This design comes from an exercise in tuning for small area on the open sky130 flow, not from production work. RTL that was checked went through simulation tests only; none was proved equivalent to the original. Not every run is shown, and edits may drop behaviour that the tests do not exercise. For runs 3, 4 and 7, only the layout was checked, not whether the RTL still works. Power is estimated from default activity; no workload was simulated.

Fig. 1: run 1, metal 1
Bar = 50 um. Supply wires on this layer in gray.
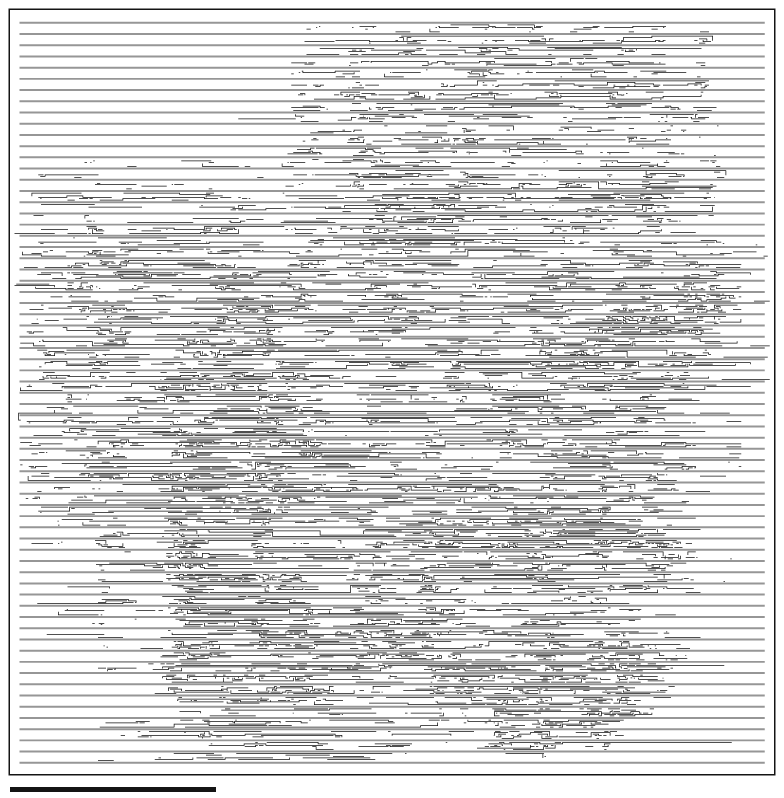
Fig. 2: run 1, signal wires on met3
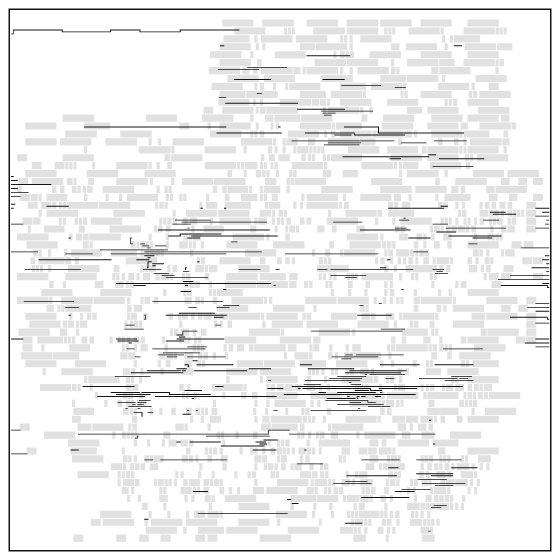
Fig. 3: run 1, layout detail
Bar = 20 um. Region (68, 105) to (118, 155) um. Cells in gray, sequential cells in the stronger gray; small squares are vias.
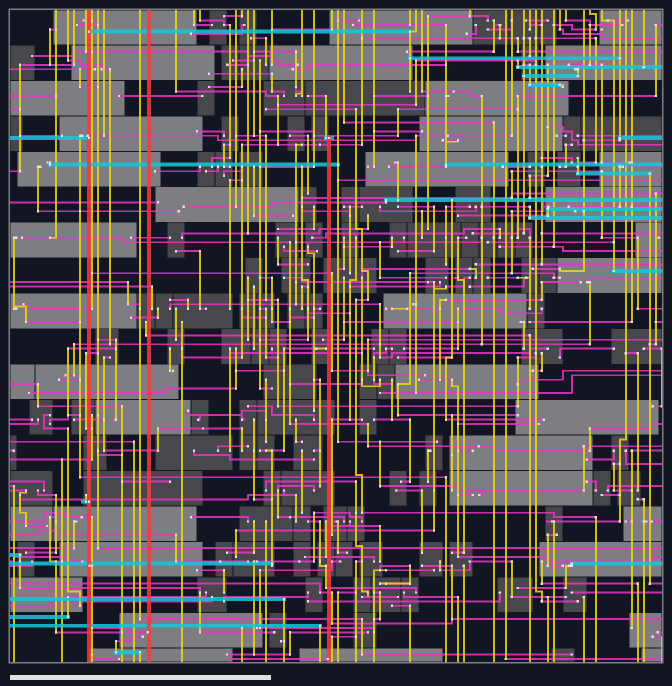
===== flow/run.sh =====
#!/bin/bash
# synth_recipe.tcl (not shown) runs the flow's synth.tcl, then flattens the netlist and writes it again
# the make line also repeats each setting of config.mk as NAME=value (left out here)
make -C /OpenROAD-flow-scripts/flow DESIGN_CONFIG=/design/flow/config.mk WORK_HOME=/design/flow/orfs CLKGATE_MAP_FILE= SYNTH_SCRIPT=/design/flow/synth_recipe.tcl finish

===== flow/config.mk =====
export PLATFORM = sky130hd
export DESIGN_NAME = k580vm80a
export DESIGN_NICKNAME = k580vm80a
export VERILOG_FILES = /design/flow/design.v
export SDC_FILE = /design/flow/constraint.sdc
export NUM_CORES = 4
export LEC_CHECK = 0
export ABC_AREA = 1
export CAP_MARGIN = 20
export CORE_MARGIN = 2
export CORE_UTILIZATION = 40
export SLEW_MARGIN = 20

===== flow/constraint.sdc =====
create_clock -name core_clock -period 8.0 [get_ports {pin_clk}]
set_input_delay 1.6000 -clock core_clock [delete_from_list [all_inputs] [get_ports {pin_clk}]]
set_output_delay 1.6000 -clock core_clock [all_outputs]
set_load 0.01 [all_outputs]

===== flow/design.v =====
`timescale 1ns / 1ns
module k580vm80a
(
   input         pin_clk,        
   input         pin_f1,         
   input         pin_f2,         
   input         pin_reset,      
   output [15:0] pin_a,          
   output  [7:0] pin_dout,       
   input   [7:0] pin_din,        
   output        pin_aena,       
   output        pin_dena,       
   input         pin_hold,      
   output        pin_hlda,      
   input         pin_ready,     
   output        pin_wait,      
   input         pin_int,       
   output        pin_inte,      
   output        pin_sync,      
   output        pin_dbin,      
   output        pin_wr_n
);
wire  [7:0]    d;
reg   [7:0]    db, di;
reg   [15:0]   a;
wire           clk, f1, f2;
reg            abufena, db_ena, db_stb, dbin_pin, dbinf2;
reg            reset;
wire           ready;
wire           dbin_ext;
reg            t851, t404, t382, t383, t712, t735, t773;
reg            hold, hlda_pin;
wire           hlda, h889;
reg            wr_n, t1124, t1011, sync;
wire           ready_int;
reg   [15:0]   r16_pc, r16_hl, r16_de, r16_bc, r16_sp, r16_wz, mxo;
wire  [15:0]   mxi;
wire           mxr0, mxr1, mxr2, mxr3, mxr4, mxr5;
wire           mxwh, mxwl, mxrh, mxrl, mxw16, mxwadr;
wire           dec16, inc16, iad16;
reg            xchg_dh, xchg_tt, t3144;
wire           t1460, t1467, t1513, t1514, t1519;
wire           sy_inta, sy_wo_n, sy_hlta, sy_out, sy_m1, sy_inp, sy_memr;
reg            sy_stack;
wire           thalt, twt2;
reg            t1, t2, tw, t3, t4, t5;
reg            t1f1, t2f1, twf1, t3f1, t4f1, t5f1;
reg            m1, m2, m3, m4, m5;
reg            m1f1, m2f1, m3f1, m4f1, m5f1;
wire           start, ms0, ms1, m836, m839, m871;
reg            eom, t789, t887, t953, t976, t980;
reg            intr, inta, inte, mstart, minta;
wire           irq;
reg   [7:0]    i;
reg            i25, i14, i03;
wire           imx, acc_sel;
wire           id_op, id_io, id_in, id_popsw, id_pupsw,
               id_nop, id_lxi, id_inx, id_inr, id_dcr, id_idr, id_mvi, id_dad,
               id_dcx, id_opa, id_idm, id_hlt, id_mov, id_opm, id_pop, id_rst,
               id_cxx, id_jxx, id_rxx, id_ret, id_jmp, id_opi, id_out, id_11x,
               id_rlc, id_rxc, id_rar, id_sha, id_daa, id_cma, id_stc, id_cmc,
               id_add, id_adc, id_sub, id_sbb, id_ana, id_xra, id_ora, id_cmp,
               id_lsax, id_mvim, id_shld, id_lhld, id_mvmr, id_mvrm, id_push,
               id_xthl, id_sphl, id_pchl, id_xchg, id_call, id_eidi, id_stlda;
wire           id80, id81, id82, id83, id84, id85, id86, id00, id01,
               id02, id03, id04, id05, id06, id07, id08, id09, id10;
wire           goto, jmpflag;
reg            jmptake, tree0, tree1, tree2;
reg            t2806, t2817, t2819, t3047, t2998, t3363, t3403, t3335, t3361;
reg   [7:0]    xr, r, acc;
wire  [7:0]    x, s, c;
wire           cl, ch, daa, daa_6x, daa_x6;
wire           a398;
reg            a327, a357, a358;
wire           alu_xout, alu_xwr, alu_xrd, alu_ald, alu_awr, alu_ard,
               alu_rld, alu_r00, alu_rwr, alu_srd, alu_zrd, alu_frd;
reg            psw_z, psw_s, psw_p, psw_c, psw_ac, tmp_c;
reg            t2222, t1375, t1497, t1698, t1668, t1780, t1993, t1994;
reg            psw_ld, psw_wr, t2046, t2133, t2175;
assign clk        = pin_clk;
assign f1         = pin_f1;
assign f2         = pin_f2;
assign pin_a      = a;
assign pin_aena   = abufena;
assign pin_dout   = db;
assign pin_dena   = db_ena;
assign dbin_ext = dbinf2;
assign d[7]    = ~reset & ~alu_zrd &
               ( dbin_ext & di[7]
               | mxrl & mxo[7]
               | mxrh & mxo[15]
               | t1f1 & sy_memr
               | alu_xrd & xr[7]
               | alu_ard & acc[7]
               | alu_frd & psw_s
               | alu_srd & s[7] );
assign d[6]    = ~reset & ~alu_zrd &
               ( dbin_ext & di[6]
               | mxrl & mxo[6]
               | mxrh & mxo[14]
               | t1f1 & sy_inp
               | alu_xrd & xr[6]
               | alu_ard & acc[6]
               | alu_frd & psw_z
               | alu_srd & s[6] );
assign d[5]    = ~reset & ~alu_zrd &
               ( dbin_ext & di[5]
               | mxrl & mxo[5]
               | mxrh & mxo[13]
               | t1f1 & sy_m1
               | alu_xrd & xr[5]
               | alu_ard & acc[5]
               | alu_frd & 1'b0
               | alu_srd & s[5] );
assign d[4]    = ~reset & ~alu_zrd &
               ( dbin_ext & di[4]
               | mxrl & mxo[4]
               | mxrh & mxo[12]
               | t1f1 & sy_out
               | alu_xrd & xr[4]
               | alu_ard & acc[4]
               | alu_frd & psw_ac
               | alu_srd & s[4] );
assign d[3]    = ~reset & ~alu_zrd &
               ( dbin_ext & di[3]
               | mxrl & mxo[3]
               | mxrh & mxo[11]
               | t1f1 & sy_hlta
               | alu_xrd & xr[3]
               | alu_ard & acc[3]
               | alu_frd & 1'b0
               | alu_srd & s[3] );
assign d[2]    = ~reset & ~alu_zrd &
               ( dbin_ext & di[2]
               | mxrl & mxo[2]
               | mxrh & mxo[10]
               | t1f1 & sy_stack
               | alu_xrd & xr[2]
               | alu_ard & acc[2]
               | alu_frd & psw_p
               | alu_srd & s[2] );
assign d[1]    = ~reset & ~alu_zrd &
               ( dbin_ext & di[1]
               | mxrl & mxo[1]
               | mxrh & mxo[9]
               | t1f1 & sy_wo_n
               | alu_xrd & xr[1]
               | alu_ard & acc[1]
               | alu_frd & 1'b1
               | alu_srd & s[1] );
assign d[0]    = ~reset & ~alu_zrd &
               ( dbin_ext & di[0]
               | mxrl & mxo[0]
               | mxrh & mxo[8]
               | t1f1 & sy_inta
               | alu_xrd & xr[0]
               | alu_ard & acc[0]
               | alu_frd & psw_c
               | alu_srd & s[0] );
always @(posedge clk)
begin
   if (f2 & db_stb) db <= d;
   if (f2) abufena <=  (~twt2 | ~thalt) & ~hlda_pin;
   if (f1) db_stb <= t1 | (~sy_wo_n & t2);
   if (f1) t851 <= t1 | (~sy_wo_n & (t2 | tw | t3));
   if (f2) db_ena <= ~reset & t851;
end
always @(posedge clk)
begin
   if (f1) t404  <= pin_reset;
   if (f2) reset <= t404;
end
assign pin_hlda = hlda_pin;
assign hlda = hold & (t773 | (t3 & sy_wo_n) | (~m1 & sy_hlta) | t735);
assign h889 = t2f1 | twf1;
always @(posedge clk)
begin
   if (f1)  t712 <= ~sy_wo_n & t3;
   if (f2)  t735 <= t712;
   if (~f2) t382 <= pin_hold;
   if (f2)  t383 <= ((~t382 & hold) | t383);  
   if (~f2) t383 <= 1'b0;
   if (f2)  t773 <= hlda_pin;
   if (f1)  hlda_pin <= hlda;
end
always @(posedge clk)
begin
   if (reset)
      hold <= 1'b0;
   else
      if (f2)
         begin
            if (t382)
               begin
                  if (~sy_inta & h889) hold <= 1'b1;
               end
            else
               hold <= 1'b0;
         end
end
assign pin_dbin   = dbin_pin;
assign pin_wr_n   = wr_n;
assign pin_sync   = sync;
always @(posedge clk)
begin
   dbinf2 <= (f2 | dbin_pin) & ((t1124 & (m1f1 | ~sy_hlta)) | dbinf2);
   if (dbin_pin) di <= pin_din;
   if (f2) dbin_pin <= t1124 & (m1f1 | ~sy_hlta);
   if (f2) sync <= ~ready_int & t1011;
   if (f1) t1011 <= t1 & ~reset;
   if (f1) t1124 <= (t2 | tw) & sy_wo_n;
   if (f1) wr_n <= ~(t3 | tw) | ready_int | sy_wo_n;
end
assign ready_int = (m4 | m5) & id_dad;
assign ready = ready_int | pin_ready;
assign pin_wait = twf1;
assign      t1467    = tree1 | (id04 & t4f1 & ~id_xthl);
assign      t1519    = tree2 | (id00 & t4f1 & ~id_xthl);
assign      mxi      = inc16 ? (a + 16'h0001)
                     : dec16 ? (a - 16'h0001)
                     : a;
assign      inc16    = iad16 & ~dec16;
assign      dec16    = iad16 & id05 & (t4f1 | t5f1 | m4f1 | m5f1);
assign      iad16    = ~(id00 & (t4f1 | t5f1)) & (~minta | m5 | t3144);
assign      mxw16    = t3403;
assign      mxwadr   = t3363 | (t4f1 & ~id_dad & ~id_hlt);
assign      t1513    = (t4f1 & id07) | t3335;
assign      t1514    = (t4f1 & id08) | t3361;
assign      mxrh     = t2998 | (id08 & t4f1 & ~i03);
assign      mxrl     = t3047 | (id08 & t4f1 & i03);
assign      mxwh     = t2817 | (t2806 & ~i03);
assign      mxwl     = t2819 | (t2806 & i03);
assign      mxr0     = tree0;
assign      mxr1     =  xchg_dh & (((t1513 | t1514) & (~i14 & i25)) | t1519)
                     | ~xchg_dh & (t1513 | t1514) & (i14 & ~i25);
assign      mxr2     =  xchg_dh & (t1513 | t1514) & (i14 & ~i25)
                     | ~xchg_dh & (((t1513 | t1514) & (~i14 & i25)) | t1519);
assign      mxr3     = (t1513 | t1514) & (~i14 & ~i25);
assign      mxr4     = t1467 | (t1513 & i14 & i25);
assign      mxr5     = ~(t1467 | t1513 | t1514 | t1519 | mxr0);
always @ (posedge clk)
begin
      if (f1) t3144 <= t4 | t5 | (m4 & ~id02);
      xchg_tt <= id_xchg & t2;
      xchg_dh <= ~reset & ((xchg_tt & ~(id_xchg & t2)) ? ~xchg_dh : xchg_dh);
end
always @ (*)
case ({mxr0, mxr1, mxr2, mxr3, mxr4, mxr5})
   6'b100000:  mxo = r16_pc;
   6'b010000:  mxo = r16_hl;
   6'b001000:  mxo = r16_de;
   6'b000100:  mxo = r16_bc;
   6'b000010:  mxo = r16_sp;
   6'b000001:  mxo = r16_wz;
   default:    mxo = 16'h0000;
endcase
always @ (posedge clk)
if (f2)
begin
   if (mxwadr) a <= mxo;
   if (mxw16)
      begin
         if (mxr0) r16_pc <= mxi;
         if (mxr1) r16_hl <= mxi;
         if (mxr2) r16_de <= mxi;
         if (mxr3) r16_bc <= mxi;
         if (mxr4) r16_sp <= mxi;
         if (mxr5) r16_wz <= mxi;
      end
   else
      begin
         if (mxwl)
            begin
               if (mxr0) r16_pc[7:0] <= d;
               if (mxr1) r16_hl[7:0] <= d;
               if (mxr2) r16_de[7:0] <= d;
               if (mxr3) r16_bc[7:0] <= d;
               if (mxr4) r16_sp[7:0] <= d;
               if (mxr5) r16_wz[7:0] <= d;
            end
         if (mxwh)
            begin
               if (mxr0) r16_pc[15:8] <= d;
               if (mxr1) r16_hl[15:8] <= d;
               if (mxr2) r16_de[15:8] <= d;
               if (mxr3) r16_bc[15:8] <= d;
               if (mxr4) r16_sp[15:8] <= d;
               if (mxr5) r16_wz[15:8] <= d;
            end
      end
end
assign sy_hlta = id_hlt;
assign sy_m1   = m1;
assign sy_inp  = m5 & id_in;
assign sy_out  = m5 & id_out;
assign sy_inta = inta;
assign sy_memr = sy_wo_n & ~sy_inp & ~minta;
assign sy_wo_n  = m1 | m2 | m3 | (((m4 & ~id86) | (m5 & ~id85)) & ~ready_int);
always @(posedge clk)
begin
   if (f1)
      begin
         sy_stack <= (t1 & t1460)
                   | (t3 & m3 & id_cxx & ~jmptake)
                   | (t5 & m1 & id_rxx & ~jmptake);
      end
end
assign twt2    = (t2f1 | twf1) & ~start;
assign thalt   = ~m1 & sy_hlta;
always @(posedge clk)
begin
   if (f1)
      begin
         t1f1 <= t1 & ~reset;  
         t2f1 <= t2;
         twf1 <= tw;
         t3f1 <= t3;
         t4f1 <= t4;
         t5f1 <= t5;
      end
   if (f2)
      begin
         t1 <= start;
         t2 <= ~start & t1f1;
         tw <= ~start & (t2f1 | twf1) & (~ready | thalt);
         t3 <= ~start & (t2f1 | twf1) &  ready & ~thalt;
         t4 <= ~start & t3f1 & ms0 & ~ms1;
         t5 <= ~start & t4f1 & ms0 & ~ms1;
      end
end
assign m836 = m1f1 & id82;
assign m839 = ~t976 | ~sy_hlta;
assign m871 = t789 | id81;
assign start = ~m839
             | t953
             | (eom & ~(hold & t887))
             | (f2 & ((~t382 & hold) | t383) & ~(twf1 | t3f1 | t4f1 | t5f1));
assign ms0 = ~reset & m839 & ~(sy_stack & ~t1f1) & ~(eom & ~m836);
assign ms1 = ~reset & m839 & ~(sy_stack & ~t1f1) & ~(m871 & ~m836) & eom;
always @(posedge clk)
begin
   if (f1)
      begin
         t789 <= (id84 & m3) | (id83 & ~id_mvim & m4) | m5;
         t887 <= hold;
         t953 <= reset;
         t976 <= t980 & m4;
         eom <= t5
              | t4 & m1 & id80
              | t3 & m2
              | t3 & m3
              | t3 & m4
              | t3 & m5 & ~id_xthl;
      end
   if (f2)
      begin
         t980 <= sy_inta;
      end
end
always @(posedge clk)
begin
   if (f1)
      begin
         m1f1 <= m1;
         m2f1 <= m2;
         m3f1 <= m3;
         m4f1 <= m4;
         m5f1 <= m5;
      end
   if (f2)
      begin
         m1 <= (~ms0 & ~ms1) | (~ms1 & m1f1);
         m2 <= (~ms0 | ~ms1) & ((ms0 & m2f1) | (ms1 & m1f1));
         m3 <= (ms0 & m3f1) | (ms1 & m2f1);
         m4 <= (ms0 & m4f1) | (ms1 & m3f1) | (ms0 & ms1);
         m5 <= (ms0 & m5f1) | (ms1 & m4f1);
      end
end
assign irq = intr & inte & ~reset & ~hold;
assign pin_inte = inte;
always @(posedge clk)
begin
   if (f2) intr <= pin_int;
   if (f2) mstart <= ~ms0 & ~ms1;
   if (sy_inta) minta <= 1;
   if (f1 & t1 & m1) minta <= 0;
end
always @(posedge clk or posedge reset)
begin
   if (reset)
      begin
         inta <= 0;
         inte <= 0;
      end
   else
      begin
         if (f1)
            begin
               if (irq & ((tw & sy_hlta) | (mstart & ~id_eidi))) inta <= 1;
               if (~intr | id_eidi | (t5 & id_rst)) inta <= 0;
            end
         if (f2)
            begin
               if (t1f1 & id_eidi) inte <= i[3];
               if (t1f1 & sy_inta) inte <= 0;
            end
      end
end
function cmp
(
   input [7:0] i,
   input [7:0] c,
   input [7:0] m
);
   cmp = &(~(i ^ c) | m);
endfunction
assign imx     = ~(id_op | (id_mov & t4));
assign acc_sel = imx ? (i[5:3] == 3'b111) : (i[2:0] == 3'b111);
assign jmpflag =    (psw_c &  i14 & ~i25)     
                  | (psw_p & ~i14 &  i25)     
                  | (psw_z & ~i14 & ~i25)     
                  | (psw_s &  i14 &  i25);    
always @(posedge clk)
begin
   if (~f2 & (reset | (m1 & t3))) i <= pin_din;
   if (f1)
      begin
         i25 <= imx ? i[5] : i[2];
         i14 <= imx ? i[4] : i[1];
         i03 <= imx ? i[3] : i[0];
      end
end
assign goto    = id_rst | id_jmp | id_call | (jmptake & (id_cxx | id_jxx));
assign t1460   = (t1 & ( (m2 & id00)
                      | (m3 & id00)
                      | (m4 & (id01 | id04))
                      | (m5 & (id01 | id04)))
               | t2 & ( (m2 & id00)
                      | (m4 & id01)
                      | (m5 & id01))
               | t3 & ( (m4 & (id04 | id_sphl)))
               | t5 & ( (m1 & (id04 | id_sphl)))) & ~(~jmptake & id_cxx & t5);
always @(posedge clk)
begin
   if (f2 & t4f1)
      begin
         jmptake <= i03 ? jmpflag : ~jmpflag;
      end
   if (f1)
      begin
         tree0 <= t1 & ( (m1 & ~goto)
                       | (m2 & ~id_xthl)
                       | (m3 & ~id_xthl)
                       | (m4 & id02))
                | t2 & (  m1
                       | (m2 & ~id_xthl)
                       | (m3 & ~id_xthl)
                       | (m4 & (id02 | id_rst | id_cxx | id_call))
                       | (m5 & (id_rst | id_cxx | id_call)))
                | t3 & ( (m4 & (id_ret | id_rxx))
                       | (m5 & (id_ret | id_rxx)))
                | t5 & id_pchl;
         tree1 <= t1460;
         tree2 <= t1 & ( (m4 & (id_mov | id_idr | id_op))
                       | (m5 & id08))
                | t2 & ( (m4 & (id_shld | id00 | id_dad))
                       | (m5 & (id_shld | id00 | id_dad)))
                | t3 & ( (m4 & (id_lhld | id_dad))
                       | (m5 & (id_lhld | id_dad)))
                | t5 & m5;
         t2806 <= id08 & ((t3 & m4) | (t5 & m1));
         t2817 <= reset | (t3 & (m1 | m3 | (m4 & id_io) | (m5 & id06)));
         t2819 <= reset | (t3 & (m2 | (m4 & id06) | (m5 & id_rst)));
         t3047 <= m4 & (t1 | t2) & id_dad
                | t2 & ((m4 & id_shld) | (m5 & id03));
         t2998 <= (t1 | t2) & m5 & id_dad
                | t2 & ((m5 & id_shld) | (m4 & id03));
         t3403 <= t2 & ( (m1 | m2)
                       | (m3 & ~id_xthl)
                       | ((m4 | m5) & ~id_dad & ~id09))
                | t3 & m4 & id09
                | t5 & (m5 | (m1 & ~id08));
         t3363 <= t1 & (m1 | m2 | m3 | ((m4 | m5) & ~id_hlt & ~id_dad));
         t3335 <= id07 & ((t1 & (m4 | m5)) | (t3 & (m2 | m3)) | t5);
         t3361 <= t1 & m4 & id_lsax
                | t2 & id10 & ~sy_wo_n
                | t3 & id10 & sy_wo_n & (m4 | m5)
                | t5 & id08 & m1;
      end
end
assign id_nop     = cmp(i, 8'b00xxx000, 8'b00111000);
assign id_lxi     = cmp(i, 8'b00xx0001, 8'b00110000);
assign id_lsax    = cmp(i, 8'b000xx010, 8'b00011000);
assign id_inx     = cmp(i, 8'b00xx0011, 8'b00110000);
assign id_inr     = cmp(i, 8'b00xxx100, 8'b00111000);
assign id_dcr     = cmp(i, 8'b00xxx101, 8'b00111000);
assign id_idr     = cmp(i, 8'b00xxx10x, 8'b00111001);
assign id_mvi     = cmp(i, 8'b00xxx110, 8'b00111000);
assign id_dad     = cmp(i, 8'b00xx1001, 8'b00110000);
assign id_dcx     = cmp(i, 8'b00xx1011, 8'b00110000);
assign id_opa     = cmp(i, 8'b00xxx111, 8'b00111000);
assign id_idm     = cmp(i, 8'b0011010x, 8'b00000001);
assign id_stlda   = cmp(i, 8'b0011x010, 8'b00001000);
assign id_mvim    = cmp(i, 8'b00110110, 8'b00000000);
assign id_shld    = cmp(i, 8'b00100010, 8'b00000000);
assign id_lhld    = cmp(i, 8'b00101010, 8'b00000000);
assign id_mvmr    = cmp(i, 8'b01110xxx, 8'b00000111) & ~id_hlt;
assign id_mvrm    = cmp(i, 8'b01xxx110, 8'b00111000) & ~id_hlt;
assign id_hlt     = cmp(i, 8'b01110110, 8'b00000000);
assign id_mov     = cmp(i, 8'b01xxxxxx, 8'b00111111);
assign id_op      = cmp(i, 8'b10xxxxxx, 8'b00111111);
assign id_opm     = cmp(i, 8'b10xxx110, 8'b00111000);
assign id_pop     = cmp(i, 8'b11xx0001, 8'b00110000);
assign id_push    = cmp(i, 8'b11xx0101, 8'b00110000);
assign id_rst     = cmp(i, 8'b11xxx111, 8'b00111000);
assign id_xthl    = cmp(i, 8'b11100011, 8'b00000000);
assign id_sphl    = cmp(i, 8'b11111001, 8'b00000000);
assign id_pchl    = cmp(i, 8'b11101001, 8'b00000000);
assign id_xchg    = cmp(i, 8'b11101011, 8'b00000000);
assign id_cxx     = cmp(i, 8'b11xxx100, 8'b00111000);
assign id_jxx     = cmp(i, 8'b11xxx010, 8'b00111000);
assign id_rxx     = cmp(i, 8'b11xxx000, 8'b00111000);
assign id_ret     = cmp(i, 8'b110x1001, 8'b00010000);
assign id_call    = cmp(i, 8'b11xx1101, 8'b00110000);
assign id_eidi    = cmp(i, 8'b1111x011, 8'b00001000);
assign id_jmp     = cmp(i, 8'b1100x011, 8'b00001000);
assign id_io      = cmp(i, 8'b1101x011, 8'b00001000);
assign id_opi     = cmp(i, 8'b11xxx110, 8'b00111000);
assign id_in      = cmp(i, 8'b11011011, 8'b00000000);
assign id_popsw   = cmp(i, 8'b11110001, 8'b00000000);
assign id_out     = cmp(i, 8'b11010011, 8'b00000000);
assign id_11x     = cmp(i, 8'b11xxxxxx, 8'b00111111);
assign id_pupsw   = cmp(i, 8'b11110101, 8'b00000000);
assign id_rxc     = ~i[5] & i[3] & id_opa;
assign id_sha     = ~i[5]        & id_opa;
assign id_rlc     = (i[5:3] == 3'b000) & id_opa;
assign id_rar     = (i[5:3] == 3'b011) & id_opa;
assign id_daa     = (i[5:3] == 3'b100) & id_opa;
assign id_cma     = (i[5:3] == 3'b101) & id_opa;
assign id_stc     = (i[5:3] == 3'b110) & id_opa;
assign id_cmc     = (i[5:3] == 3'b111) & id_opa;
assign id_add     = (i[5:3] == 3'b000) & (id_op | id_opi);
assign id_adc     = (i[5:3] == 3'b001) & (id_op | id_opi);
assign id_sub     = (i[5:3] == 3'b010) & (id_op | id_opi);
assign id_sbb     = (i[5:3] == 3'b011) & (id_op | id_opi);
assign id_ana     = (i[5:3] == 3'b100) & (id_op | id_opi);
assign id_xra     = (i[5:3] == 3'b101) & (id_op | id_opi);
assign id_ora     = (i[5:3] == 3'b110) & (id_op | id_opi);
assign id_cmp     = (i[5:3] == 3'b111) & (id_op | id_opi);
assign id80       = id_lxi  | id_pop   | id_opm  | id_idm  | id_dad
                  | id_xthl | id_xchg  | id_jxx  | id_ret  | id_eidi
                  | id_nop  | id_stlda | id_mvmr | id_mvrm | id_hlt
                  | id_opa  | id_mvim  | id_jmp  | id_io   | id_opi
                  | id_mvi  | id_lsax  | id_lhld | id_shld | id_op;
assign id81       = id_dcx  | id_inx   | id_sphl | id_pchl | id_xchg
                  | id_eidi | id_nop   | id_opa  | id_op   | id_mov
                  | (id_idr & ~id82);
assign id82       = id_pop  | id_push  | id_opm  | id_idm  | id_dad
                  | id_rst  | id_ret   | id_rxx  | id_mvrm | id_mvmr
                  | id_hlt  | id_mvim  | id_io   | id_opi  | id_mvi
                  | id_lsax;
assign id83       = id_opm  | id_stlda | id_mvmr | id_mvrm | id_opi
                  | id_mvi  | id_lsax;
assign id84       = id_lxi  | id_jxx   | id_jmp;
assign id85       = id_push | id_idm   | id_rst  | id_xthl | id_cxx
                  | id_call | id_mvim  | id_shld | (id_io & ~i[3]);
assign id86       = id_push | id_rst   | id_xthl | id_cxx  | id_call
                  | id_mvmr | id_shld  | (~i[3] & (id_lsax | id_stlda));
assign id00       = id_xthl   | id_pchl  | id_sphl;
assign id01       = id_pop    | id_rxx   | id_ret;
assign id02       = id_mvi    | id_opi   | id_io;
assign id03       = id_rst    | id_push  | id_xthl | id_cxx  | id_call;
assign id04       = id_rst    | id_push  | id_xthl | id_cxx  | id_call;
assign id05       = id_rst    | id_push  | id_xthl | id_cxx  | id_call | id_dcx;
assign id06       = id_pop    | id_rxx   | id_ret  | id_dad  | id_lhld | id_io;
assign id07       = id_dcx    | id_inx   | id_lxi  | id_dad;
assign id08       = id_mov    | id_mvi   | id_idr  | id_op;
assign id09       = id_rst    | id_push  | id_xthl | id_cxx  | id_call | id_shld;
assign id10       = id_pop    | id_push  | id_mvrm | id_mvi;
assign alu_xwr  =  (a327 | t4f1 & (id_rst | id_out | ~id_11x));
assign alu_xout = ~(id_sub | id_sbb | id_cmp | id_cma);
assign alu_xrd  = t1698 | a358;
assign x = alu_xout ? xr : ~xr;
assign alu_ald = t2222 & ( id_adc | id_add | id_daa | id_xra | id_sbb
                         | id_sub | id_ana | id_ora | id_sha | id_cma);
assign alu_ard = t1375 | a398;
assign alu_awr = t1497 | a357;
assign alu_r00 = id_dcr & t4f1;
assign alu_srd = t1668;
assign alu_rwr = t1780;
assign alu_rld = t4f1 & (id_sha | id_op | id_opi);
assign daa = id_daa & t4f1;
assign daa_x6 = (acc[3] & (acc[2] | acc[1])) | psw_ac;
assign daa_6x = ((acc[3] & (acc[2] | acc[1])) & acc[4] & acc[7])
              | (acc[7] & (acc[6] | acc[5])) | tmp_c;
assign s  = {7'b0000000, id_rlc & c[7]}
          | ((id_rxc | id_ora | id_ana | id_xra) ? 8'h00 : (x + r + cl))
          | (id_rxc  ? {ch, r[7:1]} : 8'h00)
          | (id_ora  ? (x | r) : 8'h00)
          | (id_ana  ? (x & r) : 8'h00)
          | (id_xra  ? (x ^ r) : 8'h00);
assign cl = tmp_c & ~id_daa & ~id_rlc & ~id_ora & ~id_xra & ~id_rxc;
assign ch = tmp_c & id_rar | r[0] & ~id_rar;
assign c[0] = (r[0] & x[0]) | (cl & (r[0] | x[0]));
assign c[1] = (r[1] & x[1]) | (c[0] & (r[1] | x[1]));
assign c[2] = (r[2] & x[2]) | (c[1] & (r[2] | x[2]));
assign c[3] = (r[3] & x[3]) | (c[2] & (r[3] | x[3]));
assign c[4] = (r[4] & x[4]) | (c[3] & (r[4] | x[4]));
assign c[5] = (r[5] & x[5]) | (c[4] & (r[5] | x[5]));
assign c[6] = (r[6] & x[6]) | (c[5] & (r[6] | x[6]));
assign c[7] = (r[7] & x[7]) | (c[6] & (r[7] | x[7]));
assign alu_frd = t2046;  
assign alu_zrd = m1f1 & t3f1;
assign a398 = t1993 & ((t1994 & id08) | id_opa | id_stlda | id_lsax | id_io);
always @(posedge clk)
begin
   if (f1)
      begin
         t1375 <= t2 & m4 & id_pupsw;
         t1497 <= t3 & m5 & id_popsw;
         t1698 <= t5 & m1 & ~id_inr & ~id_dcr
                | t3 & m5 & id_rst;
         t1668 <= t2 & m5 & (id_inr | id_dcr)
                | t3 & m5 & id_dad
                | t3 & m4 & id_dad
                | t5 & m1 & (id_inr | id_dcr);
         t1780 <= t3 & m1
                | t1 & (m4 | m5) & id_dad;
         t2222 <= (t2 & m1) | (t1 & m5);
         a327  <= t3 & m4 & ~(id_dad | id_out | id_rst)
                | t2 & (m4 | m5) & id_dad;
         a357  <= t3 & m5 & (id_io | id_mvim) & sy_wo_n
                | t3 & m4 & (id_stlda | id_lsax | id_mvmr) & sy_wo_n
                | acc_sel & id08 & (t5 & m1 | t3 & m4);
         a358  <= t2 &  ~sy_wo_n & (id_io | id_mvim | id_stlda | id_lsax | id_mvmr);
         psw_ld   <= t3 & m4 & id_popsw;
         psw_wr   <= t2 & m1 & (id_opi | id_inr | id_dcr | id_daa | id_op);
         t2046    <= t2 & m5 & id_pupsw;   
         t1993    <= t4 & m1;
         t1994    <= acc_sel;
         t2133    <= ~id_rxc & c[7];
         t2175    <= t3 & m1
                   | t2 & m5 & id_dad;
      end
end
always @(posedge clk)
begin
   if (f2)
      begin
         if (alu_xwr) xr <= id_rst ? (i & 8'b00111000) : d;
         if (alu_awr) acc <= d;
         if (alu_ald) acc <= s;
         if (alu_rld) r <= acc;
         if (alu_rwr) r <= d;
         if (alu_r00) r <= 8'hff;
         if (daa)
            begin
               r[1] <= daa_x6;
               r[2] <= daa_x6;
               r[5] <= daa_6x;
               r[6] <= daa_6x;
            end
         if (psw_ld)
            begin
               psw_c  <= d[0];  
               psw_p  <= d[2];
               psw_ac <= d[4];
               psw_z  <= d[6];
               psw_s  <= d[7];
            end
         if (psw_wr)
            begin
               psw_p  <= ~(^s);
               psw_ac <= (c[3] & ~id_xra & ~id_ora & ~id_rxc) | (id_ana & (x[3] | r[3]));
               psw_z  <= ~(|s);
               psw_s  <= s[7];
            end
         if (t2222)
            begin
               if (id_xra | id_stc | id_ora | id_ana | id_cmc)
                  psw_c <= ~tmp_c;
               if (id_cmp | id_sbb | id_sub)
                  psw_c <= ~(t2133 | id_rxc & x[0]);
               if (id_dad | id_sha | id_adc | id_add)
                  psw_c <= t2133 | id_rxc & x[0];
            end
         if (daa & daa_6x)
                  psw_c <= 1'b1;
         if (t2175)
            tmp_c <= psw_c;
         if (t4f1)
            begin
               if (id_sbb)
                  tmp_c <= ~psw_c;
               if (id_inr | id_ora | id_xra | id_ana | id_cmp | id_sub)
                  tmp_c <= 1'b1;
               if (id_dad | id_cma | id_dcr | id_add | id_stc)
                  tmp_c <= 1'b0;
            end
      end
end
endmodule

==> results.json, run 1 <==
{
  "yosysTopAreaCell": "edfxtp_1",
  "holdWs_ps": 427,
  "intPower_mw": 2.49,
  "r2r_start": "i[2]$_DFFE_PP_",
  "layout-drive-gt1-share_pct": 8.27,
  "wl_met3_mm": 2.83,
  "ant_nets": 0,
  "inv_count": 216,
  "dpl_cell_area_um2": 14100,
  "ys_top_cells_by_count": "nand2_1, edfxtp_1, inv_1, nor2_1, o21ai_0",
  "hold_start": "t712$_DFFE_PP_",
  "first_iter_violations": 1162,
  "finalSetupViolations": 0,
  "worst-endpoint-arrival_ps": 5460,
  "yosys-top-cells-area": "edfxtp_1, nand2_1, inv_1",
  "first_pass_iters": 6,
  "final_cell_mix": "nand2_1, edfxtp_1, inv_1",
  "synthAdderAreaFrac_pct": 2.30,
  "clockBufferDepth": 3,
  "hold_buffers": 0,
  "nClkBuffers": 37,
  "ys_types": 68,
  "syn_nets": 1402,
  "p_per_area_nw_per_um2": 232,
  "worstPathRequired_ps": 8230,
  "place_congestion": 0.960,
  "cp_top_family": "compound AO/OA/AOI/OAI gates",
  "clk-power_mw": 1.27,
  "status": "timing/DRC/antenna clean",
  "wl_per_cell_um": 22.5,
  "layout.non_clock_buffers": 51,
  "crit_buf_inv": 4,
  "fmax_mhz": 191,
  "cap_violations": 0,
  "slew_headroom_pct": 31.5,
  "worstHoldPathCells": 0,
  "seq_area_share_pct": 50.3,
  "layout.nets": 1458,
  "min_period_ps": 5230,
  "place_ws_ps": 2890,
  "synth-simple-area-share_pct": 19.0,
  "clock-sinks": 253,
  "peakVddDrop_uv": 183
}
## Picture notes: Fig. 1
nets with wire on the layer = 1383
wire length on this layer = 19100 um
longest straight run = 58.9 um
met1 Usage GRT: 36.2%
routed via count: 10500

## Picture notes: Fig. 2
main direction = horizontal
wire length on this layer = 2830 um
nets with wire on the layer = 212
Routed WL: 42.3 mm
met3 GRT Util: 2.97%

## Picture notes: Fig. 3
magenta -> met1
red -> met4
yellow -> met2
cyan -> met3
most frequent = nand2_1 (27), edfxtp_1 (26), nor2_1 (18)
sequential cells in the window = 28
cells with their middle in the window = 138
netlist names of flops here include = `r16_wz` (5), `r16_de` (4), `r16_sp` (4)

Fig. 4: run 1, power grid
Bar = 50 um. Pins as bars on the die edge.
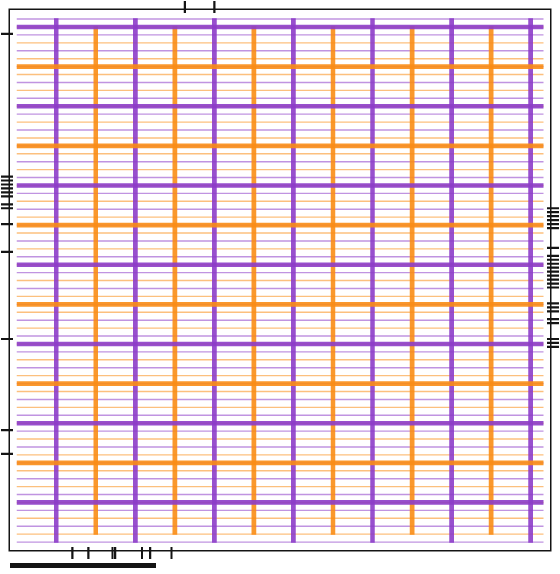

==> run 2: changes to the inputs <==
--- a/flow/config.mk
+++ b/flow/config.mk
@@ -5,7 +5,6 @@
 export SDC_FILE = /design/flow/constraint.sdc
 export NUM_CORES = 4
 export LEC_CHECK = 0
-export ABC_AREA = 1
 export CAP_MARGIN = 20
 export CORE_MARGIN = 2
 export CORE_UTILIZATION = 40
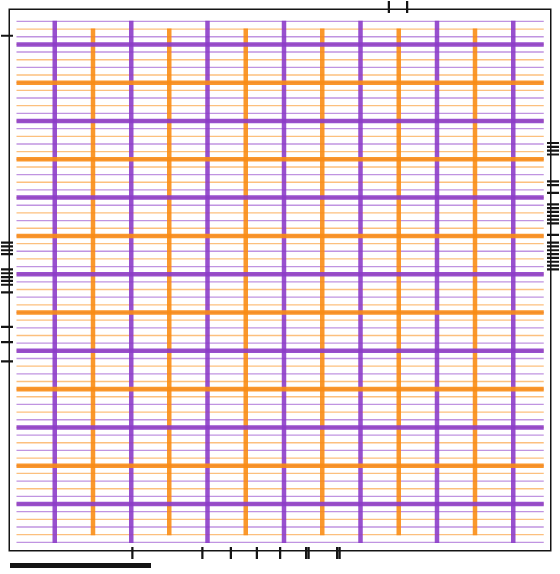
Fig. 5. Power grid (run 2).
Bar = 50 um. Pins as bars on the die edge.
purple -> VSS
orange -> VDD
met1 rails = 69
met4 straps = 13
signal pins = 47
met5 straps = 13
Placeable Area: 34600 um2
Worst IR Drop VDD: 137 uV
die span in y: 192 um

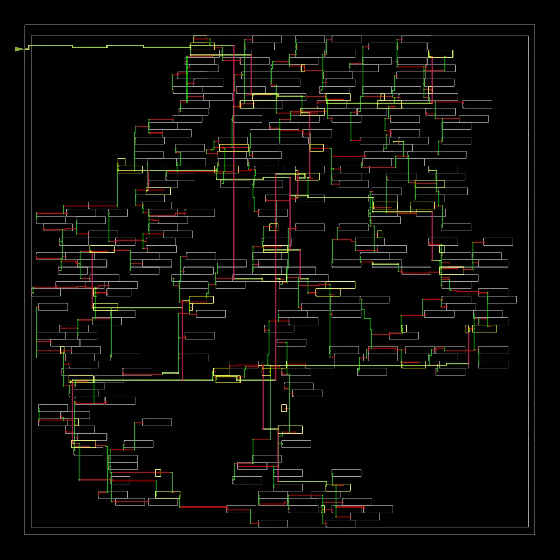
Fig. 6. Clock nets (run 2).
Power Clock: 1.33 mW
CTS sink cnt: 253
Clock Latency Late Sink: 570 ps

==> run 2 against run 1 <==
  * Count of clock-buffer cells in the layout stayed put
  * Setup slack worse by 1100 ps
  * Sequential power hardly changed
  * Die area is 7.0% higher
  * Clock power is 5% higher
  * Routed wire length is 14% higher
  * Global-route usage is 1.2 points higher
  * Fmax is 17% lower
==> results.json, run 2 <==
{
  "synth_most_common_cell": "edfxtp_1",
  "inv_count": 54,
  "min_period_ps": 6290,
  "layout_setup_ws_ps": 1710,
  "syn2layout_area_growth_pct": 12.9,
  "vias_per_cell": 6.47,
  "first_iter_violations": 1680,
  "tightest_slew_ps": 1080,
  "dpl_cell_area_um2": 15000,
  "yosysTopAreaCell": "edfxtp_1",
  "ys_warn_count": 1,
  "critical_path_depth": 16,
  "worstHoldPathCells": 0,
  "status": "timing/DRC/antenna clean",
  "ys_types": 99,
  "critPathLaunch": "i[1]$_DFFE_PP_",
  "p_total_mw": 3.61,
  "ant_nets": 0,
  "drv_slew": 0,
  "synth_ff_type": "edfxtp_1",
  "drc_errors": 0,
  "p_per_area_nw_per_um2": 227,
  "wl_per_cell_um": 26.5,
  "synth-simple-area-share_pct": 16.0,
  "largest_cell_class": "registers",
  "cp_top_family": "compound AO/OA/AOI/OAI gates",
  "fmax_mhz": 159,
  "layout-drive-gt1-share_pct": 8.54,
  "place_ws_ps": 1950,
  "layout.non_clock_buffers": 71,
  "worstPathRequired_ps": 8240,
  "crit_buf_inv": 2,
  "slew_headroom_pct": 26.5,
  "powerSeq_mw": 1.66,
  "rows": 68,
  "synth_cells": 1319,
  "hold_buffers": 0,
  "r2r_start": "i[1]$_DFFE_PP_",
  "hold_start": "t712$_DFFE_PP_",
  "synthAdderAreaFrac_pct": 2.15,
  "finalSetupViolations": 0,
  "syn_nets": 1357,
  "seq_area_share_pct": 47.3,
  "ys_top_cells_by_count": "edfxtp_1, nand2_1, nor2_1, a21oi_1, o21ai_0",
  "intPower_mw": 2.56,
  "multi_input_area_um2": 6050,
  "holdWs_ps": 422,
  "hpwl_mm": 34.5,
  "worst-endpoint-arrival_ps": 6530,
  "wl_met3_mm": 4.97,
  "slowest_stage": "a2111oi_0",
  "nClkBuffers": 37,
  "first_pass_iters": 6,
  "final_cell_mix": "edfxtp_1, nand2_1, nor2_1"
}
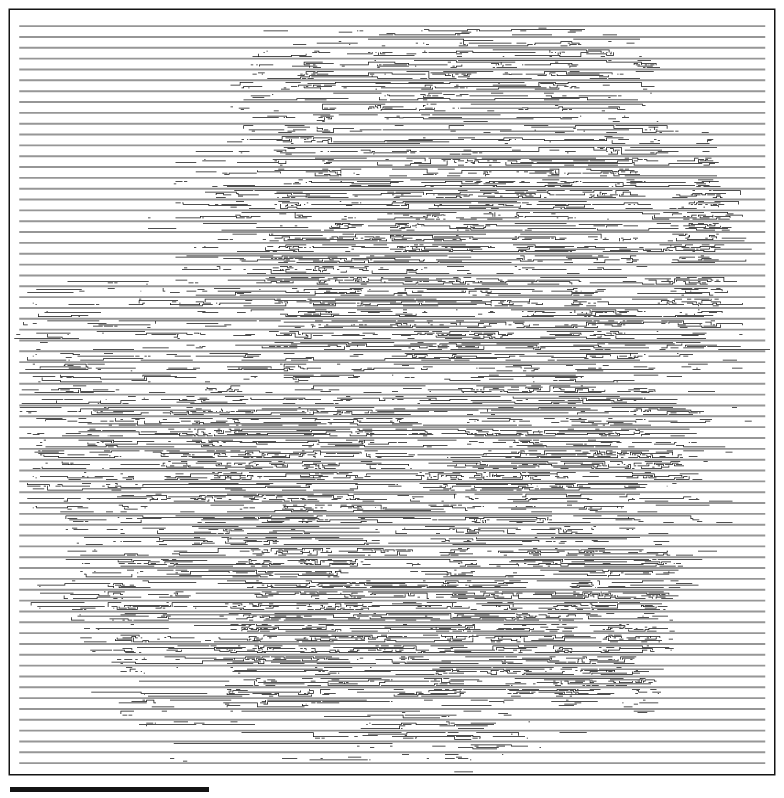
Fig. 7. Metal 1 (run 2).
Bar = 50 um. Supply wires on this layer in gray.
wire length on this layer = 20.6 mm
longest straight run = 57.0 um
nets with wire on the layer = 1305
main direction = horizontal
routed via count: 11800
Routed WL: 48.3 mm
met1 Usage GRT: 37.2%

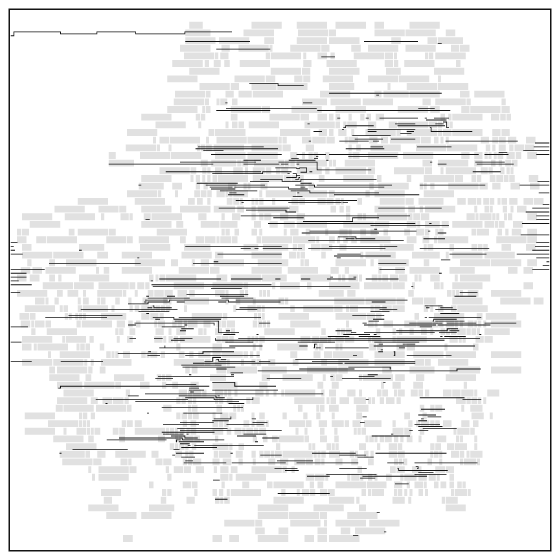
Fig. 8. Signal wires on met3 (run 2).
met3 GRT Util: 5.57%

Fig. 9: run 2, layout detail
Bar = 20 um. Region (71, 109) to (121, 159) um. Cells in gray, sequential cells in the stronger gray; small squares are vias.
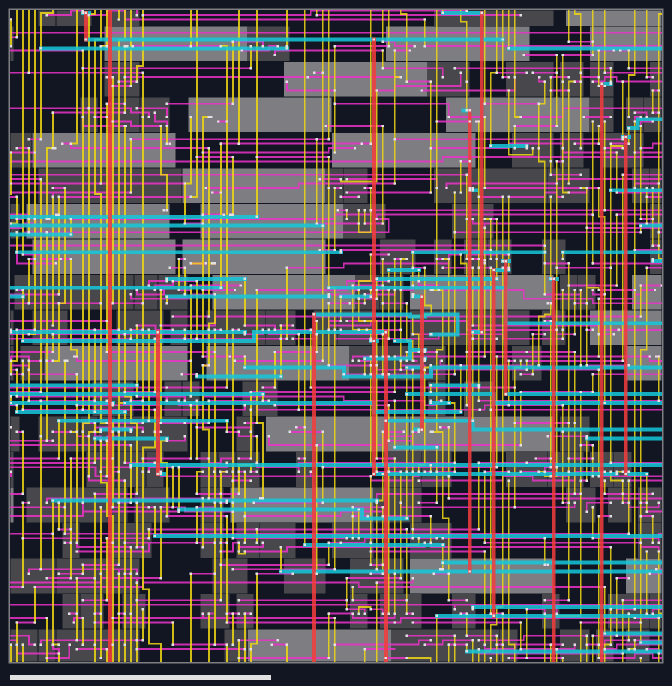

==> run 3: changes to the inputs <==
--- a/flow/design.v
+++ b/flow/design.v
@@ -24,14 +24,15 @@
 reg   [7:0]    db, di;
 reg   [15:0]   a;
 wire           clk, f1, f2;
-reg            abufena, db_ena, db_stb, dbin_pin, dbinf2;
+reg            abufena, db_ena, dbin_pin, dbinf2;
 reg            reset;
 wire           ready;
 wire           dbin_ext;
-reg            t851, t404, t382, t383, t712, t735, t773;
+reg            t404, t382, t383, t735, t773;
 reg            hold, hlda_pin;
 wire           hlda, h889;
-reg            wr_n, t1124, t1011, sync;
+reg            wr_n, t1124, sync;
+wire           t1011;
 wire           ready_int;
 reg   [15:0]   r16_pc, r16_hl, r16_de, r16_bc, r16_sp, r16_wz, mxo;
 wire  [15:0]   mxi;
@@ -41,14 +42,16 @@
 reg            xchg_dh, xchg_tt, t3144;
 wire           t1460, t1467, t1513, t1514, t1519;
 wire           sy_inta, sy_wo_n, sy_hlta, sy_out, sy_m1, sy_inp, sy_memr;
-reg            sy_stack;
 wire           thalt, twt2;
 reg            t1, t2, tw, t3, t4, t5;
-reg            t1f1, t2f1, twf1, t3f1, t4f1, t5f1;
+reg            twf1;
+wire           t1f1, t2f1, t3f1, t4f1, t5f1;
 reg            m1, m2, m3, m4, m5;
-reg            m1f1, m2f1, m3f1, m4f1, m5f1;
+reg            m1f1;
+wire           m2f1, m3f1, m4f1, m5f1;
 wire           start, ms0, ms1, m836, m839, m871;
-reg            eom, t789, t887, t953, t976, t980;
+reg            t980;
+wire           t887, t953, t976;
 reg            intr, inta, inte, mstart, minta;
 wire           irq;
 reg   [7:0]    i;
@@ -66,17 +69,33 @@
                id02, id03, id04, id05, id06, id07, id08, id09, id10;
 wire           goto, jmpflag;
 reg            jmptake, tree0, tree1, tree2;
-reg            t2806, t2817, t2819, t3047, t2998, t3363, t3403, t3335, t3361;
+reg            t3403, t3361;
 reg   [7:0]    xr, r, acc;
 wire  [7:0]    x, s, c;
 wire           cl, ch, daa, daa_6x, daa_x6;
 wire           a398;
-reg            a327, a357, a358;
+reg            a327, a357;
 wire           alu_xout, alu_xwr, alu_xrd, alu_ald, alu_awr, alu_ard,
                alu_rld, alu_r00, alu_rwr, alu_srd, alu_zrd, alu_frd;
 reg            psw_z, psw_s, psw_p, psw_c, psw_ac, tmp_c;
-reg            t2222, t1375, t1497, t1698, t1668, t1780, t1993, t1994;
-reg            psw_ld, psw_wr, t2046, t2133, t2175;
+reg            t1497;
+wire           t2222, t1993;
+reg            psw_ld;
+assign t1011 = t1 & ~reset;
+assign t1f1  = t1 & ~reset;
+assign t2f1  = t2;
+assign t3f1  = t3;
+assign t4f1  = t4;
+assign t5f1  = t5;
+assign m2f1  = m2;
+assign m3f1  = m3;
+assign m4f1  = m4;
+assign m5f1  = m5;
+assign t887  = hold;
+assign t953  = reset;
+assign t976  = t980 & m4;
+assign t2222 = (t2 & m1) | (t1 & m5);
+assign t1993 = t4 & m1;
 assign clk        = pin_clk;
 assign f1         = pin_f1;
 assign f2         = pin_f2;
@@ -161,8 +180,6 @@
 begin
    if (f2 & db_stb) db <= d;
    if (f2) abufena <=  (~twt2 | ~thalt) & ~hlda_pin;
-   if (f1) db_stb <= t1 | (~sy_wo_n & t2);
-   if (f1) t851 <= t1 | (~sy_wo_n & (t2 | tw | t3));
    if (f2) db_ena <= ~reset & t851;
 end
 always @(posedge clk)
@@ -175,7 +192,6 @@
 assign h889 = t2f1 | twf1;
 always @(posedge clk)
 begin
-   if (f1)  t712 <= ~sy_wo_n & t3;
    if (f2)  t735 <= t712;
    if (~f2) t382 <= pin_hold;
    if (f2)  t383 <= ((~t382 & hold) | t383);  
@@ -207,7 +223,6 @@
    if (dbin_pin) di <= pin_din;
    if (f2) dbin_pin <= t1124 & (m1f1 | ~sy_hlta);
    if (f2) sync <= ~ready_int & t1011;
-   if (f1) t1011 <= t1 & ~reset;
    if (f1) t1124 <= (t2 | tw) & sy_wo_n;
    if (f1) wr_n <= ~(t3 | tw) | ready_int | sy_wo_n;
 end
@@ -300,9 +315,6 @@
 begin
    if (f1)
       begin
-         sy_stack <= (t1 & t1460)
-                   | (t3 & m3 & id_cxx & ~jmptake)
-                   | (t5 & m1 & id_rxx & ~jmptake);
       end
 end
 assign twt2    = (t2f1 | twf1) & ~start;
@@ -311,12 +323,7 @@
 begin
    if (f1)
       begin
-         t1f1 <= t1 & ~reset;  
-         t2f1 <= t2;
          twf1 <= tw;
-         t3f1 <= t3;
-         t4f1 <= t4;
-         t5f1 <= t5;
       end
    if (f2)
       begin
@@ -341,16 +348,6 @@
 begin
    if (f1)
       begin
-         t789 <= (id84 & m3) | (id83 & ~id_mvim & m4) | m5;
-         t887 <= hold;
-         t953 <= reset;
-         t976 <= t980 & m4;
-         eom <= t5
-              | t4 & m1 & id80
-              | t3 & m2
-              | t3 & m3
-              | t3 & m4
-              | t3 & m5 & ~id_xthl;
       end
    if (f2)
       begin
@@ -362,10 +359,6 @@
    if (f1)
       begin
          m1f1 <= m1;
-         m2f1 <= m2;
-         m3f1 <= m3;
-         m4f1 <= m4;
-         m5f1 <= m5;
       end
    if (f2)
       begin
@@ -468,20 +461,11 @@
                 | t3 & ( (m4 & (id_lhld | id_dad))
                        | (m5 & (id_lhld | id_dad)))
                 | t5 & m5;
-         t2806 <= id08 & ((t3 & m4) | (t5 & m1));
-         t2817 <= reset | (t3 & (m1 | m3 | (m4 & id_io) | (m5 & id06)));
-         t2819 <= reset | (t3 & (m2 | (m4 & id06) | (m5 & id_rst)));
-         t3047 <= m4 & (t1 | t2) & id_dad
-                | t2 & ((m4 & id_shld) | (m5 & id03));
-         t2998 <= (t1 | t2) & m5 & id_dad
-                | t2 & ((m5 & id_shld) | (m4 & id03));
          t3403 <= t2 & ( (m1 | m2)
                        | (m3 & ~id_xthl)
                        | ((m4 | m5) & ~id_dad & ~id09))
                 | t3 & m4 & id09
                 | t5 & (m5 | (m1 & ~id08));
-         t3363 <= t1 & (m1 | m2 | m3 | ((m4 | m5) & ~id_hlt & ~id_dad));
-         t3335 <= id07 & ((t1 & (m4 | m5)) | (t3 & (m2 | m3)) | t5);
          t3361 <= t1 & m4 & id_lsax
                 | t2 & id10 & ~sy_wo_n
                 | t3 & id10 & sy_wo_n & (m4 | m5)
@@ -616,31 +600,13 @@
 begin
    if (f1)
       begin
-         t1375 <= t2 & m4 & id_pupsw;
          t1497 <= t3 & m5 & id_popsw;
-         t1698 <= t5 & m1 & ~id_inr & ~id_dcr
-                | t3 & m5 & id_rst;
-         t1668 <= t2 & m5 & (id_inr | id_dcr)
-                | t3 & m5 & id_dad
-                | t3 & m4 & id_dad
-                | t5 & m1 & (id_inr | id_dcr);
-         t1780 <= t3 & m1
-                | t1 & (m4 | m5) & id_dad;
-         t2222 <= (t2 & m1) | (t1 & m5);
          a327  <= t3 & m4 & ~(id_dad | id_out | id_rst)
                 | t2 & (m4 | m5) & id_dad;
          a357  <= t3 & m5 & (id_io | id_mvim) & sy_wo_n
                 | t3 & m4 & (id_stlda | id_lsax | id_mvmr) & sy_wo_n
                 | acc_sel & id08 & (t5 & m1 | t3 & m4);
-         a358  <= t2 &  ~sy_wo_n & (id_io | id_mvim | id_stlda | id_lsax | id_mvmr);
          psw_ld   <= t3 & m4 & id_popsw;
-         psw_wr   <= t2 & m1 & (id_opi | id_inr | id_dcr | id_daa | id_op);
-         t2046    <= t2 & m5 & id_pupsw;   
-         t1993    <= t4 & m1;
-         t1994    <= acc_sel;
-         t2133    <= ~id_rxc & c[7];
-         t2175    <= t3 & m1
-                   | t2 & m5 & id_dad;
       end
 end
 always @(posedge clk)
@@ -699,4 +665,43 @@
             end
       end
 end
+wire           db_stb, t851, t712, sy_stack, eom, t789, t2806, t2817, t2819, t3047, t2998, t3363, t3335, t1375, t1698, t1668, t1780, a358, psw_wr, t2046, t1994, t2133, t2175;
+assign db_stb = t1 | (~sy_wo_n & t2);
+assign t851 = t1 | (~sy_wo_n & (t2 | tw | t3));
+assign t712 = ~sy_wo_n & t3;
+assign sy_stack = (t1 & t1460)
+                   | (t3 & m3 & id_cxx & ~jmptake)
+                   | (t5 & m1 & id_rxx & ~jmptake);
+assign eom = t5
+              | t4 & m1 & id80
+              | t3 & m2
+              | t3 & m3
+              | t3 & m4
+              | t3 & m5 & ~id_xthl;
+assign t789 = (id84 & m3) | (id83 & ~id_mvim & m4) | m5;
+assign t2806 = id08 & ((t3 & m4) | (t5 & m1));
+assign t2817 = reset | (t3 & (m1 | m3 | (m4 & id_io) | (m5 & id06)));
+assign t2819 = reset | (t3 & (m2 | (m4 & id06) | (m5 & id_rst)));
+assign t3047 = m4 & (t1 | t2) & id_dad
+                | t2 & ((m4 & id_shld) | (m5 & id03));
+assign t2998 = (t1 | t2) & m5 & id_dad
+                | t2 & ((m5 & id_shld) | (m4 & id03));
+assign t3363 = t1 & (m1 | m2 | m3 | ((m4 | m5) & ~id_hlt & ~id_dad));
+assign t3335 = id07 & ((t1 & (m4 | m5)) | (t3 & (m2 | m3)) | t5);
+assign t1375 = t2 & m4 & id_pupsw;
+assign t1698 = t5 & m1 & ~id_inr & ~id_dcr
+                | t3 & m5 & id_rst;
+assign t1668 = t2 & m5 & (id_inr | id_dcr)
+                | t3 & m5 & id_dad
+                | t3 & m4 & id_dad
+                | t5 & m1 & (id_inr | id_dcr);
+assign t1780 = t3 & m1
+                | t1 & (m4 | m5) & id_dad;
+assign a358 = t2 &  ~sy_wo_n & (id_io | id_mvim | id_stlda | id_lsax | id_mvmr);
+assign psw_wr = t2 & m1 & (id_opi | id_inr | id_dcr | id_daa | id_op);
+assign t2046 = t2 & m5 & id_pupsw;   
+assign t1994 = acc_sel;
+assign t2133 = ~id_rxc & c[7];
+assign t2175 = t3 & m1
+                   | t2 & m5 & id_dad;
 endmodule
--- a/flow/config.mk
+++ b/flow/config.mk
@@ -5,7 +5,11 @@
 export SDC_FILE = /design/flow/constraint.sdc
 export NUM_CORES = 4
 export LEC_CHECK = 0
+export ABC_AREA = 1
 export CAP_MARGIN = 20
 export CORE_MARGIN = 2
-export CORE_UTILIZATION = 40
+export CORE_UTILIZATION = 55
+export CTS_BUF_LIST = sky130_fd_sc_hd__clkbuf_4
+export CTS_CLUSTER_DIAMETER = 40
+export CTS_CLUSTER_SIZE = 10
 export SLEW_MARGIN = 20
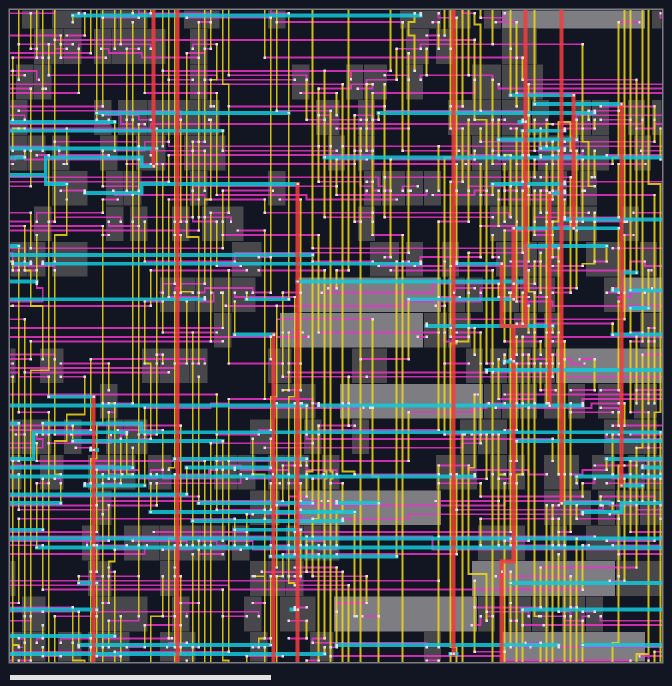
Fig. 10. Layout detail (run 3).
Bar = 20 um. Region (52, 82) to (102, 132) um. Cells in gray, sequential cells in the stronger gray; small squares are vias.
magenta -> met1
red -> met4
yellow -> met2
cyan -> met3
sequential cells in the window = 9
cells with their middle in the window = 207
netlist names of flops here include = `acc` (2)
most frequent = nand2_1 (45), nor2_1 (34), inv_1 (32)

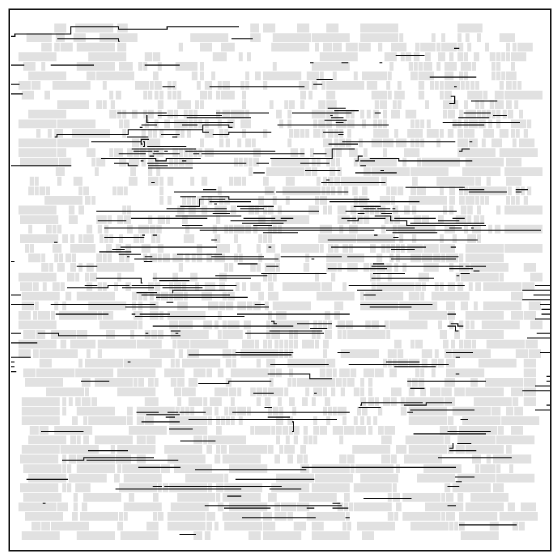
Fig. 11. Signal wires on met3 (run 3).
met3 GRT Util: 6.12%
Routed WL: 38.0 mm
routed via count: 10400

==> run 3 against run 2 <==
  * Still clean on timing, DRC and antenna
  * Synthesized area down 13%
  * Routed wire length down 21%
  * Sequential share of layout area up 0.73 points
  * Critical endpoint is now r16_sp[6]$_DFFE_PP_
  * Largest cell class unchanged
==> results.json, run 3 <==
{
  "status": "timing/DRC/antenna clean",
  "die_h_um": 153,
  "powerSeq_mw": 1.43,
  "worstHoldPathCells": 0,
  "first_pass_iters": 6,
  "clk-insertion-delay-late_ps": 660,
  "place_ws_ps": 3080,
  "layout_setup_ws_ps": 3030,
  "synth-simple-area-share_pct": 24.2,
  "slowest_stage": "edfxtp_1",
  "synthAdderAreaFrac_pct": 2.57,
  "crit_path_start_kind": "register",
  "intPower_mw": 1.82,
  "r2r_start": "i[2]$_DFFE_PP_",
  "crit_buf_inv": 6,
  "seq_area_share_pct": 48.0,
  "slew_headroom_pct": 27.7,
  "finalSetupViolations": 0,
  "ys_top_cells_by_count": "nand2_1, edfxtp_1, inv_1, nor2_1, nand3_1",
  "synth_cells": 1342,
  "ant_nets": 0,
  "drv_slew": 0,
  "r2r-end": "r16_sp[6]$_DFFE_PP_",
  "fmax_mhz": 201,
  "synth_most_common_cell": "nand2_1",
  "critPathLaunch": "i[2]$_DFFE_PP_",
  "worst-endpoint-arrival_ps": 5320,
  "clock-sinks": 216,
  "coreArea_um2": 21900,
  "hpwl_mm": 28.6,
  "layout.nets": 1438,
  "largest_cell_class": "registers",
  "vias_per_cell": 6.09,
  "nClkBuffers": 42,
  "clk-power_mw": 0.717,
  "synth-compound-area-share_pct": 11.9,
  "ys_types": 63,
  "ys_ff_latch": 216,
  "layout.non_clock_buffers": 49,
  "wl_per_cell_um": 22.4,
  "hold_start": "t404$_DFFE_PP_",
  "wl_met3_mm": 3.60,
  "p_per_area_nw_per_um2": 201,
  "syn2layout_area_growth_pct": 8.92,
  "place_congestion": 1.01,
  "hold_buffers": 0,
  "ys_warn_count": 1,
  "clockBufferDepth": 3,
  "tightest_slew_ps": 1080,
  "min_period_ps": 4970,
  "syn_nets": 1381,
  "first_iter_violations": 1436,
  "yosys-top-cells-area": "edfxtp_1, nand2_1, inv_1",
  "holdWs_ps": 411,
  "yosysTopAreaCell": "edfxtp_1",
  "drc_errors": 0,
  "peakVddDrop_uv": 170,
  "inv_count": 186,
  "worstPathRequired_ps": 8340
}
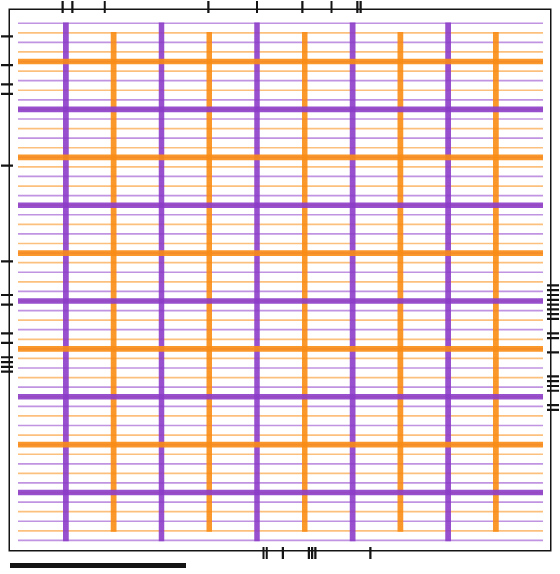
Fig. 12. Power grid (run 3).
Bar = 50 um. Pins as bars on the die edge.
purple -> VSS
orange -> VDD
rows = 54
met1 rails = 55
met4 straps = 10
met5 straps = 10

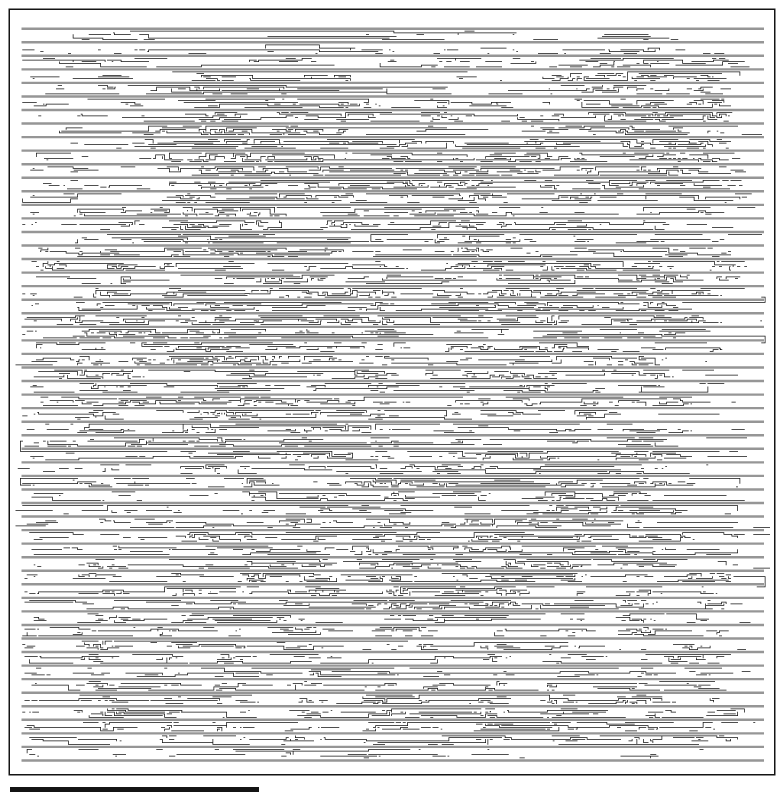
Fig. 13. Metal 1 (run 3).
Bar = 50 um. Supply wires on this layer in gray.
wire length on this layer = 16500 um
main direction = horizontal
longest straight run = 70.8 um
nets with wire on the layer = 1355
met1 Usage GRT: 47.9%

Fig. 14: run 3, clock nets
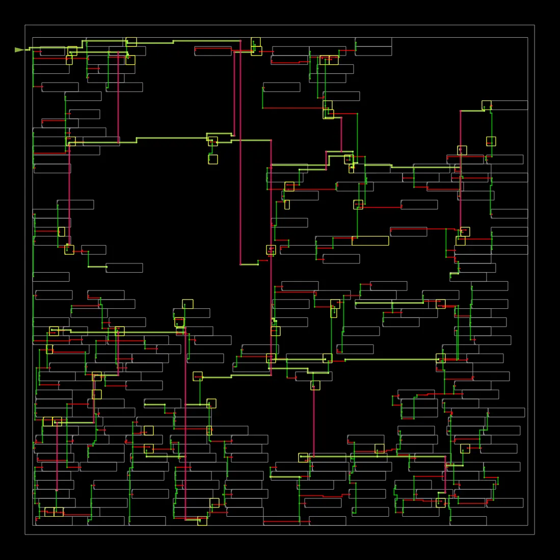

==> run 4: changes to the inputs <==
--- a/flow/config.mk
+++ b/flow/config.mk
@@ -9,7 +9,7 @@
 export CAP_MARGIN = 20
 export CORE_MARGIN = 2
 export CORE_UTILIZATION = 55
-export CTS_BUF_LIST = sky130_fd_sc_hd__clkbuf_4
-export CTS_CLUSTER_DIAMETER = 40
-export CTS_CLUSTER_SIZE = 10
+export CTS_BUF_LIST = sky130_fd_sc_hd__clkbuf_8
+export CTS_CLUSTER_DIAMETER = 60
+export CTS_CLUSTER_SIZE = 20
 export SLEW_MARGIN = 20
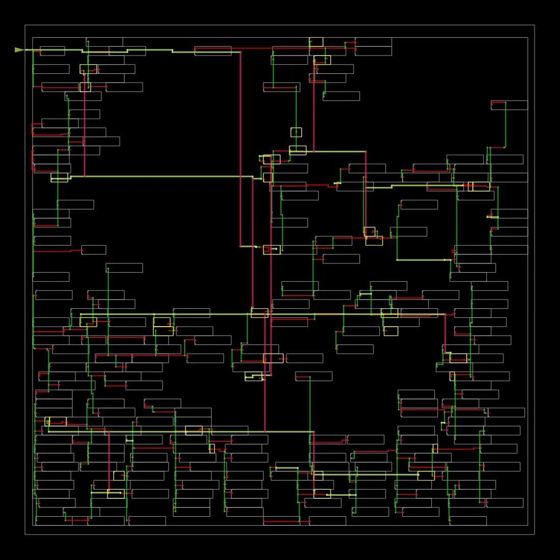
Fig. 15. Clock nets (run 4).
Clock Latency Late Sink: 580 ps
TritonCTS buffer count: 19

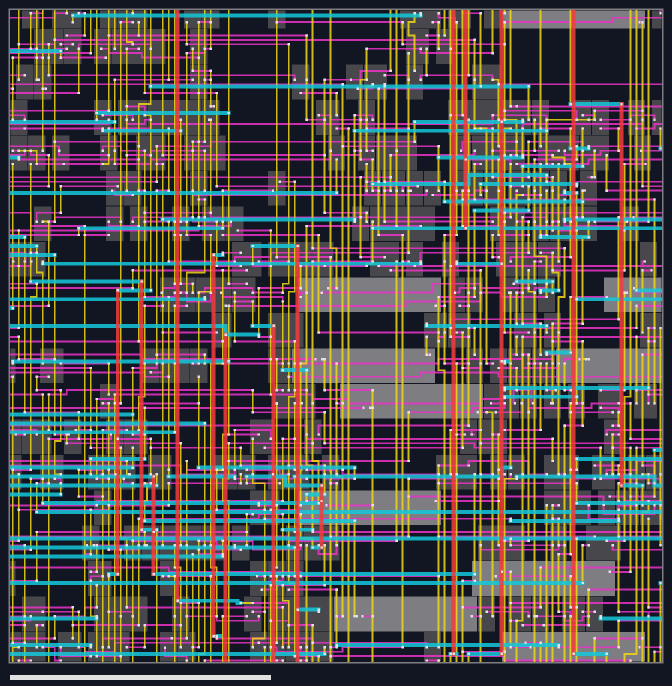
Fig. 16. Layout detail (run 4).
Bar = 20 um. Region (52, 82) to (102, 132) um. Cells in gray, sequential cells in the stronger gray; small squares are vias.
red -> met4
magenta -> met1
yellow -> met2
cyan -> met3
sequential cells in the window = 9
most frequent = nand2_1 (46), nor2_1 (34), inv_1 (32)
netlist names of flops here include = `acc` (2)
cells with their middle in the window = 204

==> run 4 against run 3 <==
  * Synthesized cell count did not move
  * Still clean on timing, DRC and antenna
  * Critical path depth did not move
  * Non-clock buffer count did not move
  * Global-route usage fell by 0.27 points
  * Total power fell by 1.7%
  * Register-to-register slack got worse by 20 ps
==> results.json, run 4 <==
{
  "synth-simple-area-share_pct": 24.2,
  "slowest_stage": "edfxtp_1",
  "fmax_mhz": 200,
  "layout-drive-gt1-share_pct": 9.38,
  "vias_per_cell": 6.19,
  "clk-power_mw": 0.670,
  "finalSetupViolations": 0,
  "status": "timing/DRC/antenna clean",
  "nClkBuffers": 19,
  "place_congestion": 1.01,
  "r2r_start": "i[2]$_DFFE_PP_",
  "place_ws_ps": 3080,
  "rows": 54,
  "ys_warn_count": 1,
  "rrSetupSlack_ps": 3000,
  "antenna_found_initial": 0,
  "p_per_area_nw_per_um2": 199,
  "min_period_ps": 5000,
  "clockBufferDepth": 3,
  "final_cell_mix": "nand2_1, edfxtp_1, inv_1",
  "first_pass_iters": 19,
  "layout_setup_ws_ps": 3000,
  "synth_ff_type": "edfxtp_1",
  "cap_violations": 0,
  "critical_path_depth": 27,
  "intPower_mw": 1.78,
  "holdWs_ps": 412,
  "synth_cells": 1342,
  "die_h_um": 153,
  "dpl_cell_area_um2": 12900,
  "largest_cell_class": "registers",
  "coreArea_um2": 21900,
  "p_total_mw": 2.64,
  "peakVddDrop_uv": 182,
  "end_kind": "register",
  "ys_types": 63,
  "synth-compound-area-share_pct": 11.9,
  "hold_buffers": 0,
  "clock-sinks": 216,
  "seq_area_share_pct": 48.2,
  "syn2layout_area_growth_pct": 8.51,
  "slew_headroom_pct": 28.0,
  "worst-endpoint-arrival_ps": 5250,
  "crit_buf_inv": 6,
  "layout.non_clock_buffers": 49,
  "critPathLaunch": "i[2]$_DFFE_PP_",
  "layout.nets": 1423,
  "yosysTopAreaCell": "edfxtp_1",
  "inv_count": 186,
  "ys_ff_latch": 216,
  "start_util_pct": 56.0,
  "multi_input_area_share_pct": 37.3,
  "powerSeq_mw": 1.43,
  "cp_top_family": "simple AND/OR/NAND/NOR gates",
  "synthAdderAreaFrac_pct": 2.57,
  "drv_slew": 0,
  "ant_nets": 0,
  "syn_nets": 1381,
  "wl_per_cell_um": 22.6,
  "hpwl_mm": 28.6
}
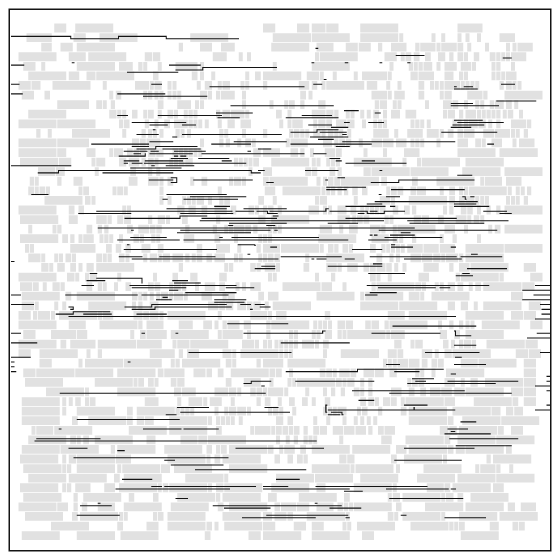
Fig. 17. Signal wires on met3 (run 4).
routed via count: 10400
met3 GRT Util: 5.36%
Routed WL: 38.0 mm

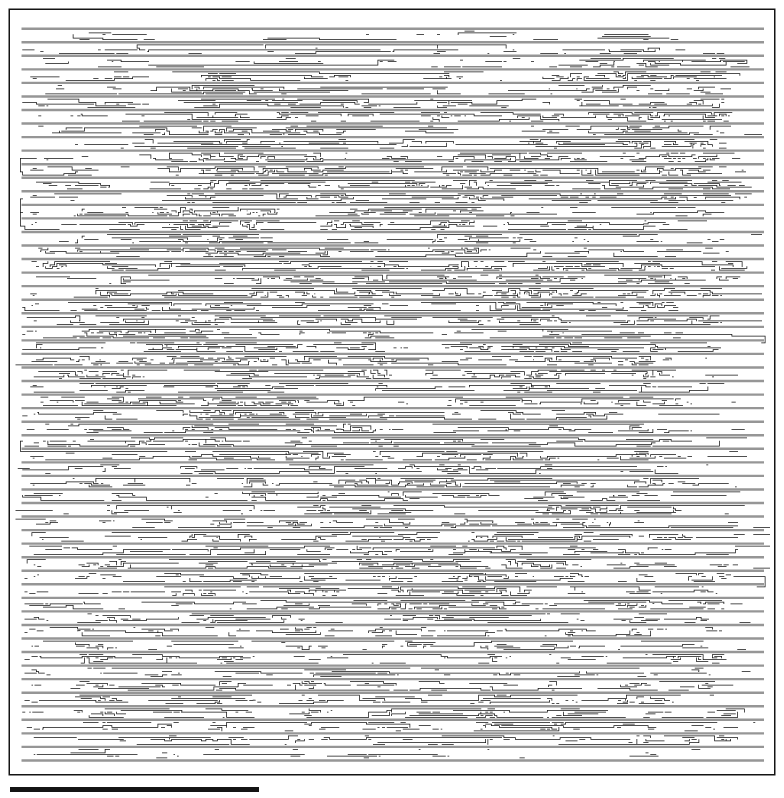
Fig. 18. Metal 1 (run 4).
Bar = 50 um. Supply wires on this layer in gray.
met1 Usage GRT: 47.5%

==> run 5: changes to the inputs <==
--- a/flow/design.v
+++ b/flow/design.v
@@ -28,7 +28,8 @@
 reg            reset;
 wire           ready;
 wire           dbin_ext;
-reg            t404, t382, t383, t735, t773;
+reg            t404, t382, t383, t735;
+wire           t773;
 reg            hold, hlda_pin;
 wire           hlda, h889;
 reg            wr_n, t1124, sync;
@@ -39,7 +40,7 @@
 wire           mxr0, mxr1, mxr2, mxr3, mxr4, mxr5;
 wire           mxwh, mxwl, mxrh, mxrl, mxw16, mxwadr;
 wire           dec16, inc16, iad16;
-reg            xchg_dh, xchg_tt, t3144;
+reg            xchg_dh, t3144;
 wire           t1460, t1467, t1513, t1514, t1519;
 wire           sy_inta, sy_wo_n, sy_hlta, sy_out, sy_m1, sy_inp, sy_memr;
 wire           thalt, twt2;
@@ -188,6 +189,7 @@
    if (f2) reset <= t404;
 end
 assign pin_hlda = hlda_pin;
+assign t773 = hlda_pin;
 assign hlda = hold & (t773 | (t3 & sy_wo_n) | (~m1 & sy_hlta) | t735);
 assign h889 = t2f1 | twf1;
 always @(posedge clk)
@@ -196,7 +198,6 @@
    if (~f2) t382 <= pin_hold;
    if (f2)  t383 <= ((~t382 & hold) | t383);  
    if (~f2) t383 <= 1'b0;
-   if (f2)  t773 <= hlda_pin;
    if (f1)  hlda_pin <= hlda;
 end
 always @(posedge clk)
@@ -256,8 +257,7 @@
 always @ (posedge clk)
 begin
       if (f1) t3144 <= t4 | t5 | (m4 & ~id02);
-      xchg_tt <= id_xchg & t2;
-      xchg_dh <= ~reset & ((xchg_tt & ~(id_xchg & t2)) ? ~xchg_dh : xchg_dh);
+      xchg_dh <= (xchg_dh & ~reset) ^ (f2 & t2 & id_xchg);
 end
 always @ (*)
 case ({mxr0, mxr1, mxr2, mxr3, mxr4, mxr5})
--- a/flow/config.mk
+++ b/flow/config.mk
@@ -11,5 +11,5 @@
 export CORE_UTILIZATION = 55
 export CTS_BUF_LIST = sky130_fd_sc_hd__clkbuf_8
 export CTS_CLUSTER_DIAMETER = 60
-export CTS_CLUSTER_SIZE = 20
+export CTS_CLUSTER_SIZE = 16
 export SLEW_MARGIN = 20
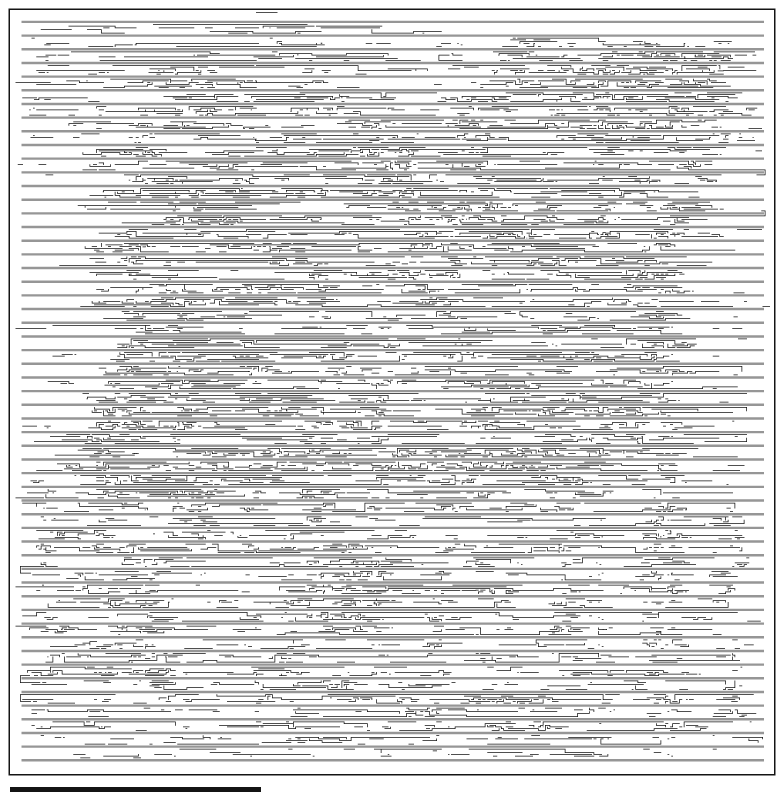
Fig. 19. Metal 1 (run 5).
Bar = 50 um. Supply wires on this layer in gray.
share of all routed wire = 40%
main direction = horizontal
wire length on this layer = 15600 um
longest straight run = 54.7 um
nets with wire on the layer = 1360
met1 Usage GRT: 46.4%
routed via count: 10500
Routed WL: 38.9 mm

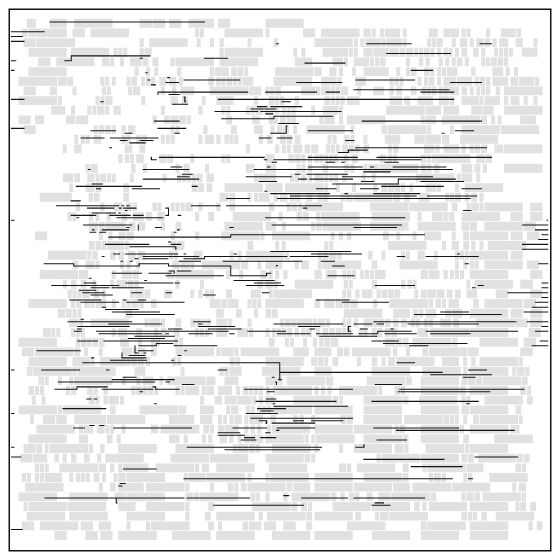
Fig. 20. Signal wires on met3 (run 5).
met3 GRT Util: 4.59%

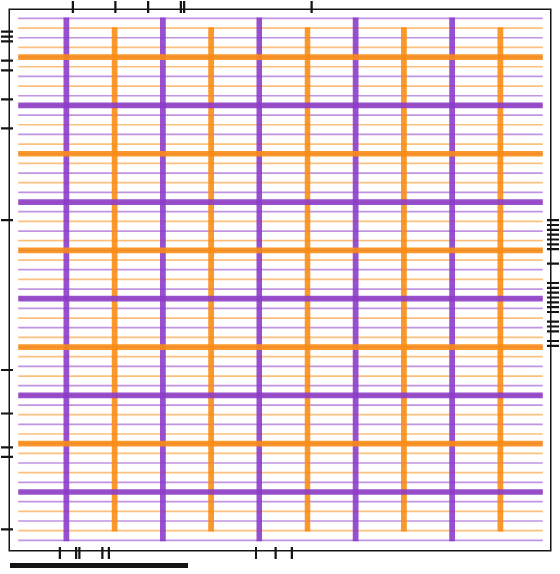
Fig. 21. Power grid (run 5).
Bar = 50 um. Pins as bars on the die edge.
orange -> VDD
purple -> VSS
met4 straps = 10
rows = 54
Die W: 152 um
Worst IR Drop VDD: 163 uV
Placeable Area: 21700 um2
die span in y: 152 um

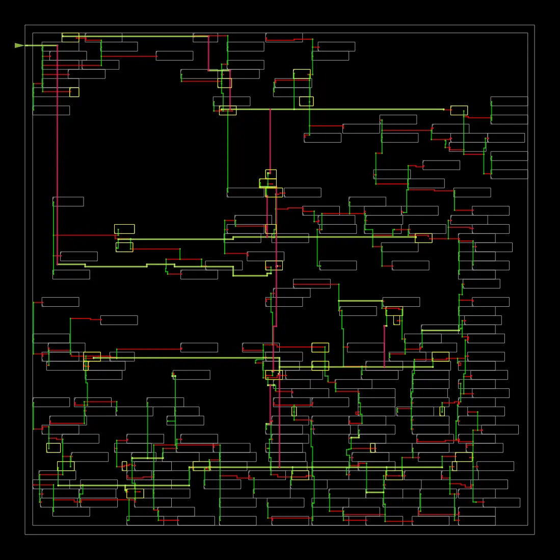
Fig. 22. Clock nets (run 5).
Power Clock: 0.679 mW
TritonCTS buffer count: 20
number of sequential cells: 214
Clock Latency Late Sink: 560 ps

==> run 5 against run 4 <==
  * Routed wire length grew 2.5%
  * Sequential share of layout area up 0.34 points
  * Global-route usage grew 1.4 points
==> results.json, run 5 <==
{
  "ys_warn_count": 1,
  "final_cell_mix": "nand2_1, edfxtp_1, inv_1",
  "hold_buffers": 0,
  "critical_path_depth": 31,
  "hold_start": "t404$_DFFE_PP_",
  "clockBufferDepth": 3,
  "wl_met3_mm": 3.65,
  "tightest_slew_ps": 1040,
  "yosysTopAreaCell": "edfxtp_1",
  "worst-endpoint-arrival_ps": 5330,
  "yosys-top-cells-area": "edfxtp_1, nand2_1, inv_1",
  "seq_area_share_pct": 48.5,
  "layout.non_clock_buffers": 49,
  "wl_per_cell_um": 22.9,
  "place_congestion": 1.07,
  "status": "timing/DRC/antenna clean",
  "rows": 54,
  "synth_cells": 1363,
  "first_pass_iters": 5,
  "antenna_found_initial": 0,
  "synthAdderAreaFrac_pct": 2.62,
  "syn_nets": 1402,
  "worstPathRequired_ps": 8210,
  "r2r-end": "r16_pc[15]$_DFFE_PP_",
  "nClkBuffers": 21,
  "layout-drive-gt1-share_pct": 7.61,
  "layout_setup_ws_ps": 2870,
  "multi_input_area_share_pct": 36.9,
  "synth_most_common_cell": "nand2_1",
  "drc_errors": 0,
  "ant_nets": 0,
  "cap_violations": 0,
  "place_ws_ps": 2960,
  "crit_buf_inv": 6,
  "powerSeq_mw": 1.42,
  "end_kind": "register",
  "start_util_pct": 55.5,
  "inv_count": 184,
  "r2r_start": "i[0]$_DFFE_PP_",
  "finalSetupViolations": 0,
  "ys_ff_latch": 214,
  "multi_input_area_um2": 4840,
  "min_period_ps": 5130,
  "ys_types": 57,
  "ys_top_cells_by_count": "nand2_1, edfxtp_1, inv_1, nor2_1, nand3_1",
  "cp_top_family": "simple AND/OR/NAND/NOR gates",
  "synth_ff_type": "edfxtp_1",
  "worstHoldPathCells": 0,
  "layout.nets": 1446,
  "dpl_cell_area_um2": 12700,
  "synth-simple-area-share_pct": 24.7,
  "holdWs_ps": 412,
  "intPower_mw": 1.78,
  "slowest_stage": "edfxtp_1",
  "first_iter_violations": 1261,
  "drv_slew": 0
}
Fig. 23: run 5, layout detail
Bar = 20 um. Region (51, 81) to (101, 131) um. Cells in gray, sequential cells in the stronger gray; small squares are vias.
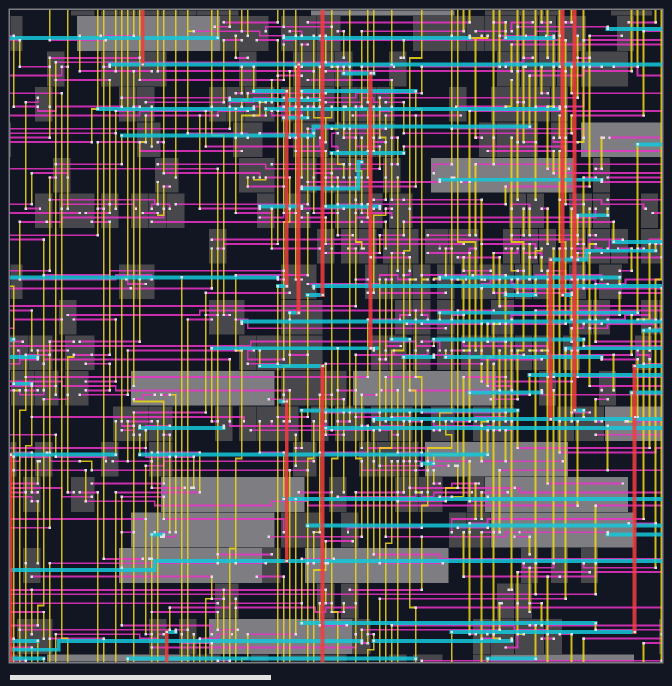

==> run 6: changes to the inputs <==
--- a/flow/design.v
+++ b/flow/design.v
@@ -21,7 +21,8 @@
    output        pin_wr_n
 );
 wire  [7:0]    d;
-reg   [7:0]    db, di;
+reg   [7:0]    db;
+wire  [7:0]    di;
 reg   [15:0]   a;
 wire           clk, f1, f2;
 reg            abufena, db_ena, dbin_pin, dbinf2;
@@ -105,6 +106,7 @@
 assign pin_dout   = db;
 assign pin_dena   = db_ena;
 assign dbin_ext = dbinf2;
+assign di       = pin_din;
 assign d[7]    = ~reset & ~alu_zrd &
                ( dbin_ext & di[7]
                | mxrl & mxo[7]
@@ -221,7 +223,6 @@
 always @(posedge clk)
 begin
    dbinf2 <= (f2 | dbin_pin) & ((t1124 & (m1f1 | ~sy_hlta)) | dbinf2);
-   if (dbin_pin) di <= pin_din;
    if (f2) dbin_pin <= t1124 & (m1f1 | ~sy_hlta);
    if (f2) sync <= ~ready_int & t1011;
    if (f1) t1124 <= (t2 | tw) & sy_wo_n;
==> flow/flow/run.sh (new file) <==
#!/bin/bash
# The standard layout (standard.sh), with three changes:
#  - synthesis maps the logic with an area-oriented ABC script (flow/abc_area.script,
#    used in place of ORFS's abc_area.script; ABC does not touch the registers);
#  - port buffers use the smallest buffer cell;
#  - clock tree synthesis inserts no dummy loads.
# The make output is in ./logs_flow/standard.log, each step's log under orfs/logs.
set -euo pipefail
here=$PWD
mkdir -p "$here/logs_flow"
rm -rf "$here/scripts_area"
cp -r "$FLOW_HOME/scripts" "$here/scripts_area"
cp "$here/flow/abc_area.script" "$here/scripts_area/abc_area.script"
bash "$here/standard.sh" SCRIPTS_DIR="$here/scripts_area" \
     BUFFER_PORTS_ARGS="-buffer_cell sky130_fd_sc_hd__buf_1" \
     CTS_ARGS="-sink_clustering_enable -repair_clock_nets -sink_clustering_size 16 -sink_clustering_max_diameter 60 -buf_list sky130_fd_sc_hd__clkbuf_8 -dont_use_dummy_load" \
     finish > "$here/logs_flow/standard.log" 2>&1
==> flow/flow/abc_area.script (new file) <==
strash
balance
rewrite
refactor
balance
rewrite
rewrite -z
balance
refactor -z
rewrite -z
balance
dch -f
amap -F 4 -A 8
topo
==> flow/standard.sh (new file) <==
#!/bin/bash
# synth_recipe.tcl (not shown) runs the flow's synth.tcl, then flattens the netlist and writes it again
# the make line also repeats each setting of config.mk as NAME=value (left out here)
make -C /OpenROAD-flow-scripts/flow DESIGN_CONFIG=/design/flow/config.mk WORK_HOME=/design/flow/orfs CLKGATE_MAP_FILE= SYNTH_SCRIPT=/design/flow/synth_recipe.tcl "${@:-finish}"
removed: flow/run.sh
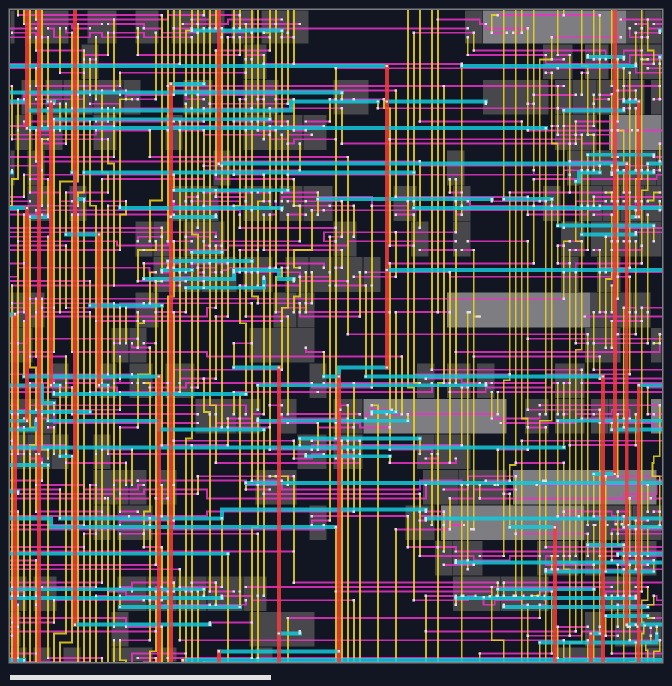
Fig. 24. Layout detail (run 6).
Bar = 20 um. Region (47, 75) to (97, 125) um. Cells in gray, sequential cells in the stronger gray; small squares are vias.
magenta -> met1
cyan -> met3
yellow -> met2
red -> met4
netlist names of flops here include = `xr` (2)
cells with their middle in the window = 156
most frequent = nor2_1 (27), clkinv_1 (19), nor3_1 (17)
sequential cells in the window = 5

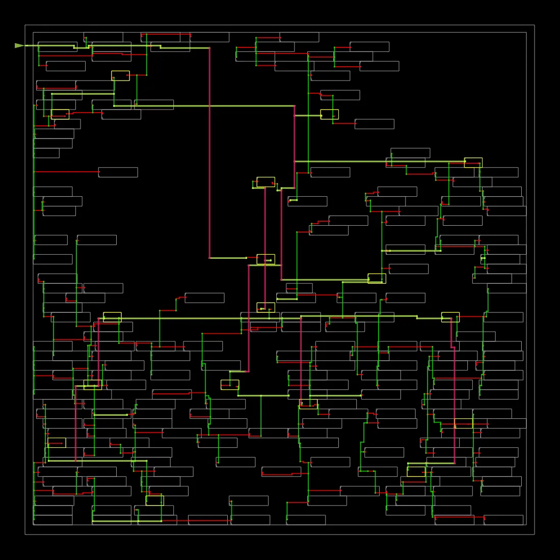
Fig. 25. Clock nets (run 6).
CTS sink cnt: 206
TritonCTS buffer count: 17
Power Clock: 0.525 mW

==> run 6 against run 5 <==
  * Still clean on timing, DRC and antenna
  * Critical path depth shrank 6
  * Clock power shrank 23%
  * Synthesized cell count down 23%
==> results.json, run 6 <==
{
  "seq_cells": 206,
  "wl_met3_mm": 4.15,
  "first_iter_violations": 1746,
  "drc_errors": 0,
  "fmax_mhz": 153,
  "intPower_mw": 1.62,
  "multi_input_area_um2": 4100,
  "place_ws_ps": 1410,
  "status": "timing/DRC/antenna clean",
  "synth_most_common_cell": "edfxtp_1",
  "synth_cells": 1045,
  "cap_violations": 0,
  "yosysTopAreaCell": "edfxtp_1",
  "hpwl_mm": 27.1,
  "p_per_area_nw_per_um2": 204,
  "ys_top_cells_by_count": "edfxtp_1, nor2_1, clkinv_1, o21ai_0, nand2_1",
  "synth-simple-area-share_pct": 14.4,
  "r2r_start": "i[0]$_DFFE_PP_",
  "largest_cell_class": "registers",
  "dpl_cell_area_um2": 11300,
  "seq_area_share_pct": 52.9,
  "grtUsageMet3_pct": 6.53,
  "synthAdderAreaFrac_pct": 2.95,
  "coreArea_um2": 19300,
  "die_h_um": 144,
  "first_pass_iters": 6,
  "syn_nets": 1084,
  "synth-compound-area-share_pct": 20.4,
  "crit_path_start_kind": "register",
  "drv_slew": 0,
  "dieWidth_um": 144,
  "critical_path_depth": 25,
  "ys_warn_count": 1,
  "critPathLaunch": "i[0]$_DFFE_PP_",
  "crit_buf_inv": 4,
  "worstPathRequired_ps": 8260,
  "rrSetupSlack_ps": 1450,
  "place_congestion": 1.07,
  "layout_setup_ws_ps": 1450,
  "final_cell_mix": "edfxtp_1, nor2_1, clkinv_1",
  "syn2layout_area_growth_pct": 8.09,
  "finalSetupViolations": 0,
  "powerSeq_mw": 1.36
}
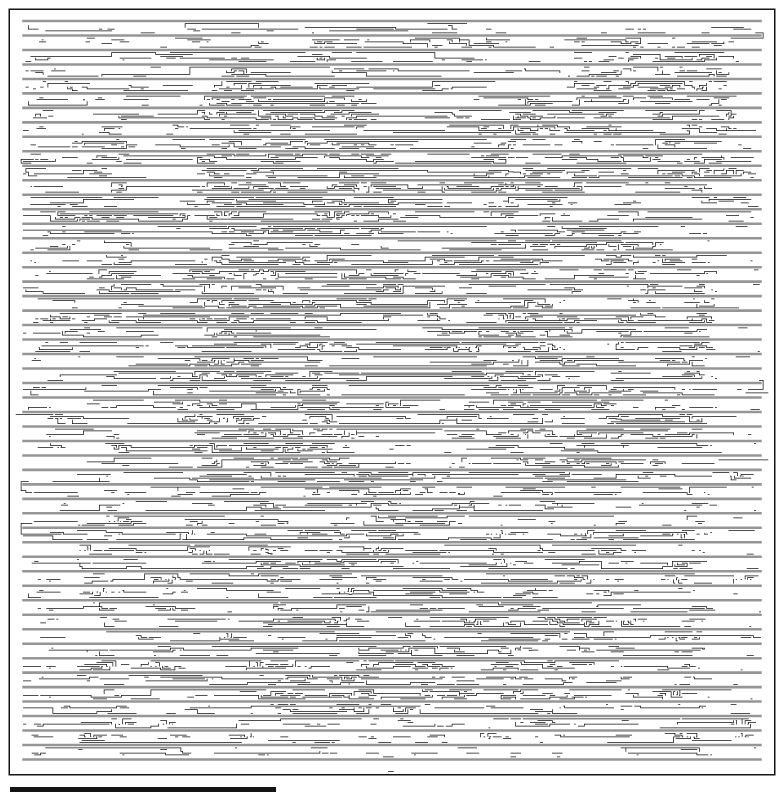
Fig. 26. Metal 1 (run 6).
Bar = 50 um. Supply wires on this layer in gray.
routed via count: 9477
Routed WL: 36.4 mm
met1 Usage GRT: 50.0%

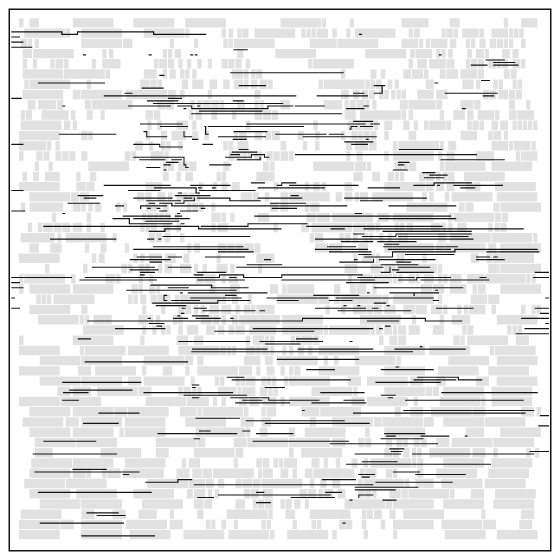
Fig. 27. Signal wires on met3 (run 6).
main direction = horizontal
share of all routed wire = 11%
wire length on this layer = 4150 um

Fig. 28: run 6, power grid
Bar = 50 um. Pins as bars on the die edge.
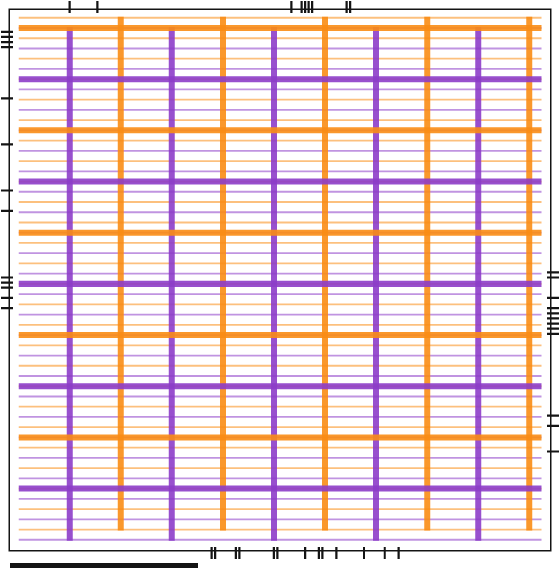

==> run 7: changes to the inputs <==
--- a/flow/design.v
+++ b/flow/design.v
@@ -21,16 +21,14 @@
    output        pin_wr_n
 );
 wire  [7:0]    d;
-reg   [7:0]    db;
-wire  [7:0]    di;
+reg   [7:0]    db, di;
 reg   [15:0]   a;
 wire           clk, f1, f2;
 reg            abufena, db_ena, dbin_pin, dbinf2;
 reg            reset;
 wire           ready;
 wire           dbin_ext;
-reg            t404, t382, t383, t735;
-wire           t773;
+reg            t404, t382, t383, t735, t773;
 reg            hold, hlda_pin;
 wire           hlda, h889;
 reg            wr_n, t1124, sync;
@@ -41,7 +39,7 @@
 wire           mxr0, mxr1, mxr2, mxr3, mxr4, mxr5;
 wire           mxwh, mxwl, mxrh, mxrl, mxw16, mxwadr;
 wire           dec16, inc16, iad16;
-reg            xchg_dh, t3144;
+reg            xchg_dh, xchg_tt, t3144;
 wire           t1460, t1467, t1513, t1514, t1519;
 wire           sy_inta, sy_wo_n, sy_hlta, sy_out, sy_m1, sy_inp, sy_memr;
 wire           thalt, twt2;
@@ -106,7 +104,6 @@
 assign pin_dout   = db;
 assign pin_dena   = db_ena;
 assign dbin_ext = dbinf2;
-assign di       = pin_din;
 assign d[7]    = ~reset & ~alu_zrd &
                ( dbin_ext & di[7]
                | mxrl & mxo[7]
@@ -191,7 +188,6 @@
    if (f2) reset <= t404;
 end
 assign pin_hlda = hlda_pin;
-assign t773 = hlda_pin;
 assign hlda = hold & (t773 | (t3 & sy_wo_n) | (~m1 & sy_hlta) | t735);
 assign h889 = t2f1 | twf1;
 always @(posedge clk)
@@ -200,6 +196,7 @@
    if (~f2) t382 <= pin_hold;
    if (f2)  t383 <= ((~t382 & hold) | t383);  
    if (~f2) t383 <= 1'b0;
+   if (f2)  t773 <= hlda_pin;
    if (f1)  hlda_pin <= hlda;
 end
 always @(posedge clk)
@@ -223,6 +220,7 @@
 always @(posedge clk)
 begin
    dbinf2 <= (f2 | dbin_pin) & ((t1124 & (m1f1 | ~sy_hlta)) | dbinf2);
+   if (dbin_pin) di <= pin_din;
    if (f2) dbin_pin <= t1124 & (m1f1 | ~sy_hlta);
    if (f2) sync <= ~ready_int & t1011;
    if (f1) t1124 <= (t2 | tw) & sy_wo_n;
@@ -258,7 +256,8 @@
 always @ (posedge clk)
 begin
       if (f1) t3144 <= t4 | t5 | (m4 & ~id02);
-      xchg_dh <= (xchg_dh & ~reset) ^ (f2 & t2 & id_xchg);
+      xchg_tt <= id_xchg & t2;
+      xchg_dh <= ~reset & ((xchg_tt & ~(id_xchg & t2)) ? ~xchg_dh : xchg_dh);
 end
 always @ (*)
 case ({mxr0, mxr1, mxr2, mxr3, mxr4, mxr5})
==> flow/flow/run.sh (replaced) <==
#!/bin/bash
# The standard layout (standard.sh), with two changes:
#  - synthesis maps the logic with an area-oriented ABC script (flow/abc_area.script,
#    used in place of ORFS's abc_area.script; registers are not touched by ABC);
#  - port buffers use the smallest buffer cell.
# Each tool's output is in ./logs_flow and under orfs/logs.
set -euo pipefail
here=$PWD
mkdir -p "$here/logs_flow"
rm -rf "$here/scripts_area"
cp -r "$FLOW_HOME/scripts" "$here/scripts_area"
cp "$here/flow/abc_area.script" "$here/scripts_area/abc_area.script"
bash "$here/standard.sh" SCRIPTS_DIR="$here/scripts_area" \
     BUFFER_PORTS_ARGS="-buffer_cell sky130_fd_sc_hd__buf_1" finish \
     > "$here/logs_flow/standard.log" 2>&1
==> flow/flow/abc_area.script (replaced) <==
strash
&get -n
&deepsyn -T 60
&put
dch -f
amap
topo
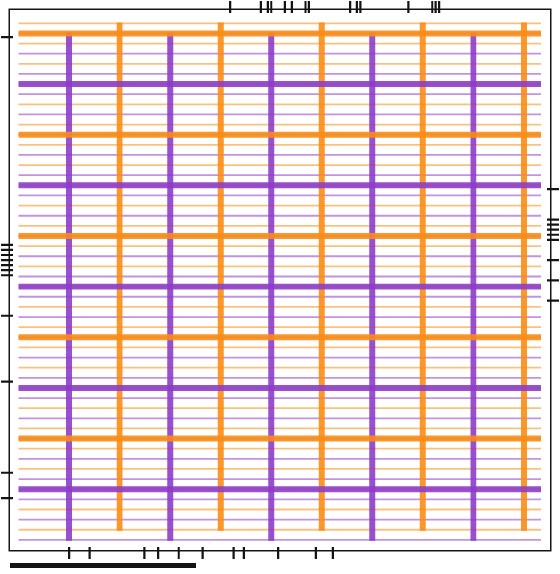
Fig. 29. Power grid (run 7).
Bar = 50 um. Pins as bars on the die edge.
orange -> VDD
purple -> VSS
rows = 51
signal pins = 47
met1 rails = 52

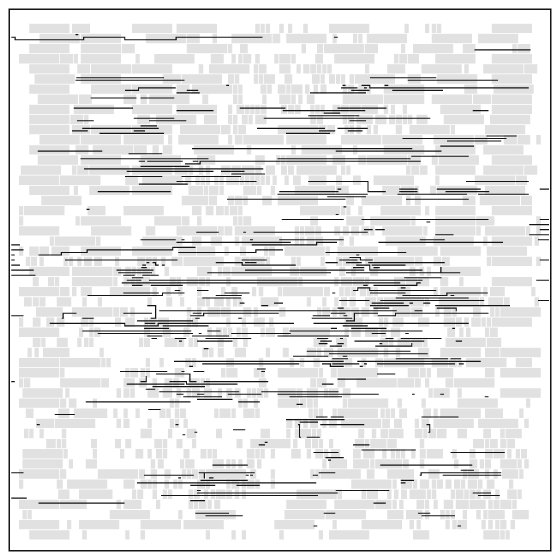
Fig. 30. Signal wires on met3 (run 7).
wire length on this layer = 3840 um
longest straight run = 74.5 um
share of all routed wire = 11%
nets with wire on the layer = 228
routed via count: 9309
Routed WL: 35.1 mm
met3 GRT Util: 6.26%

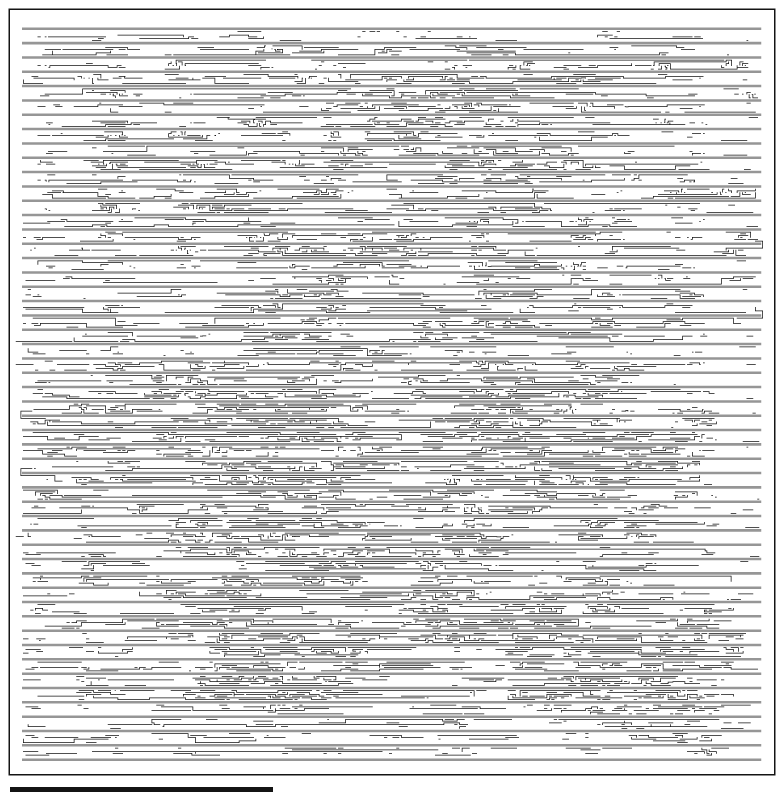
Fig. 31. Metal 1 (run 7).
Bar = 50 um. Supply wires on this layer in gray.
share of all routed wire = 40%
longest straight run = 55.0 um
main direction = horizontal
met1 Usage GRT: 48.0%

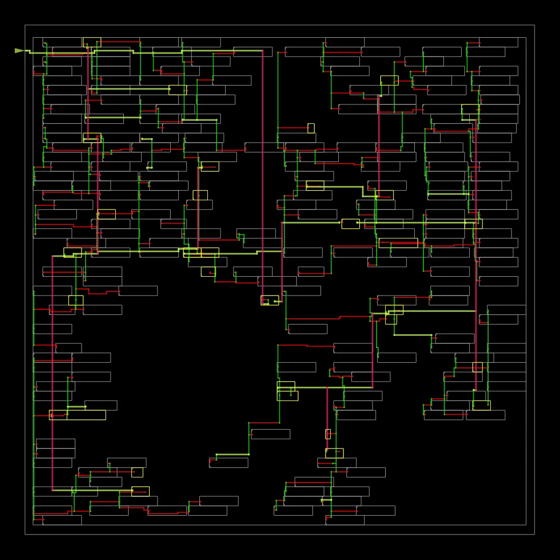
Fig. 32. Clock nets (run 7).
CTS sink cnt: 216
number of sequential cells: 216

==> run 7 against run 6 <==
  * Synthesized cell count is 1.3% higher
  * Cell count is 2.7% higher
  * Total power is 11% higher
==> results.json, run 7 <==
{
  "status": "timing/DRC/antenna clean",
  "clockBufferDepth": 3,
  "wl_per_cell_um": 24.7,
  "critPathLaunch": "i[1]$_DFFE_PP_",
  "place_congestion": 0.995,
  "synth-compound-area-share_pct": 18.6,
  "vias_per_cell": 6.54,
  "clk-power_mw": 0.736,
  "drv_slew": 0,
  "critical_path_depth": 23,
  "cp_top_family": "compound AO/OA/AOI/OAI gates",
  "tightest_slew_ps": 1140,
  "ant_nets": 0,
  "holdWs_ps": 436,
  "nClkBuffers": 21,
  "synthAdderAreaFrac_pct": 2.88,
  "end_kind": "register",
  "numCtsBuffers": 21,
  "min_period_ps": 7280,
  "largest_cell_class": "registers",
  "multi_input_area_um2": 3990,
  "crit_path_start_kind": "register",
  "r2r_start": "i[1]$_DFFE_PP_",
  "layout.nets": 1187,
  "die_h_um": 145,
  "slowest_stage": "o41ai_1",
  "finalSetupViolations": 0,
  "yosys-top-cells-area": "edfxtp_1, nor2_1, clkinv_1",
  "ys_top_cells_by_count": "edfxtp_1, nor2_1, clkinv_1, nand2_1, o21ai_0",
  "first_iter_violations": 1487,
  "synth-simple-area-share_pct": 14.7,
  "hpwl_mm": 26.5,
  "antenna_found_initial": 1,
  "drc_errors": 0,
  "dpl_cell_area_um2": 11600,
  "powerSeq_mw": 1.42,
  "layout.non_clock_buffers": 66,
  "coreArea_um2": 19500,
  "r2r-end": "r16_hl[14]$_DFFE_PP_",
  "start_util_pct": 56.2,
  "intPower_mw": 1.82,
  "p_per_area_nw_per_um2": 216,
  "hold_buffers": 0,
  "worst-endpoint-arrival_ps": 7470,
  "crit_buf_inv": 6,
  "first_pass_iters": 7,
  "synth_ff_type": "edfxtp_1",
  "syn2layout_area_growth_pct": 10.2
}
Fig. 33: run 7, layout detail
Bar = 20 um. Region (48, 77) to (98, 127) um. Cells in gray, sequential cells in the stronger gray; small squares are vias.
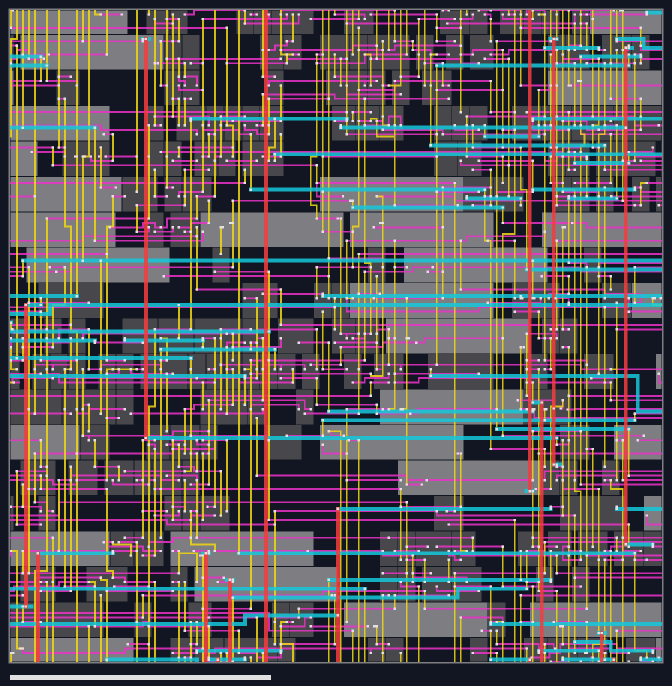

==> run 8: changes to the inputs <==
--- a/flow/design.v
+++ b/flow/design.v
@@ -21,14 +21,18 @@
    output        pin_wr_n
 );
 wire  [7:0]    d;
-reg   [7:0]    db, di;
+reg   [7:0]    db;
+wire  [7:0]    di;
 reg   [15:0]   a;
 wire           clk, f1, f2;
-reg            abufena, db_ena, dbin_pin, dbinf2;
+reg            abufena, db_ena, dbin_pin;
+wire           dbinf2;
 reg            reset;
 wire           ready;
 wire           dbin_ext;
-reg            t404, t382, t383, t735, t773;
+reg            t404, t382, t735;
+wire           t383;
+wire           t773;
 reg            hold, hlda_pin;
 wire           hlda, h889;
 reg            wr_n, t1124, sync;
@@ -39,7 +43,7 @@
 wire           mxr0, mxr1, mxr2, mxr3, mxr4, mxr5;
 wire           mxwh, mxwl, mxrh, mxrl, mxw16, mxwadr;
 wire           dec16, inc16, iad16;
-reg            xchg_dh, xchg_tt, t3144;
+reg            xchg_dh, t3144;
 wire           t1460, t1467, t1513, t1514, t1519;
 wire           sy_inta, sy_wo_n, sy_hlta, sy_out, sy_m1, sy_inp, sy_memr;
 wire           thalt, twt2;
@@ -47,7 +51,7 @@
 reg            twf1;
 wire           t1f1, t2f1, t3f1, t4f1, t5f1;
 reg            m1, m2, m3, m4, m5;
-reg            m1f1;
+wire           m1f1;
 wire           m2f1, m3f1, m4f1, m5f1;
 wire           start, ms0, ms1, m836, m839, m871;
 reg            t980;
@@ -84,6 +88,9 @@
 assign t1011 = t1 & ~reset;
 assign t1f1  = t1 & ~reset;
 assign t2f1  = t2;
+assign m1f1  = m1;
+assign dbinf2 = dbin_pin;
+assign t383 = 1'b0;
 assign t3f1  = t3;
 assign t4f1  = t4;
 assign t5f1  = t5;
@@ -104,6 +111,7 @@
 assign pin_dout   = db;
 assign pin_dena   = db_ena;
 assign dbin_ext = dbinf2;
+assign di       = pin_din;
 assign d[7]    = ~reset & ~alu_zrd &
                ( dbin_ext & di[7]
                | mxrl & mxo[7]
@@ -188,15 +196,13 @@
    if (f2) reset <= t404;
 end
 assign pin_hlda = hlda_pin;
+assign t773 = hlda_pin;
 assign hlda = hold & (t773 | (t3 & sy_wo_n) | (~m1 & sy_hlta) | t735);
 assign h889 = t2f1 | twf1;
 always @(posedge clk)
 begin
    if (f2)  t735 <= t712;
    if (~f2) t382 <= pin_hold;
-   if (f2)  t383 <= ((~t382 & hold) | t383);  
-   if (~f2) t383 <= 1'b0;
-   if (f2)  t773 <= hlda_pin;
    if (f1)  hlda_pin <= hlda;
 end
 always @(posedge clk)
@@ -219,8 +225,6 @@
 assign pin_sync   = sync;
 always @(posedge clk)
 begin
-   dbinf2 <= (f2 | dbin_pin) & ((t1124 & (m1f1 | ~sy_hlta)) | dbinf2);
-   if (dbin_pin) di <= pin_din;
    if (f2) dbin_pin <= t1124 & (m1f1 | ~sy_hlta);
    if (f2) sync <= ~ready_int & t1011;
    if (f1) t1124 <= (t2 | tw) & sy_wo_n;
@@ -231,9 +235,16 @@
 assign pin_wait = twf1;
 assign      t1467    = tree1 | (id04 & t4f1 & ~id_xthl);
 assign      t1519    = tree2 | (id00 & t4f1 & ~id_xthl);
-assign      mxi      = inc16 ? (a + 16'h0001)
-                     : dec16 ? (a - 16'h0001)
-                     : a;
+wire  [16:0]   mxc;
+assign      mxc[0]   = iad16;
+genvar gk;
+generate
+   for (gk = 0; gk < 16; gk = gk + 1)
+   begin : g_incdec
+      assign mxc[gk+1] = mxc[gk] & (a[gk] ^ dec16);
+      assign mxi[gk]   = a[gk] ^ mxc[gk];
+   end
+endgenerate
 assign      inc16    = iad16 & ~dec16;
 assign      dec16    = iad16 & id05 & (t4f1 | t5f1 | m4f1 | m5f1);
 assign      iad16    = ~(id00 & (t4f1 | t5f1)) & (~minta | m5 | t3144);
@@ -256,8 +267,7 @@
 always @ (posedge clk)
 begin
       if (f1) t3144 <= t4 | t5 | (m4 & ~id02);
-      xchg_tt <= id_xchg & t2;
-      xchg_dh <= ~reset & ((xchg_tt & ~(id_xchg & t2)) ? ~xchg_dh : xchg_dh);
+      xchg_dh <= (xchg_dh & ~reset) ^ (f2 & t2 & id_xchg);
 end
 always @ (*)
 case ({mxr0, mxr1, mxr2, mxr3, mxr4, mxr5})
@@ -358,7 +368,6 @@
 begin
    if (f1)
       begin
-         m1f1 <= m1;
       end
    if (f2)
       begin
@@ -578,7 +587,7 @@
 assign daa_6x = ((acc[3] & (acc[2] | acc[1])) & acc[4] & acc[7])
               | (acc[7] & (acc[6] | acc[5])) | tmp_c;
 assign s  = {7'b0000000, id_rlc & c[7]}
-          | ((id_rxc | id_ora | id_ana | id_xra) ? 8'h00 : (x + r + cl))
+          | ((id_rxc | id_ora | id_ana | id_xra) ? 8'h00 : (x ^ r ^ {c[6:0], cl}))
           | (id_rxc  ? {ch, r[7:1]} : 8'h00)
           | (id_ora  ? (x | r) : 8'h00)
           | (id_ana  ? (x & r) : 8'h00)
==> flow/flow/run.sh (replaced) <==
#!/bin/bash
# The standard layout (standard.sh), with these changes:
#  - synthesis maps the logic with an area-oriented ABC script (flow/abc_area.script,
#    used in place of ORFS's abc_area.script; ABC does not touch the registers),
#    and leaves adders to ABC instead of extracting full/half-adder cells first;
#  - port buffers use the smallest buffer cell;
#  - clock tree synthesis inserts no dummy loads.
# The make output is in ./logs_flow/standard.log, each step's log under orfs/logs.
set -euo pipefail
here=$PWD
mkdir -p "$here/logs_flow"
rm -rf "$here/scripts_area"
cp -r "$FLOW_HOME/scripts" "$here/scripts_area"
cp "$here/flow/abc_area.script" "$here/scripts_area/abc_area.script"
bash "$here/standard.sh" SCRIPTS_DIR="$here/scripts_area" ADDER_MAP_FILE= \
     BUFFER_PORTS_ARGS="-buffer_cell sky130_fd_sc_hd__buf_1" \
     CTS_ARGS="-sink_clustering_enable -repair_clock_nets -sink_clustering_size 16 -sink_clustering_max_diameter 60 -buf_list sky130_fd_sc_hd__clkbuf_8 -dont_use_dummy_load" \
     finish > "$here/logs_flow/standard.log" 2>&1
==> flow/flow/abc_area.script (replaced) <==
strash
balance
rewrite
refactor
balance
rewrite
rewrite -z
balance
refactor -z
rewrite -z
balance
dch -f
amap -F 4 -A 8
topo
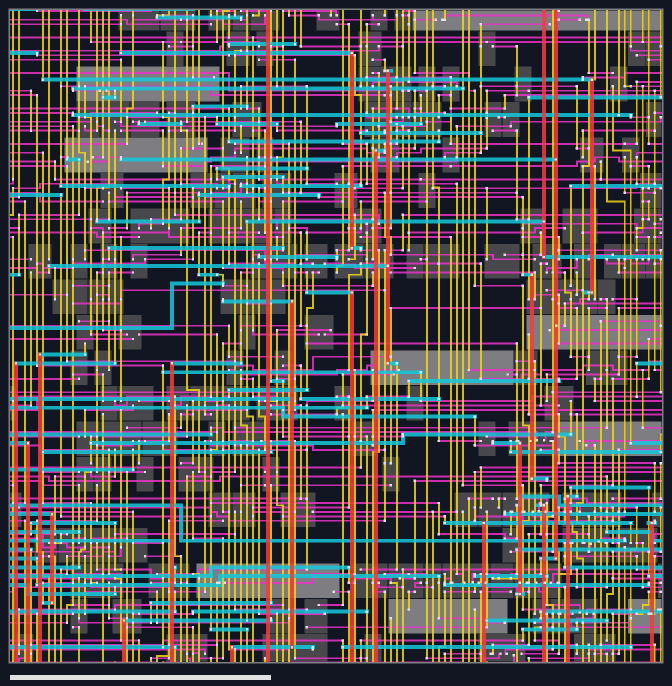
Fig. 34. Layout detail (run 8).
Bar = 20 um. Region (46, 74) to (96, 124) um. Cells in gray, sequential cells in the stronger gray; small squares are vias.
magenta -> met1
cyan -> met3
yellow -> met2
red -> met4
most frequent = nor2_1 (26), clkinv_1 (17), nand2_1 (16)
sequential cells in the window = 9
cells with their middle in the window = 157
netlist names of flops here include = `i` (4)

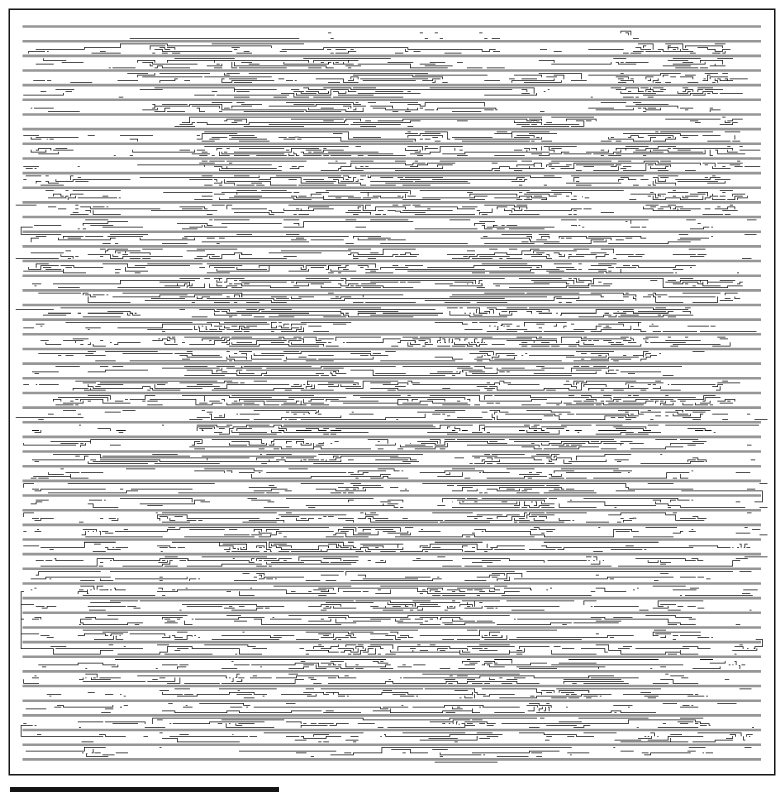
Fig. 35. Metal 1 (run 8).
Bar = 50 um. Supply wires on this layer in gray.
routed via count: 9421
Routed WL: 35.7 mm

==> run 8 against run 7 <==
  * Still clean
  * Sequential power shrank 6%
  * Clock skew grew 31 ps
  * Setup slack lost 27 ps
  * Routed wire length grew 1.7%
  * First-iteration DRC count grew 2.6%
  * Synthesized cell count shrank 1.0%
  * Combinational power shrank 3%
  * Clock power shrank 25%
  * Critical endpoint is now r16_de[15]$_DFFE_PP_
  * Largest power group unchanged
==> results.json, run 8 <==
{
  "synth-simple-area-share_pct": 13.9,
  "layout_setup_ws_ps": 696,
  "syn2layout_area_growth_pct": 9.43,
  "hold_buffers": 0,
  "dieWidth_um": 142,
  "cp_top_family": "compound AO/OA/AOI/OAI gates",
  "r2r_start": "i[7]$_DFFE_PP_",
  "slew_headroom_pct": 28.2,
  "wl_per_cell_um": 26.0,
  "layout.non_clock_buffers": 74,
  "grtUsageMet3_pct": 6.41,
  "ys_types": 46,
  "finalSetupViolations": 0,
  "ys_warn_count": 1,
  "multi_input_area_um2": 3810,
  "dpl_cell_area_um2": 11100,
  "drc_errors": 0,
  "synth_ff_type": "edfxtp_1",
  "layout-drive-gt1-share_pct": 4.91,
  "worst-endpoint-arrival_ps": 7640,
  "vias_per_cell": 6.85,
  "hpwl_mm": 26.6,
  "seq_area_share_pct": 53.0,
  "ys_top_cells_by_count": "edfxtp_1, clkinv_1, nor2_1, o21ai_0, nand2_1",
  "status": "timing/DRC/antenna clean",
  "seq_cells": 203
}
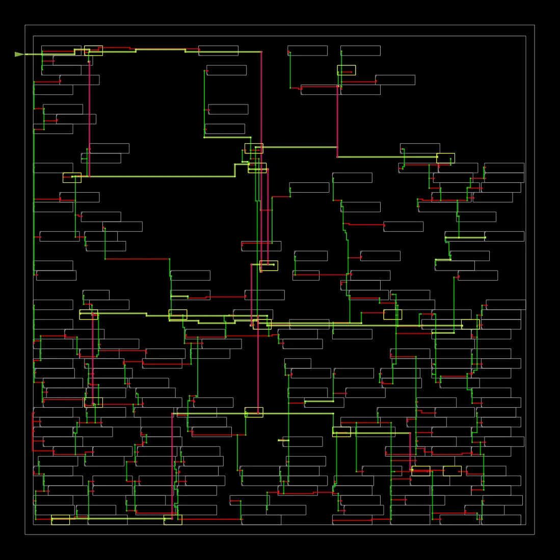
Fig. 36. Clock nets (run 8).
CTS sink cnt: 203
TritonCTS buffer count: 19
Clock Skew: 66.0 ps

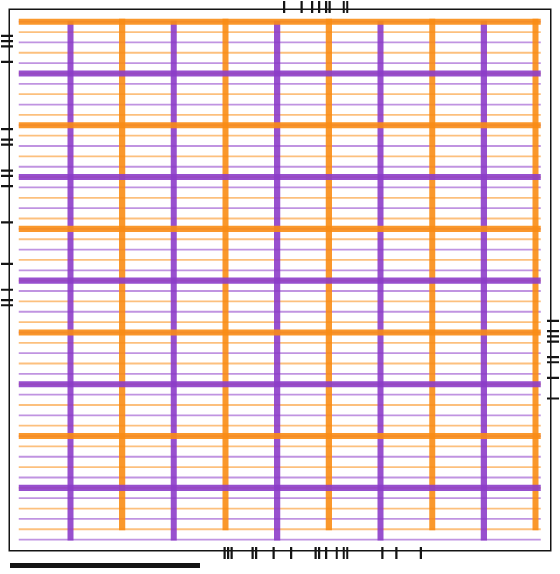
Fig. 37. Power grid (run 8).
Bar = 50 um. Pins as bars on the die edge.
orange -> VDD
purple -> VSS
rows = 50
signal pins = 47
met1 rails = 51
met5 straps = 10
met4 straps = 10
die span in y: 142 um
Worst IR Drop VDD: 188 uV

Fig. 38: run 8, signal wires on met3
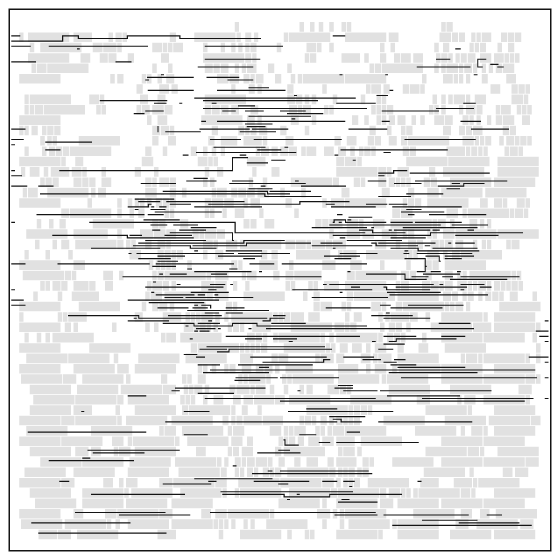

==> run 9: changes to the inputs <==
==> flow/flow/abc_area.script (replaced) <==
strash
ifraig
balance
rewrite
refactor
balance
rewrite
rewrite -z
balance
refactor -z
rewrite -z
balance
dc2
dch -f
amap -F 4 -A 8
strash
balance
rewrite
refactor
balance
rewrite
rewrite -z
balance
refactor -z
rewrite -z
balance
dch -f
amap -F 4 -A 8
strash
balance
rewrite
refactor
balance
rewrite
rewrite -z
balance
refactor -z
rewrite -z
balance
dch -f
amap -F 4 -A 8
topo
--- a/flow/config.mk
+++ b/flow/config.mk
@@ -12,4 +12,5 @@
 export CTS_BUF_LIST = sky130_fd_sc_hd__clkbuf_8
 export CTS_CLUSTER_DIAMETER = 60
 export CTS_CLUSTER_SIZE = 16
+export GPL_TIMING_DRIVEN = 0
 export SLEW_MARGIN = 20
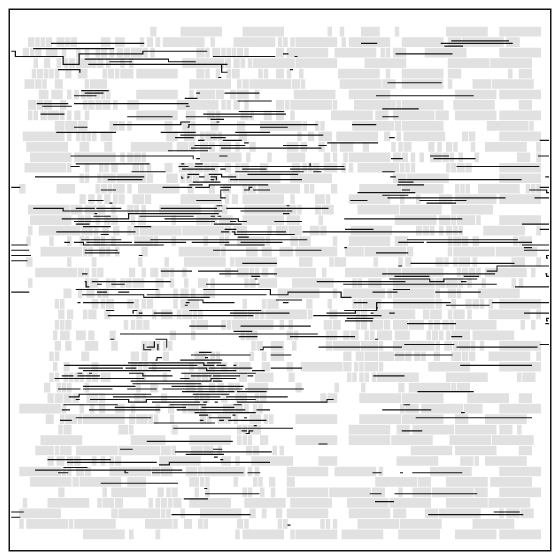
Fig. 39. Signal wires on met3 (run 9).
main direction = horizontal
longest straight run = 51.1 um

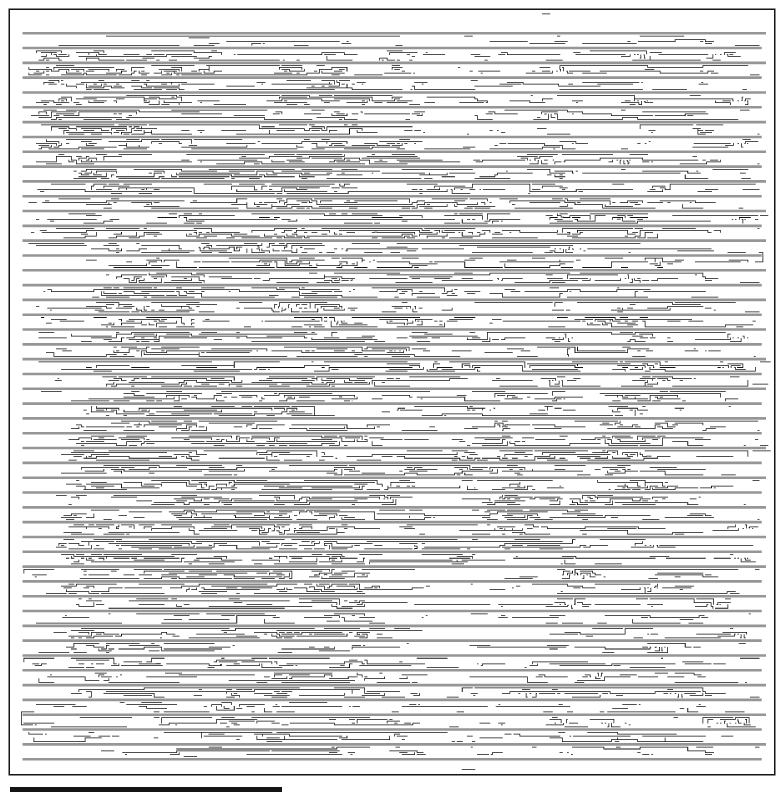
Fig. 40. Metal 1 (run 9).
Bar = 50 um. Supply wires on this layer in gray.
main direction = horizontal
nets with wire on the layer = 1046
share of all routed wire = 39%
longest straight run = 53.8 um
wire length on this layer = 13200 um

==> run 9 against run 8 <==
  * Non-clock buffer count fell by 19
  * Setup slack got worse by 20 ps
  * Flip-flop and latch count stayed put
  * Clock power decreased by 3%
  * Cell count decreased by 4.9%
  * Fmax is 0.28% lower
  * Synthesized cell count shrank 4.1%
  * Global-route usage down 1.3 points
  * Clock skew rose by 24 ps
  * Critical endpoint is now psw_c$_SDFFCE_PP1P_
==> results.json, run 9 <==
{
  "r2r_start": "i[0]$_DFFE_PP_",
  "coreArea_um2": 18100,
  "worstPathRequired_ps": 8330,
  "final.setup_skew_ps": 90.2,
  "clock-sinks": 203,
  "synth_ff_type": "edfxtp_1",
  "cap_violations": 0,
  "antenna_found_initial": 0,
  "ant_nets": 0,
  "tightest_slew_ps": 1180,
  "synth_most_common_cell": "edfxtp_1",
  "finalSetupViolations": 0,
  "status": "timing/DRC/antenna clean",
  "wl_met3_mm": 3.93,
  "wl_per_cell_um": 25.8,
  "critPathLaunch": "i[0]$_DFFE_PP_",
  "syn_nets": 1020,
  "yosysTopAreaCell": "edfxtp_1",
  "p_total_mw": 2.28,
  "r2r-end": "psw_c$_SDFFCE_PP1P_",
  "holdWs_ps": 378,
  "p_per_area_nw_per_um2": 206,
  "hpwl_mm": 25.0,
  "worst-endpoint-arrival_ps": 7650,
  "layout.nets": 1095,
  "rows": 49,
  "largest_cell_class": "registers",
  "first_iter_violations": 1560,
  "synth-simple-area-share_pct": 13.7,
  "grtUsageMet3_pct": 6.84,
  "place_ws_ps": 479,
  "final_cell_mix": "edfxtp_1, nor2_1, clkinv_1",
  "slew_headroom_pct": 21.2,
  "syn2layout_area_growth_pct": 8.50,
  "drv_slew": 0,
  "powerSeq_mw": 1.33,
  "grtUsageMet1_pct": 47.0,
  "wl_mm": 33.8,
  "intPower_mw": 1.59,
  "synth-compound-area-share_pct": 21.9
}
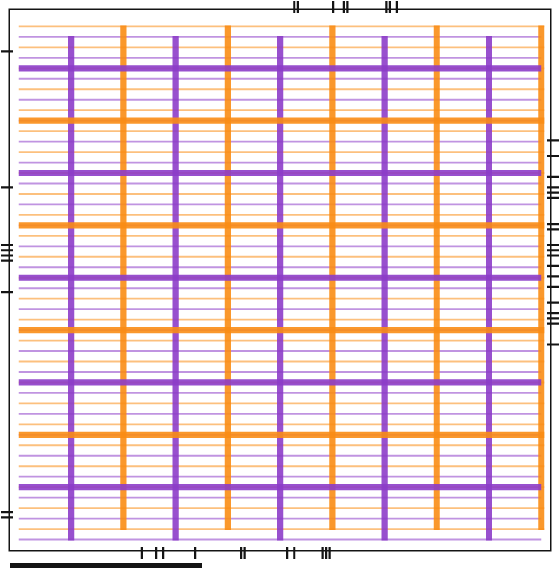
Fig. 41. Power grid (run 9).
Bar = 50 um. Pins as bars on the die edge.
purple -> VSS
orange -> VDD
met4 straps = 10
rows = 49
met1 rails = 50
signal pins = 47
met5 straps = 9
Die W: 140 um
die span in y: 140 um

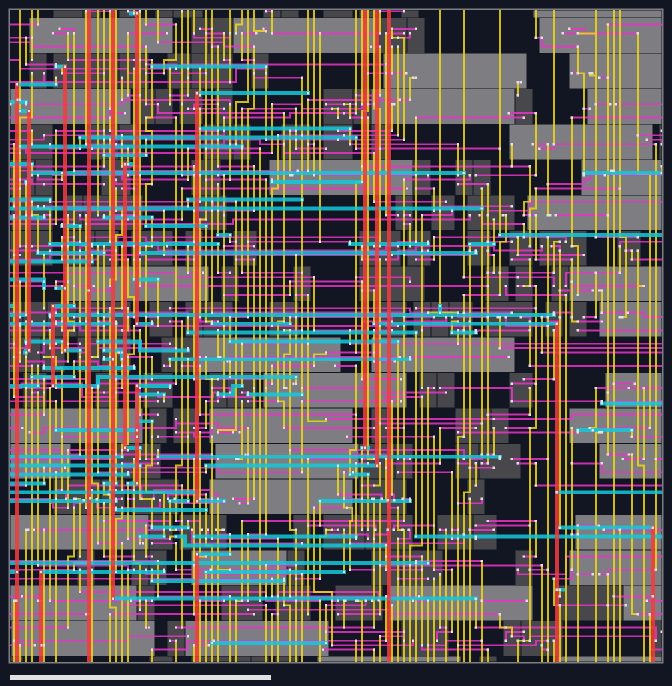
Fig. 42. Layout detail (run 9).
Bar = 20 um. Region (45, 73) to (95, 123) um. Cells in gray, sequential cells in the stronger gray; small squares are vias.
red -> met4
cyan -> met3
magenta -> met1
yellow -> met2
most frequent = edfxtp_1 (29), clkinv_1 (23)
netlist names of flops here include = `acc` (8), `r16_bc` (2), `r16_hl` (2)
cells with their middle in the window = 157
sequential cells in the window = 30

==> port drivers added, routing unchanged <==
In the flow no input, the clock included, has a driving cell. The finished layouts below were timed again as built, in two steps. Step 1, drivers: a clkbuf_16 drives pin_clk and a buf_2 each remaining input, both assumed. Step 2 times the ports against the registers' clock, not the clock port: input delays grow and output delays shrink by t, the midpoint of the rising clock arrivals with the driver on. Three values: ideal, step 1, step 2; two values: the first two.
| run | t, ns | setup WS [ns] | hold WS [ns] | latest minus earliest clock arrival (ns) | worst register clock-pin slew, ns |
|---|---|---|---|---|---|
| run 1 | 0.614 | 2.771 / 2.771 / 2.771 | 0.427 / 0.427 / 0.427 | 0.013 / 0.014 | 0.06 / 0.06 |
| run 2 | 0.617 | 1.713 / 1.713 / 1.713 | 0.422 / 0.422 / 0.422 | 0.017 / 0.017 | 0.07 / 0.07 |
| run 3 | 0.685 | 3.025 / 3.025 / 3.025 | 0.411 / 0.411 / 0.411 | 0.041 / 0.042 | 0.11 / 0.11 |
| run 4 | 0.602 | 3.000 / 3.000 / 3.000 | 0.412 / 0.412 / 0.412 | 0.042 / 0.042 | 0.12 / 0.12 |
| run 5 | 0.596 | 2.873 / 2.873 / 2.873 | 0.412 / 0.412 / 0.412 | 0.027 / 0.026 | 0.11 / 0.11 |
| run 6 | 0.545 | 1.447 / 1.447 / 1.447 | 0.415 / 0.415 / 0.415 | 0.044 / 0.044 | 0.11 / 0.11 |
| run 7 | 0.581 | 0.722 / 0.722 / 0.722 | 0.436 / 0.436 / 0.436 | 0.035 / 0.036 | 0.10 / 0.10 |
| run 8 | 0.564 | 0.696 / 0.696 / 0.696 | 0.413 / 0.413 / 0.413 | 0.066 / 0.066 | 0.11 / 0.11 |
| run 9 | 0.555 | 0.675 / 0.675 / 0.675 | 0.378 / 0.378 / 0.378 | 0.091 / 0.090 | 0.11 / 0.11 |
After both steps setup and hold are still met in every run listed.
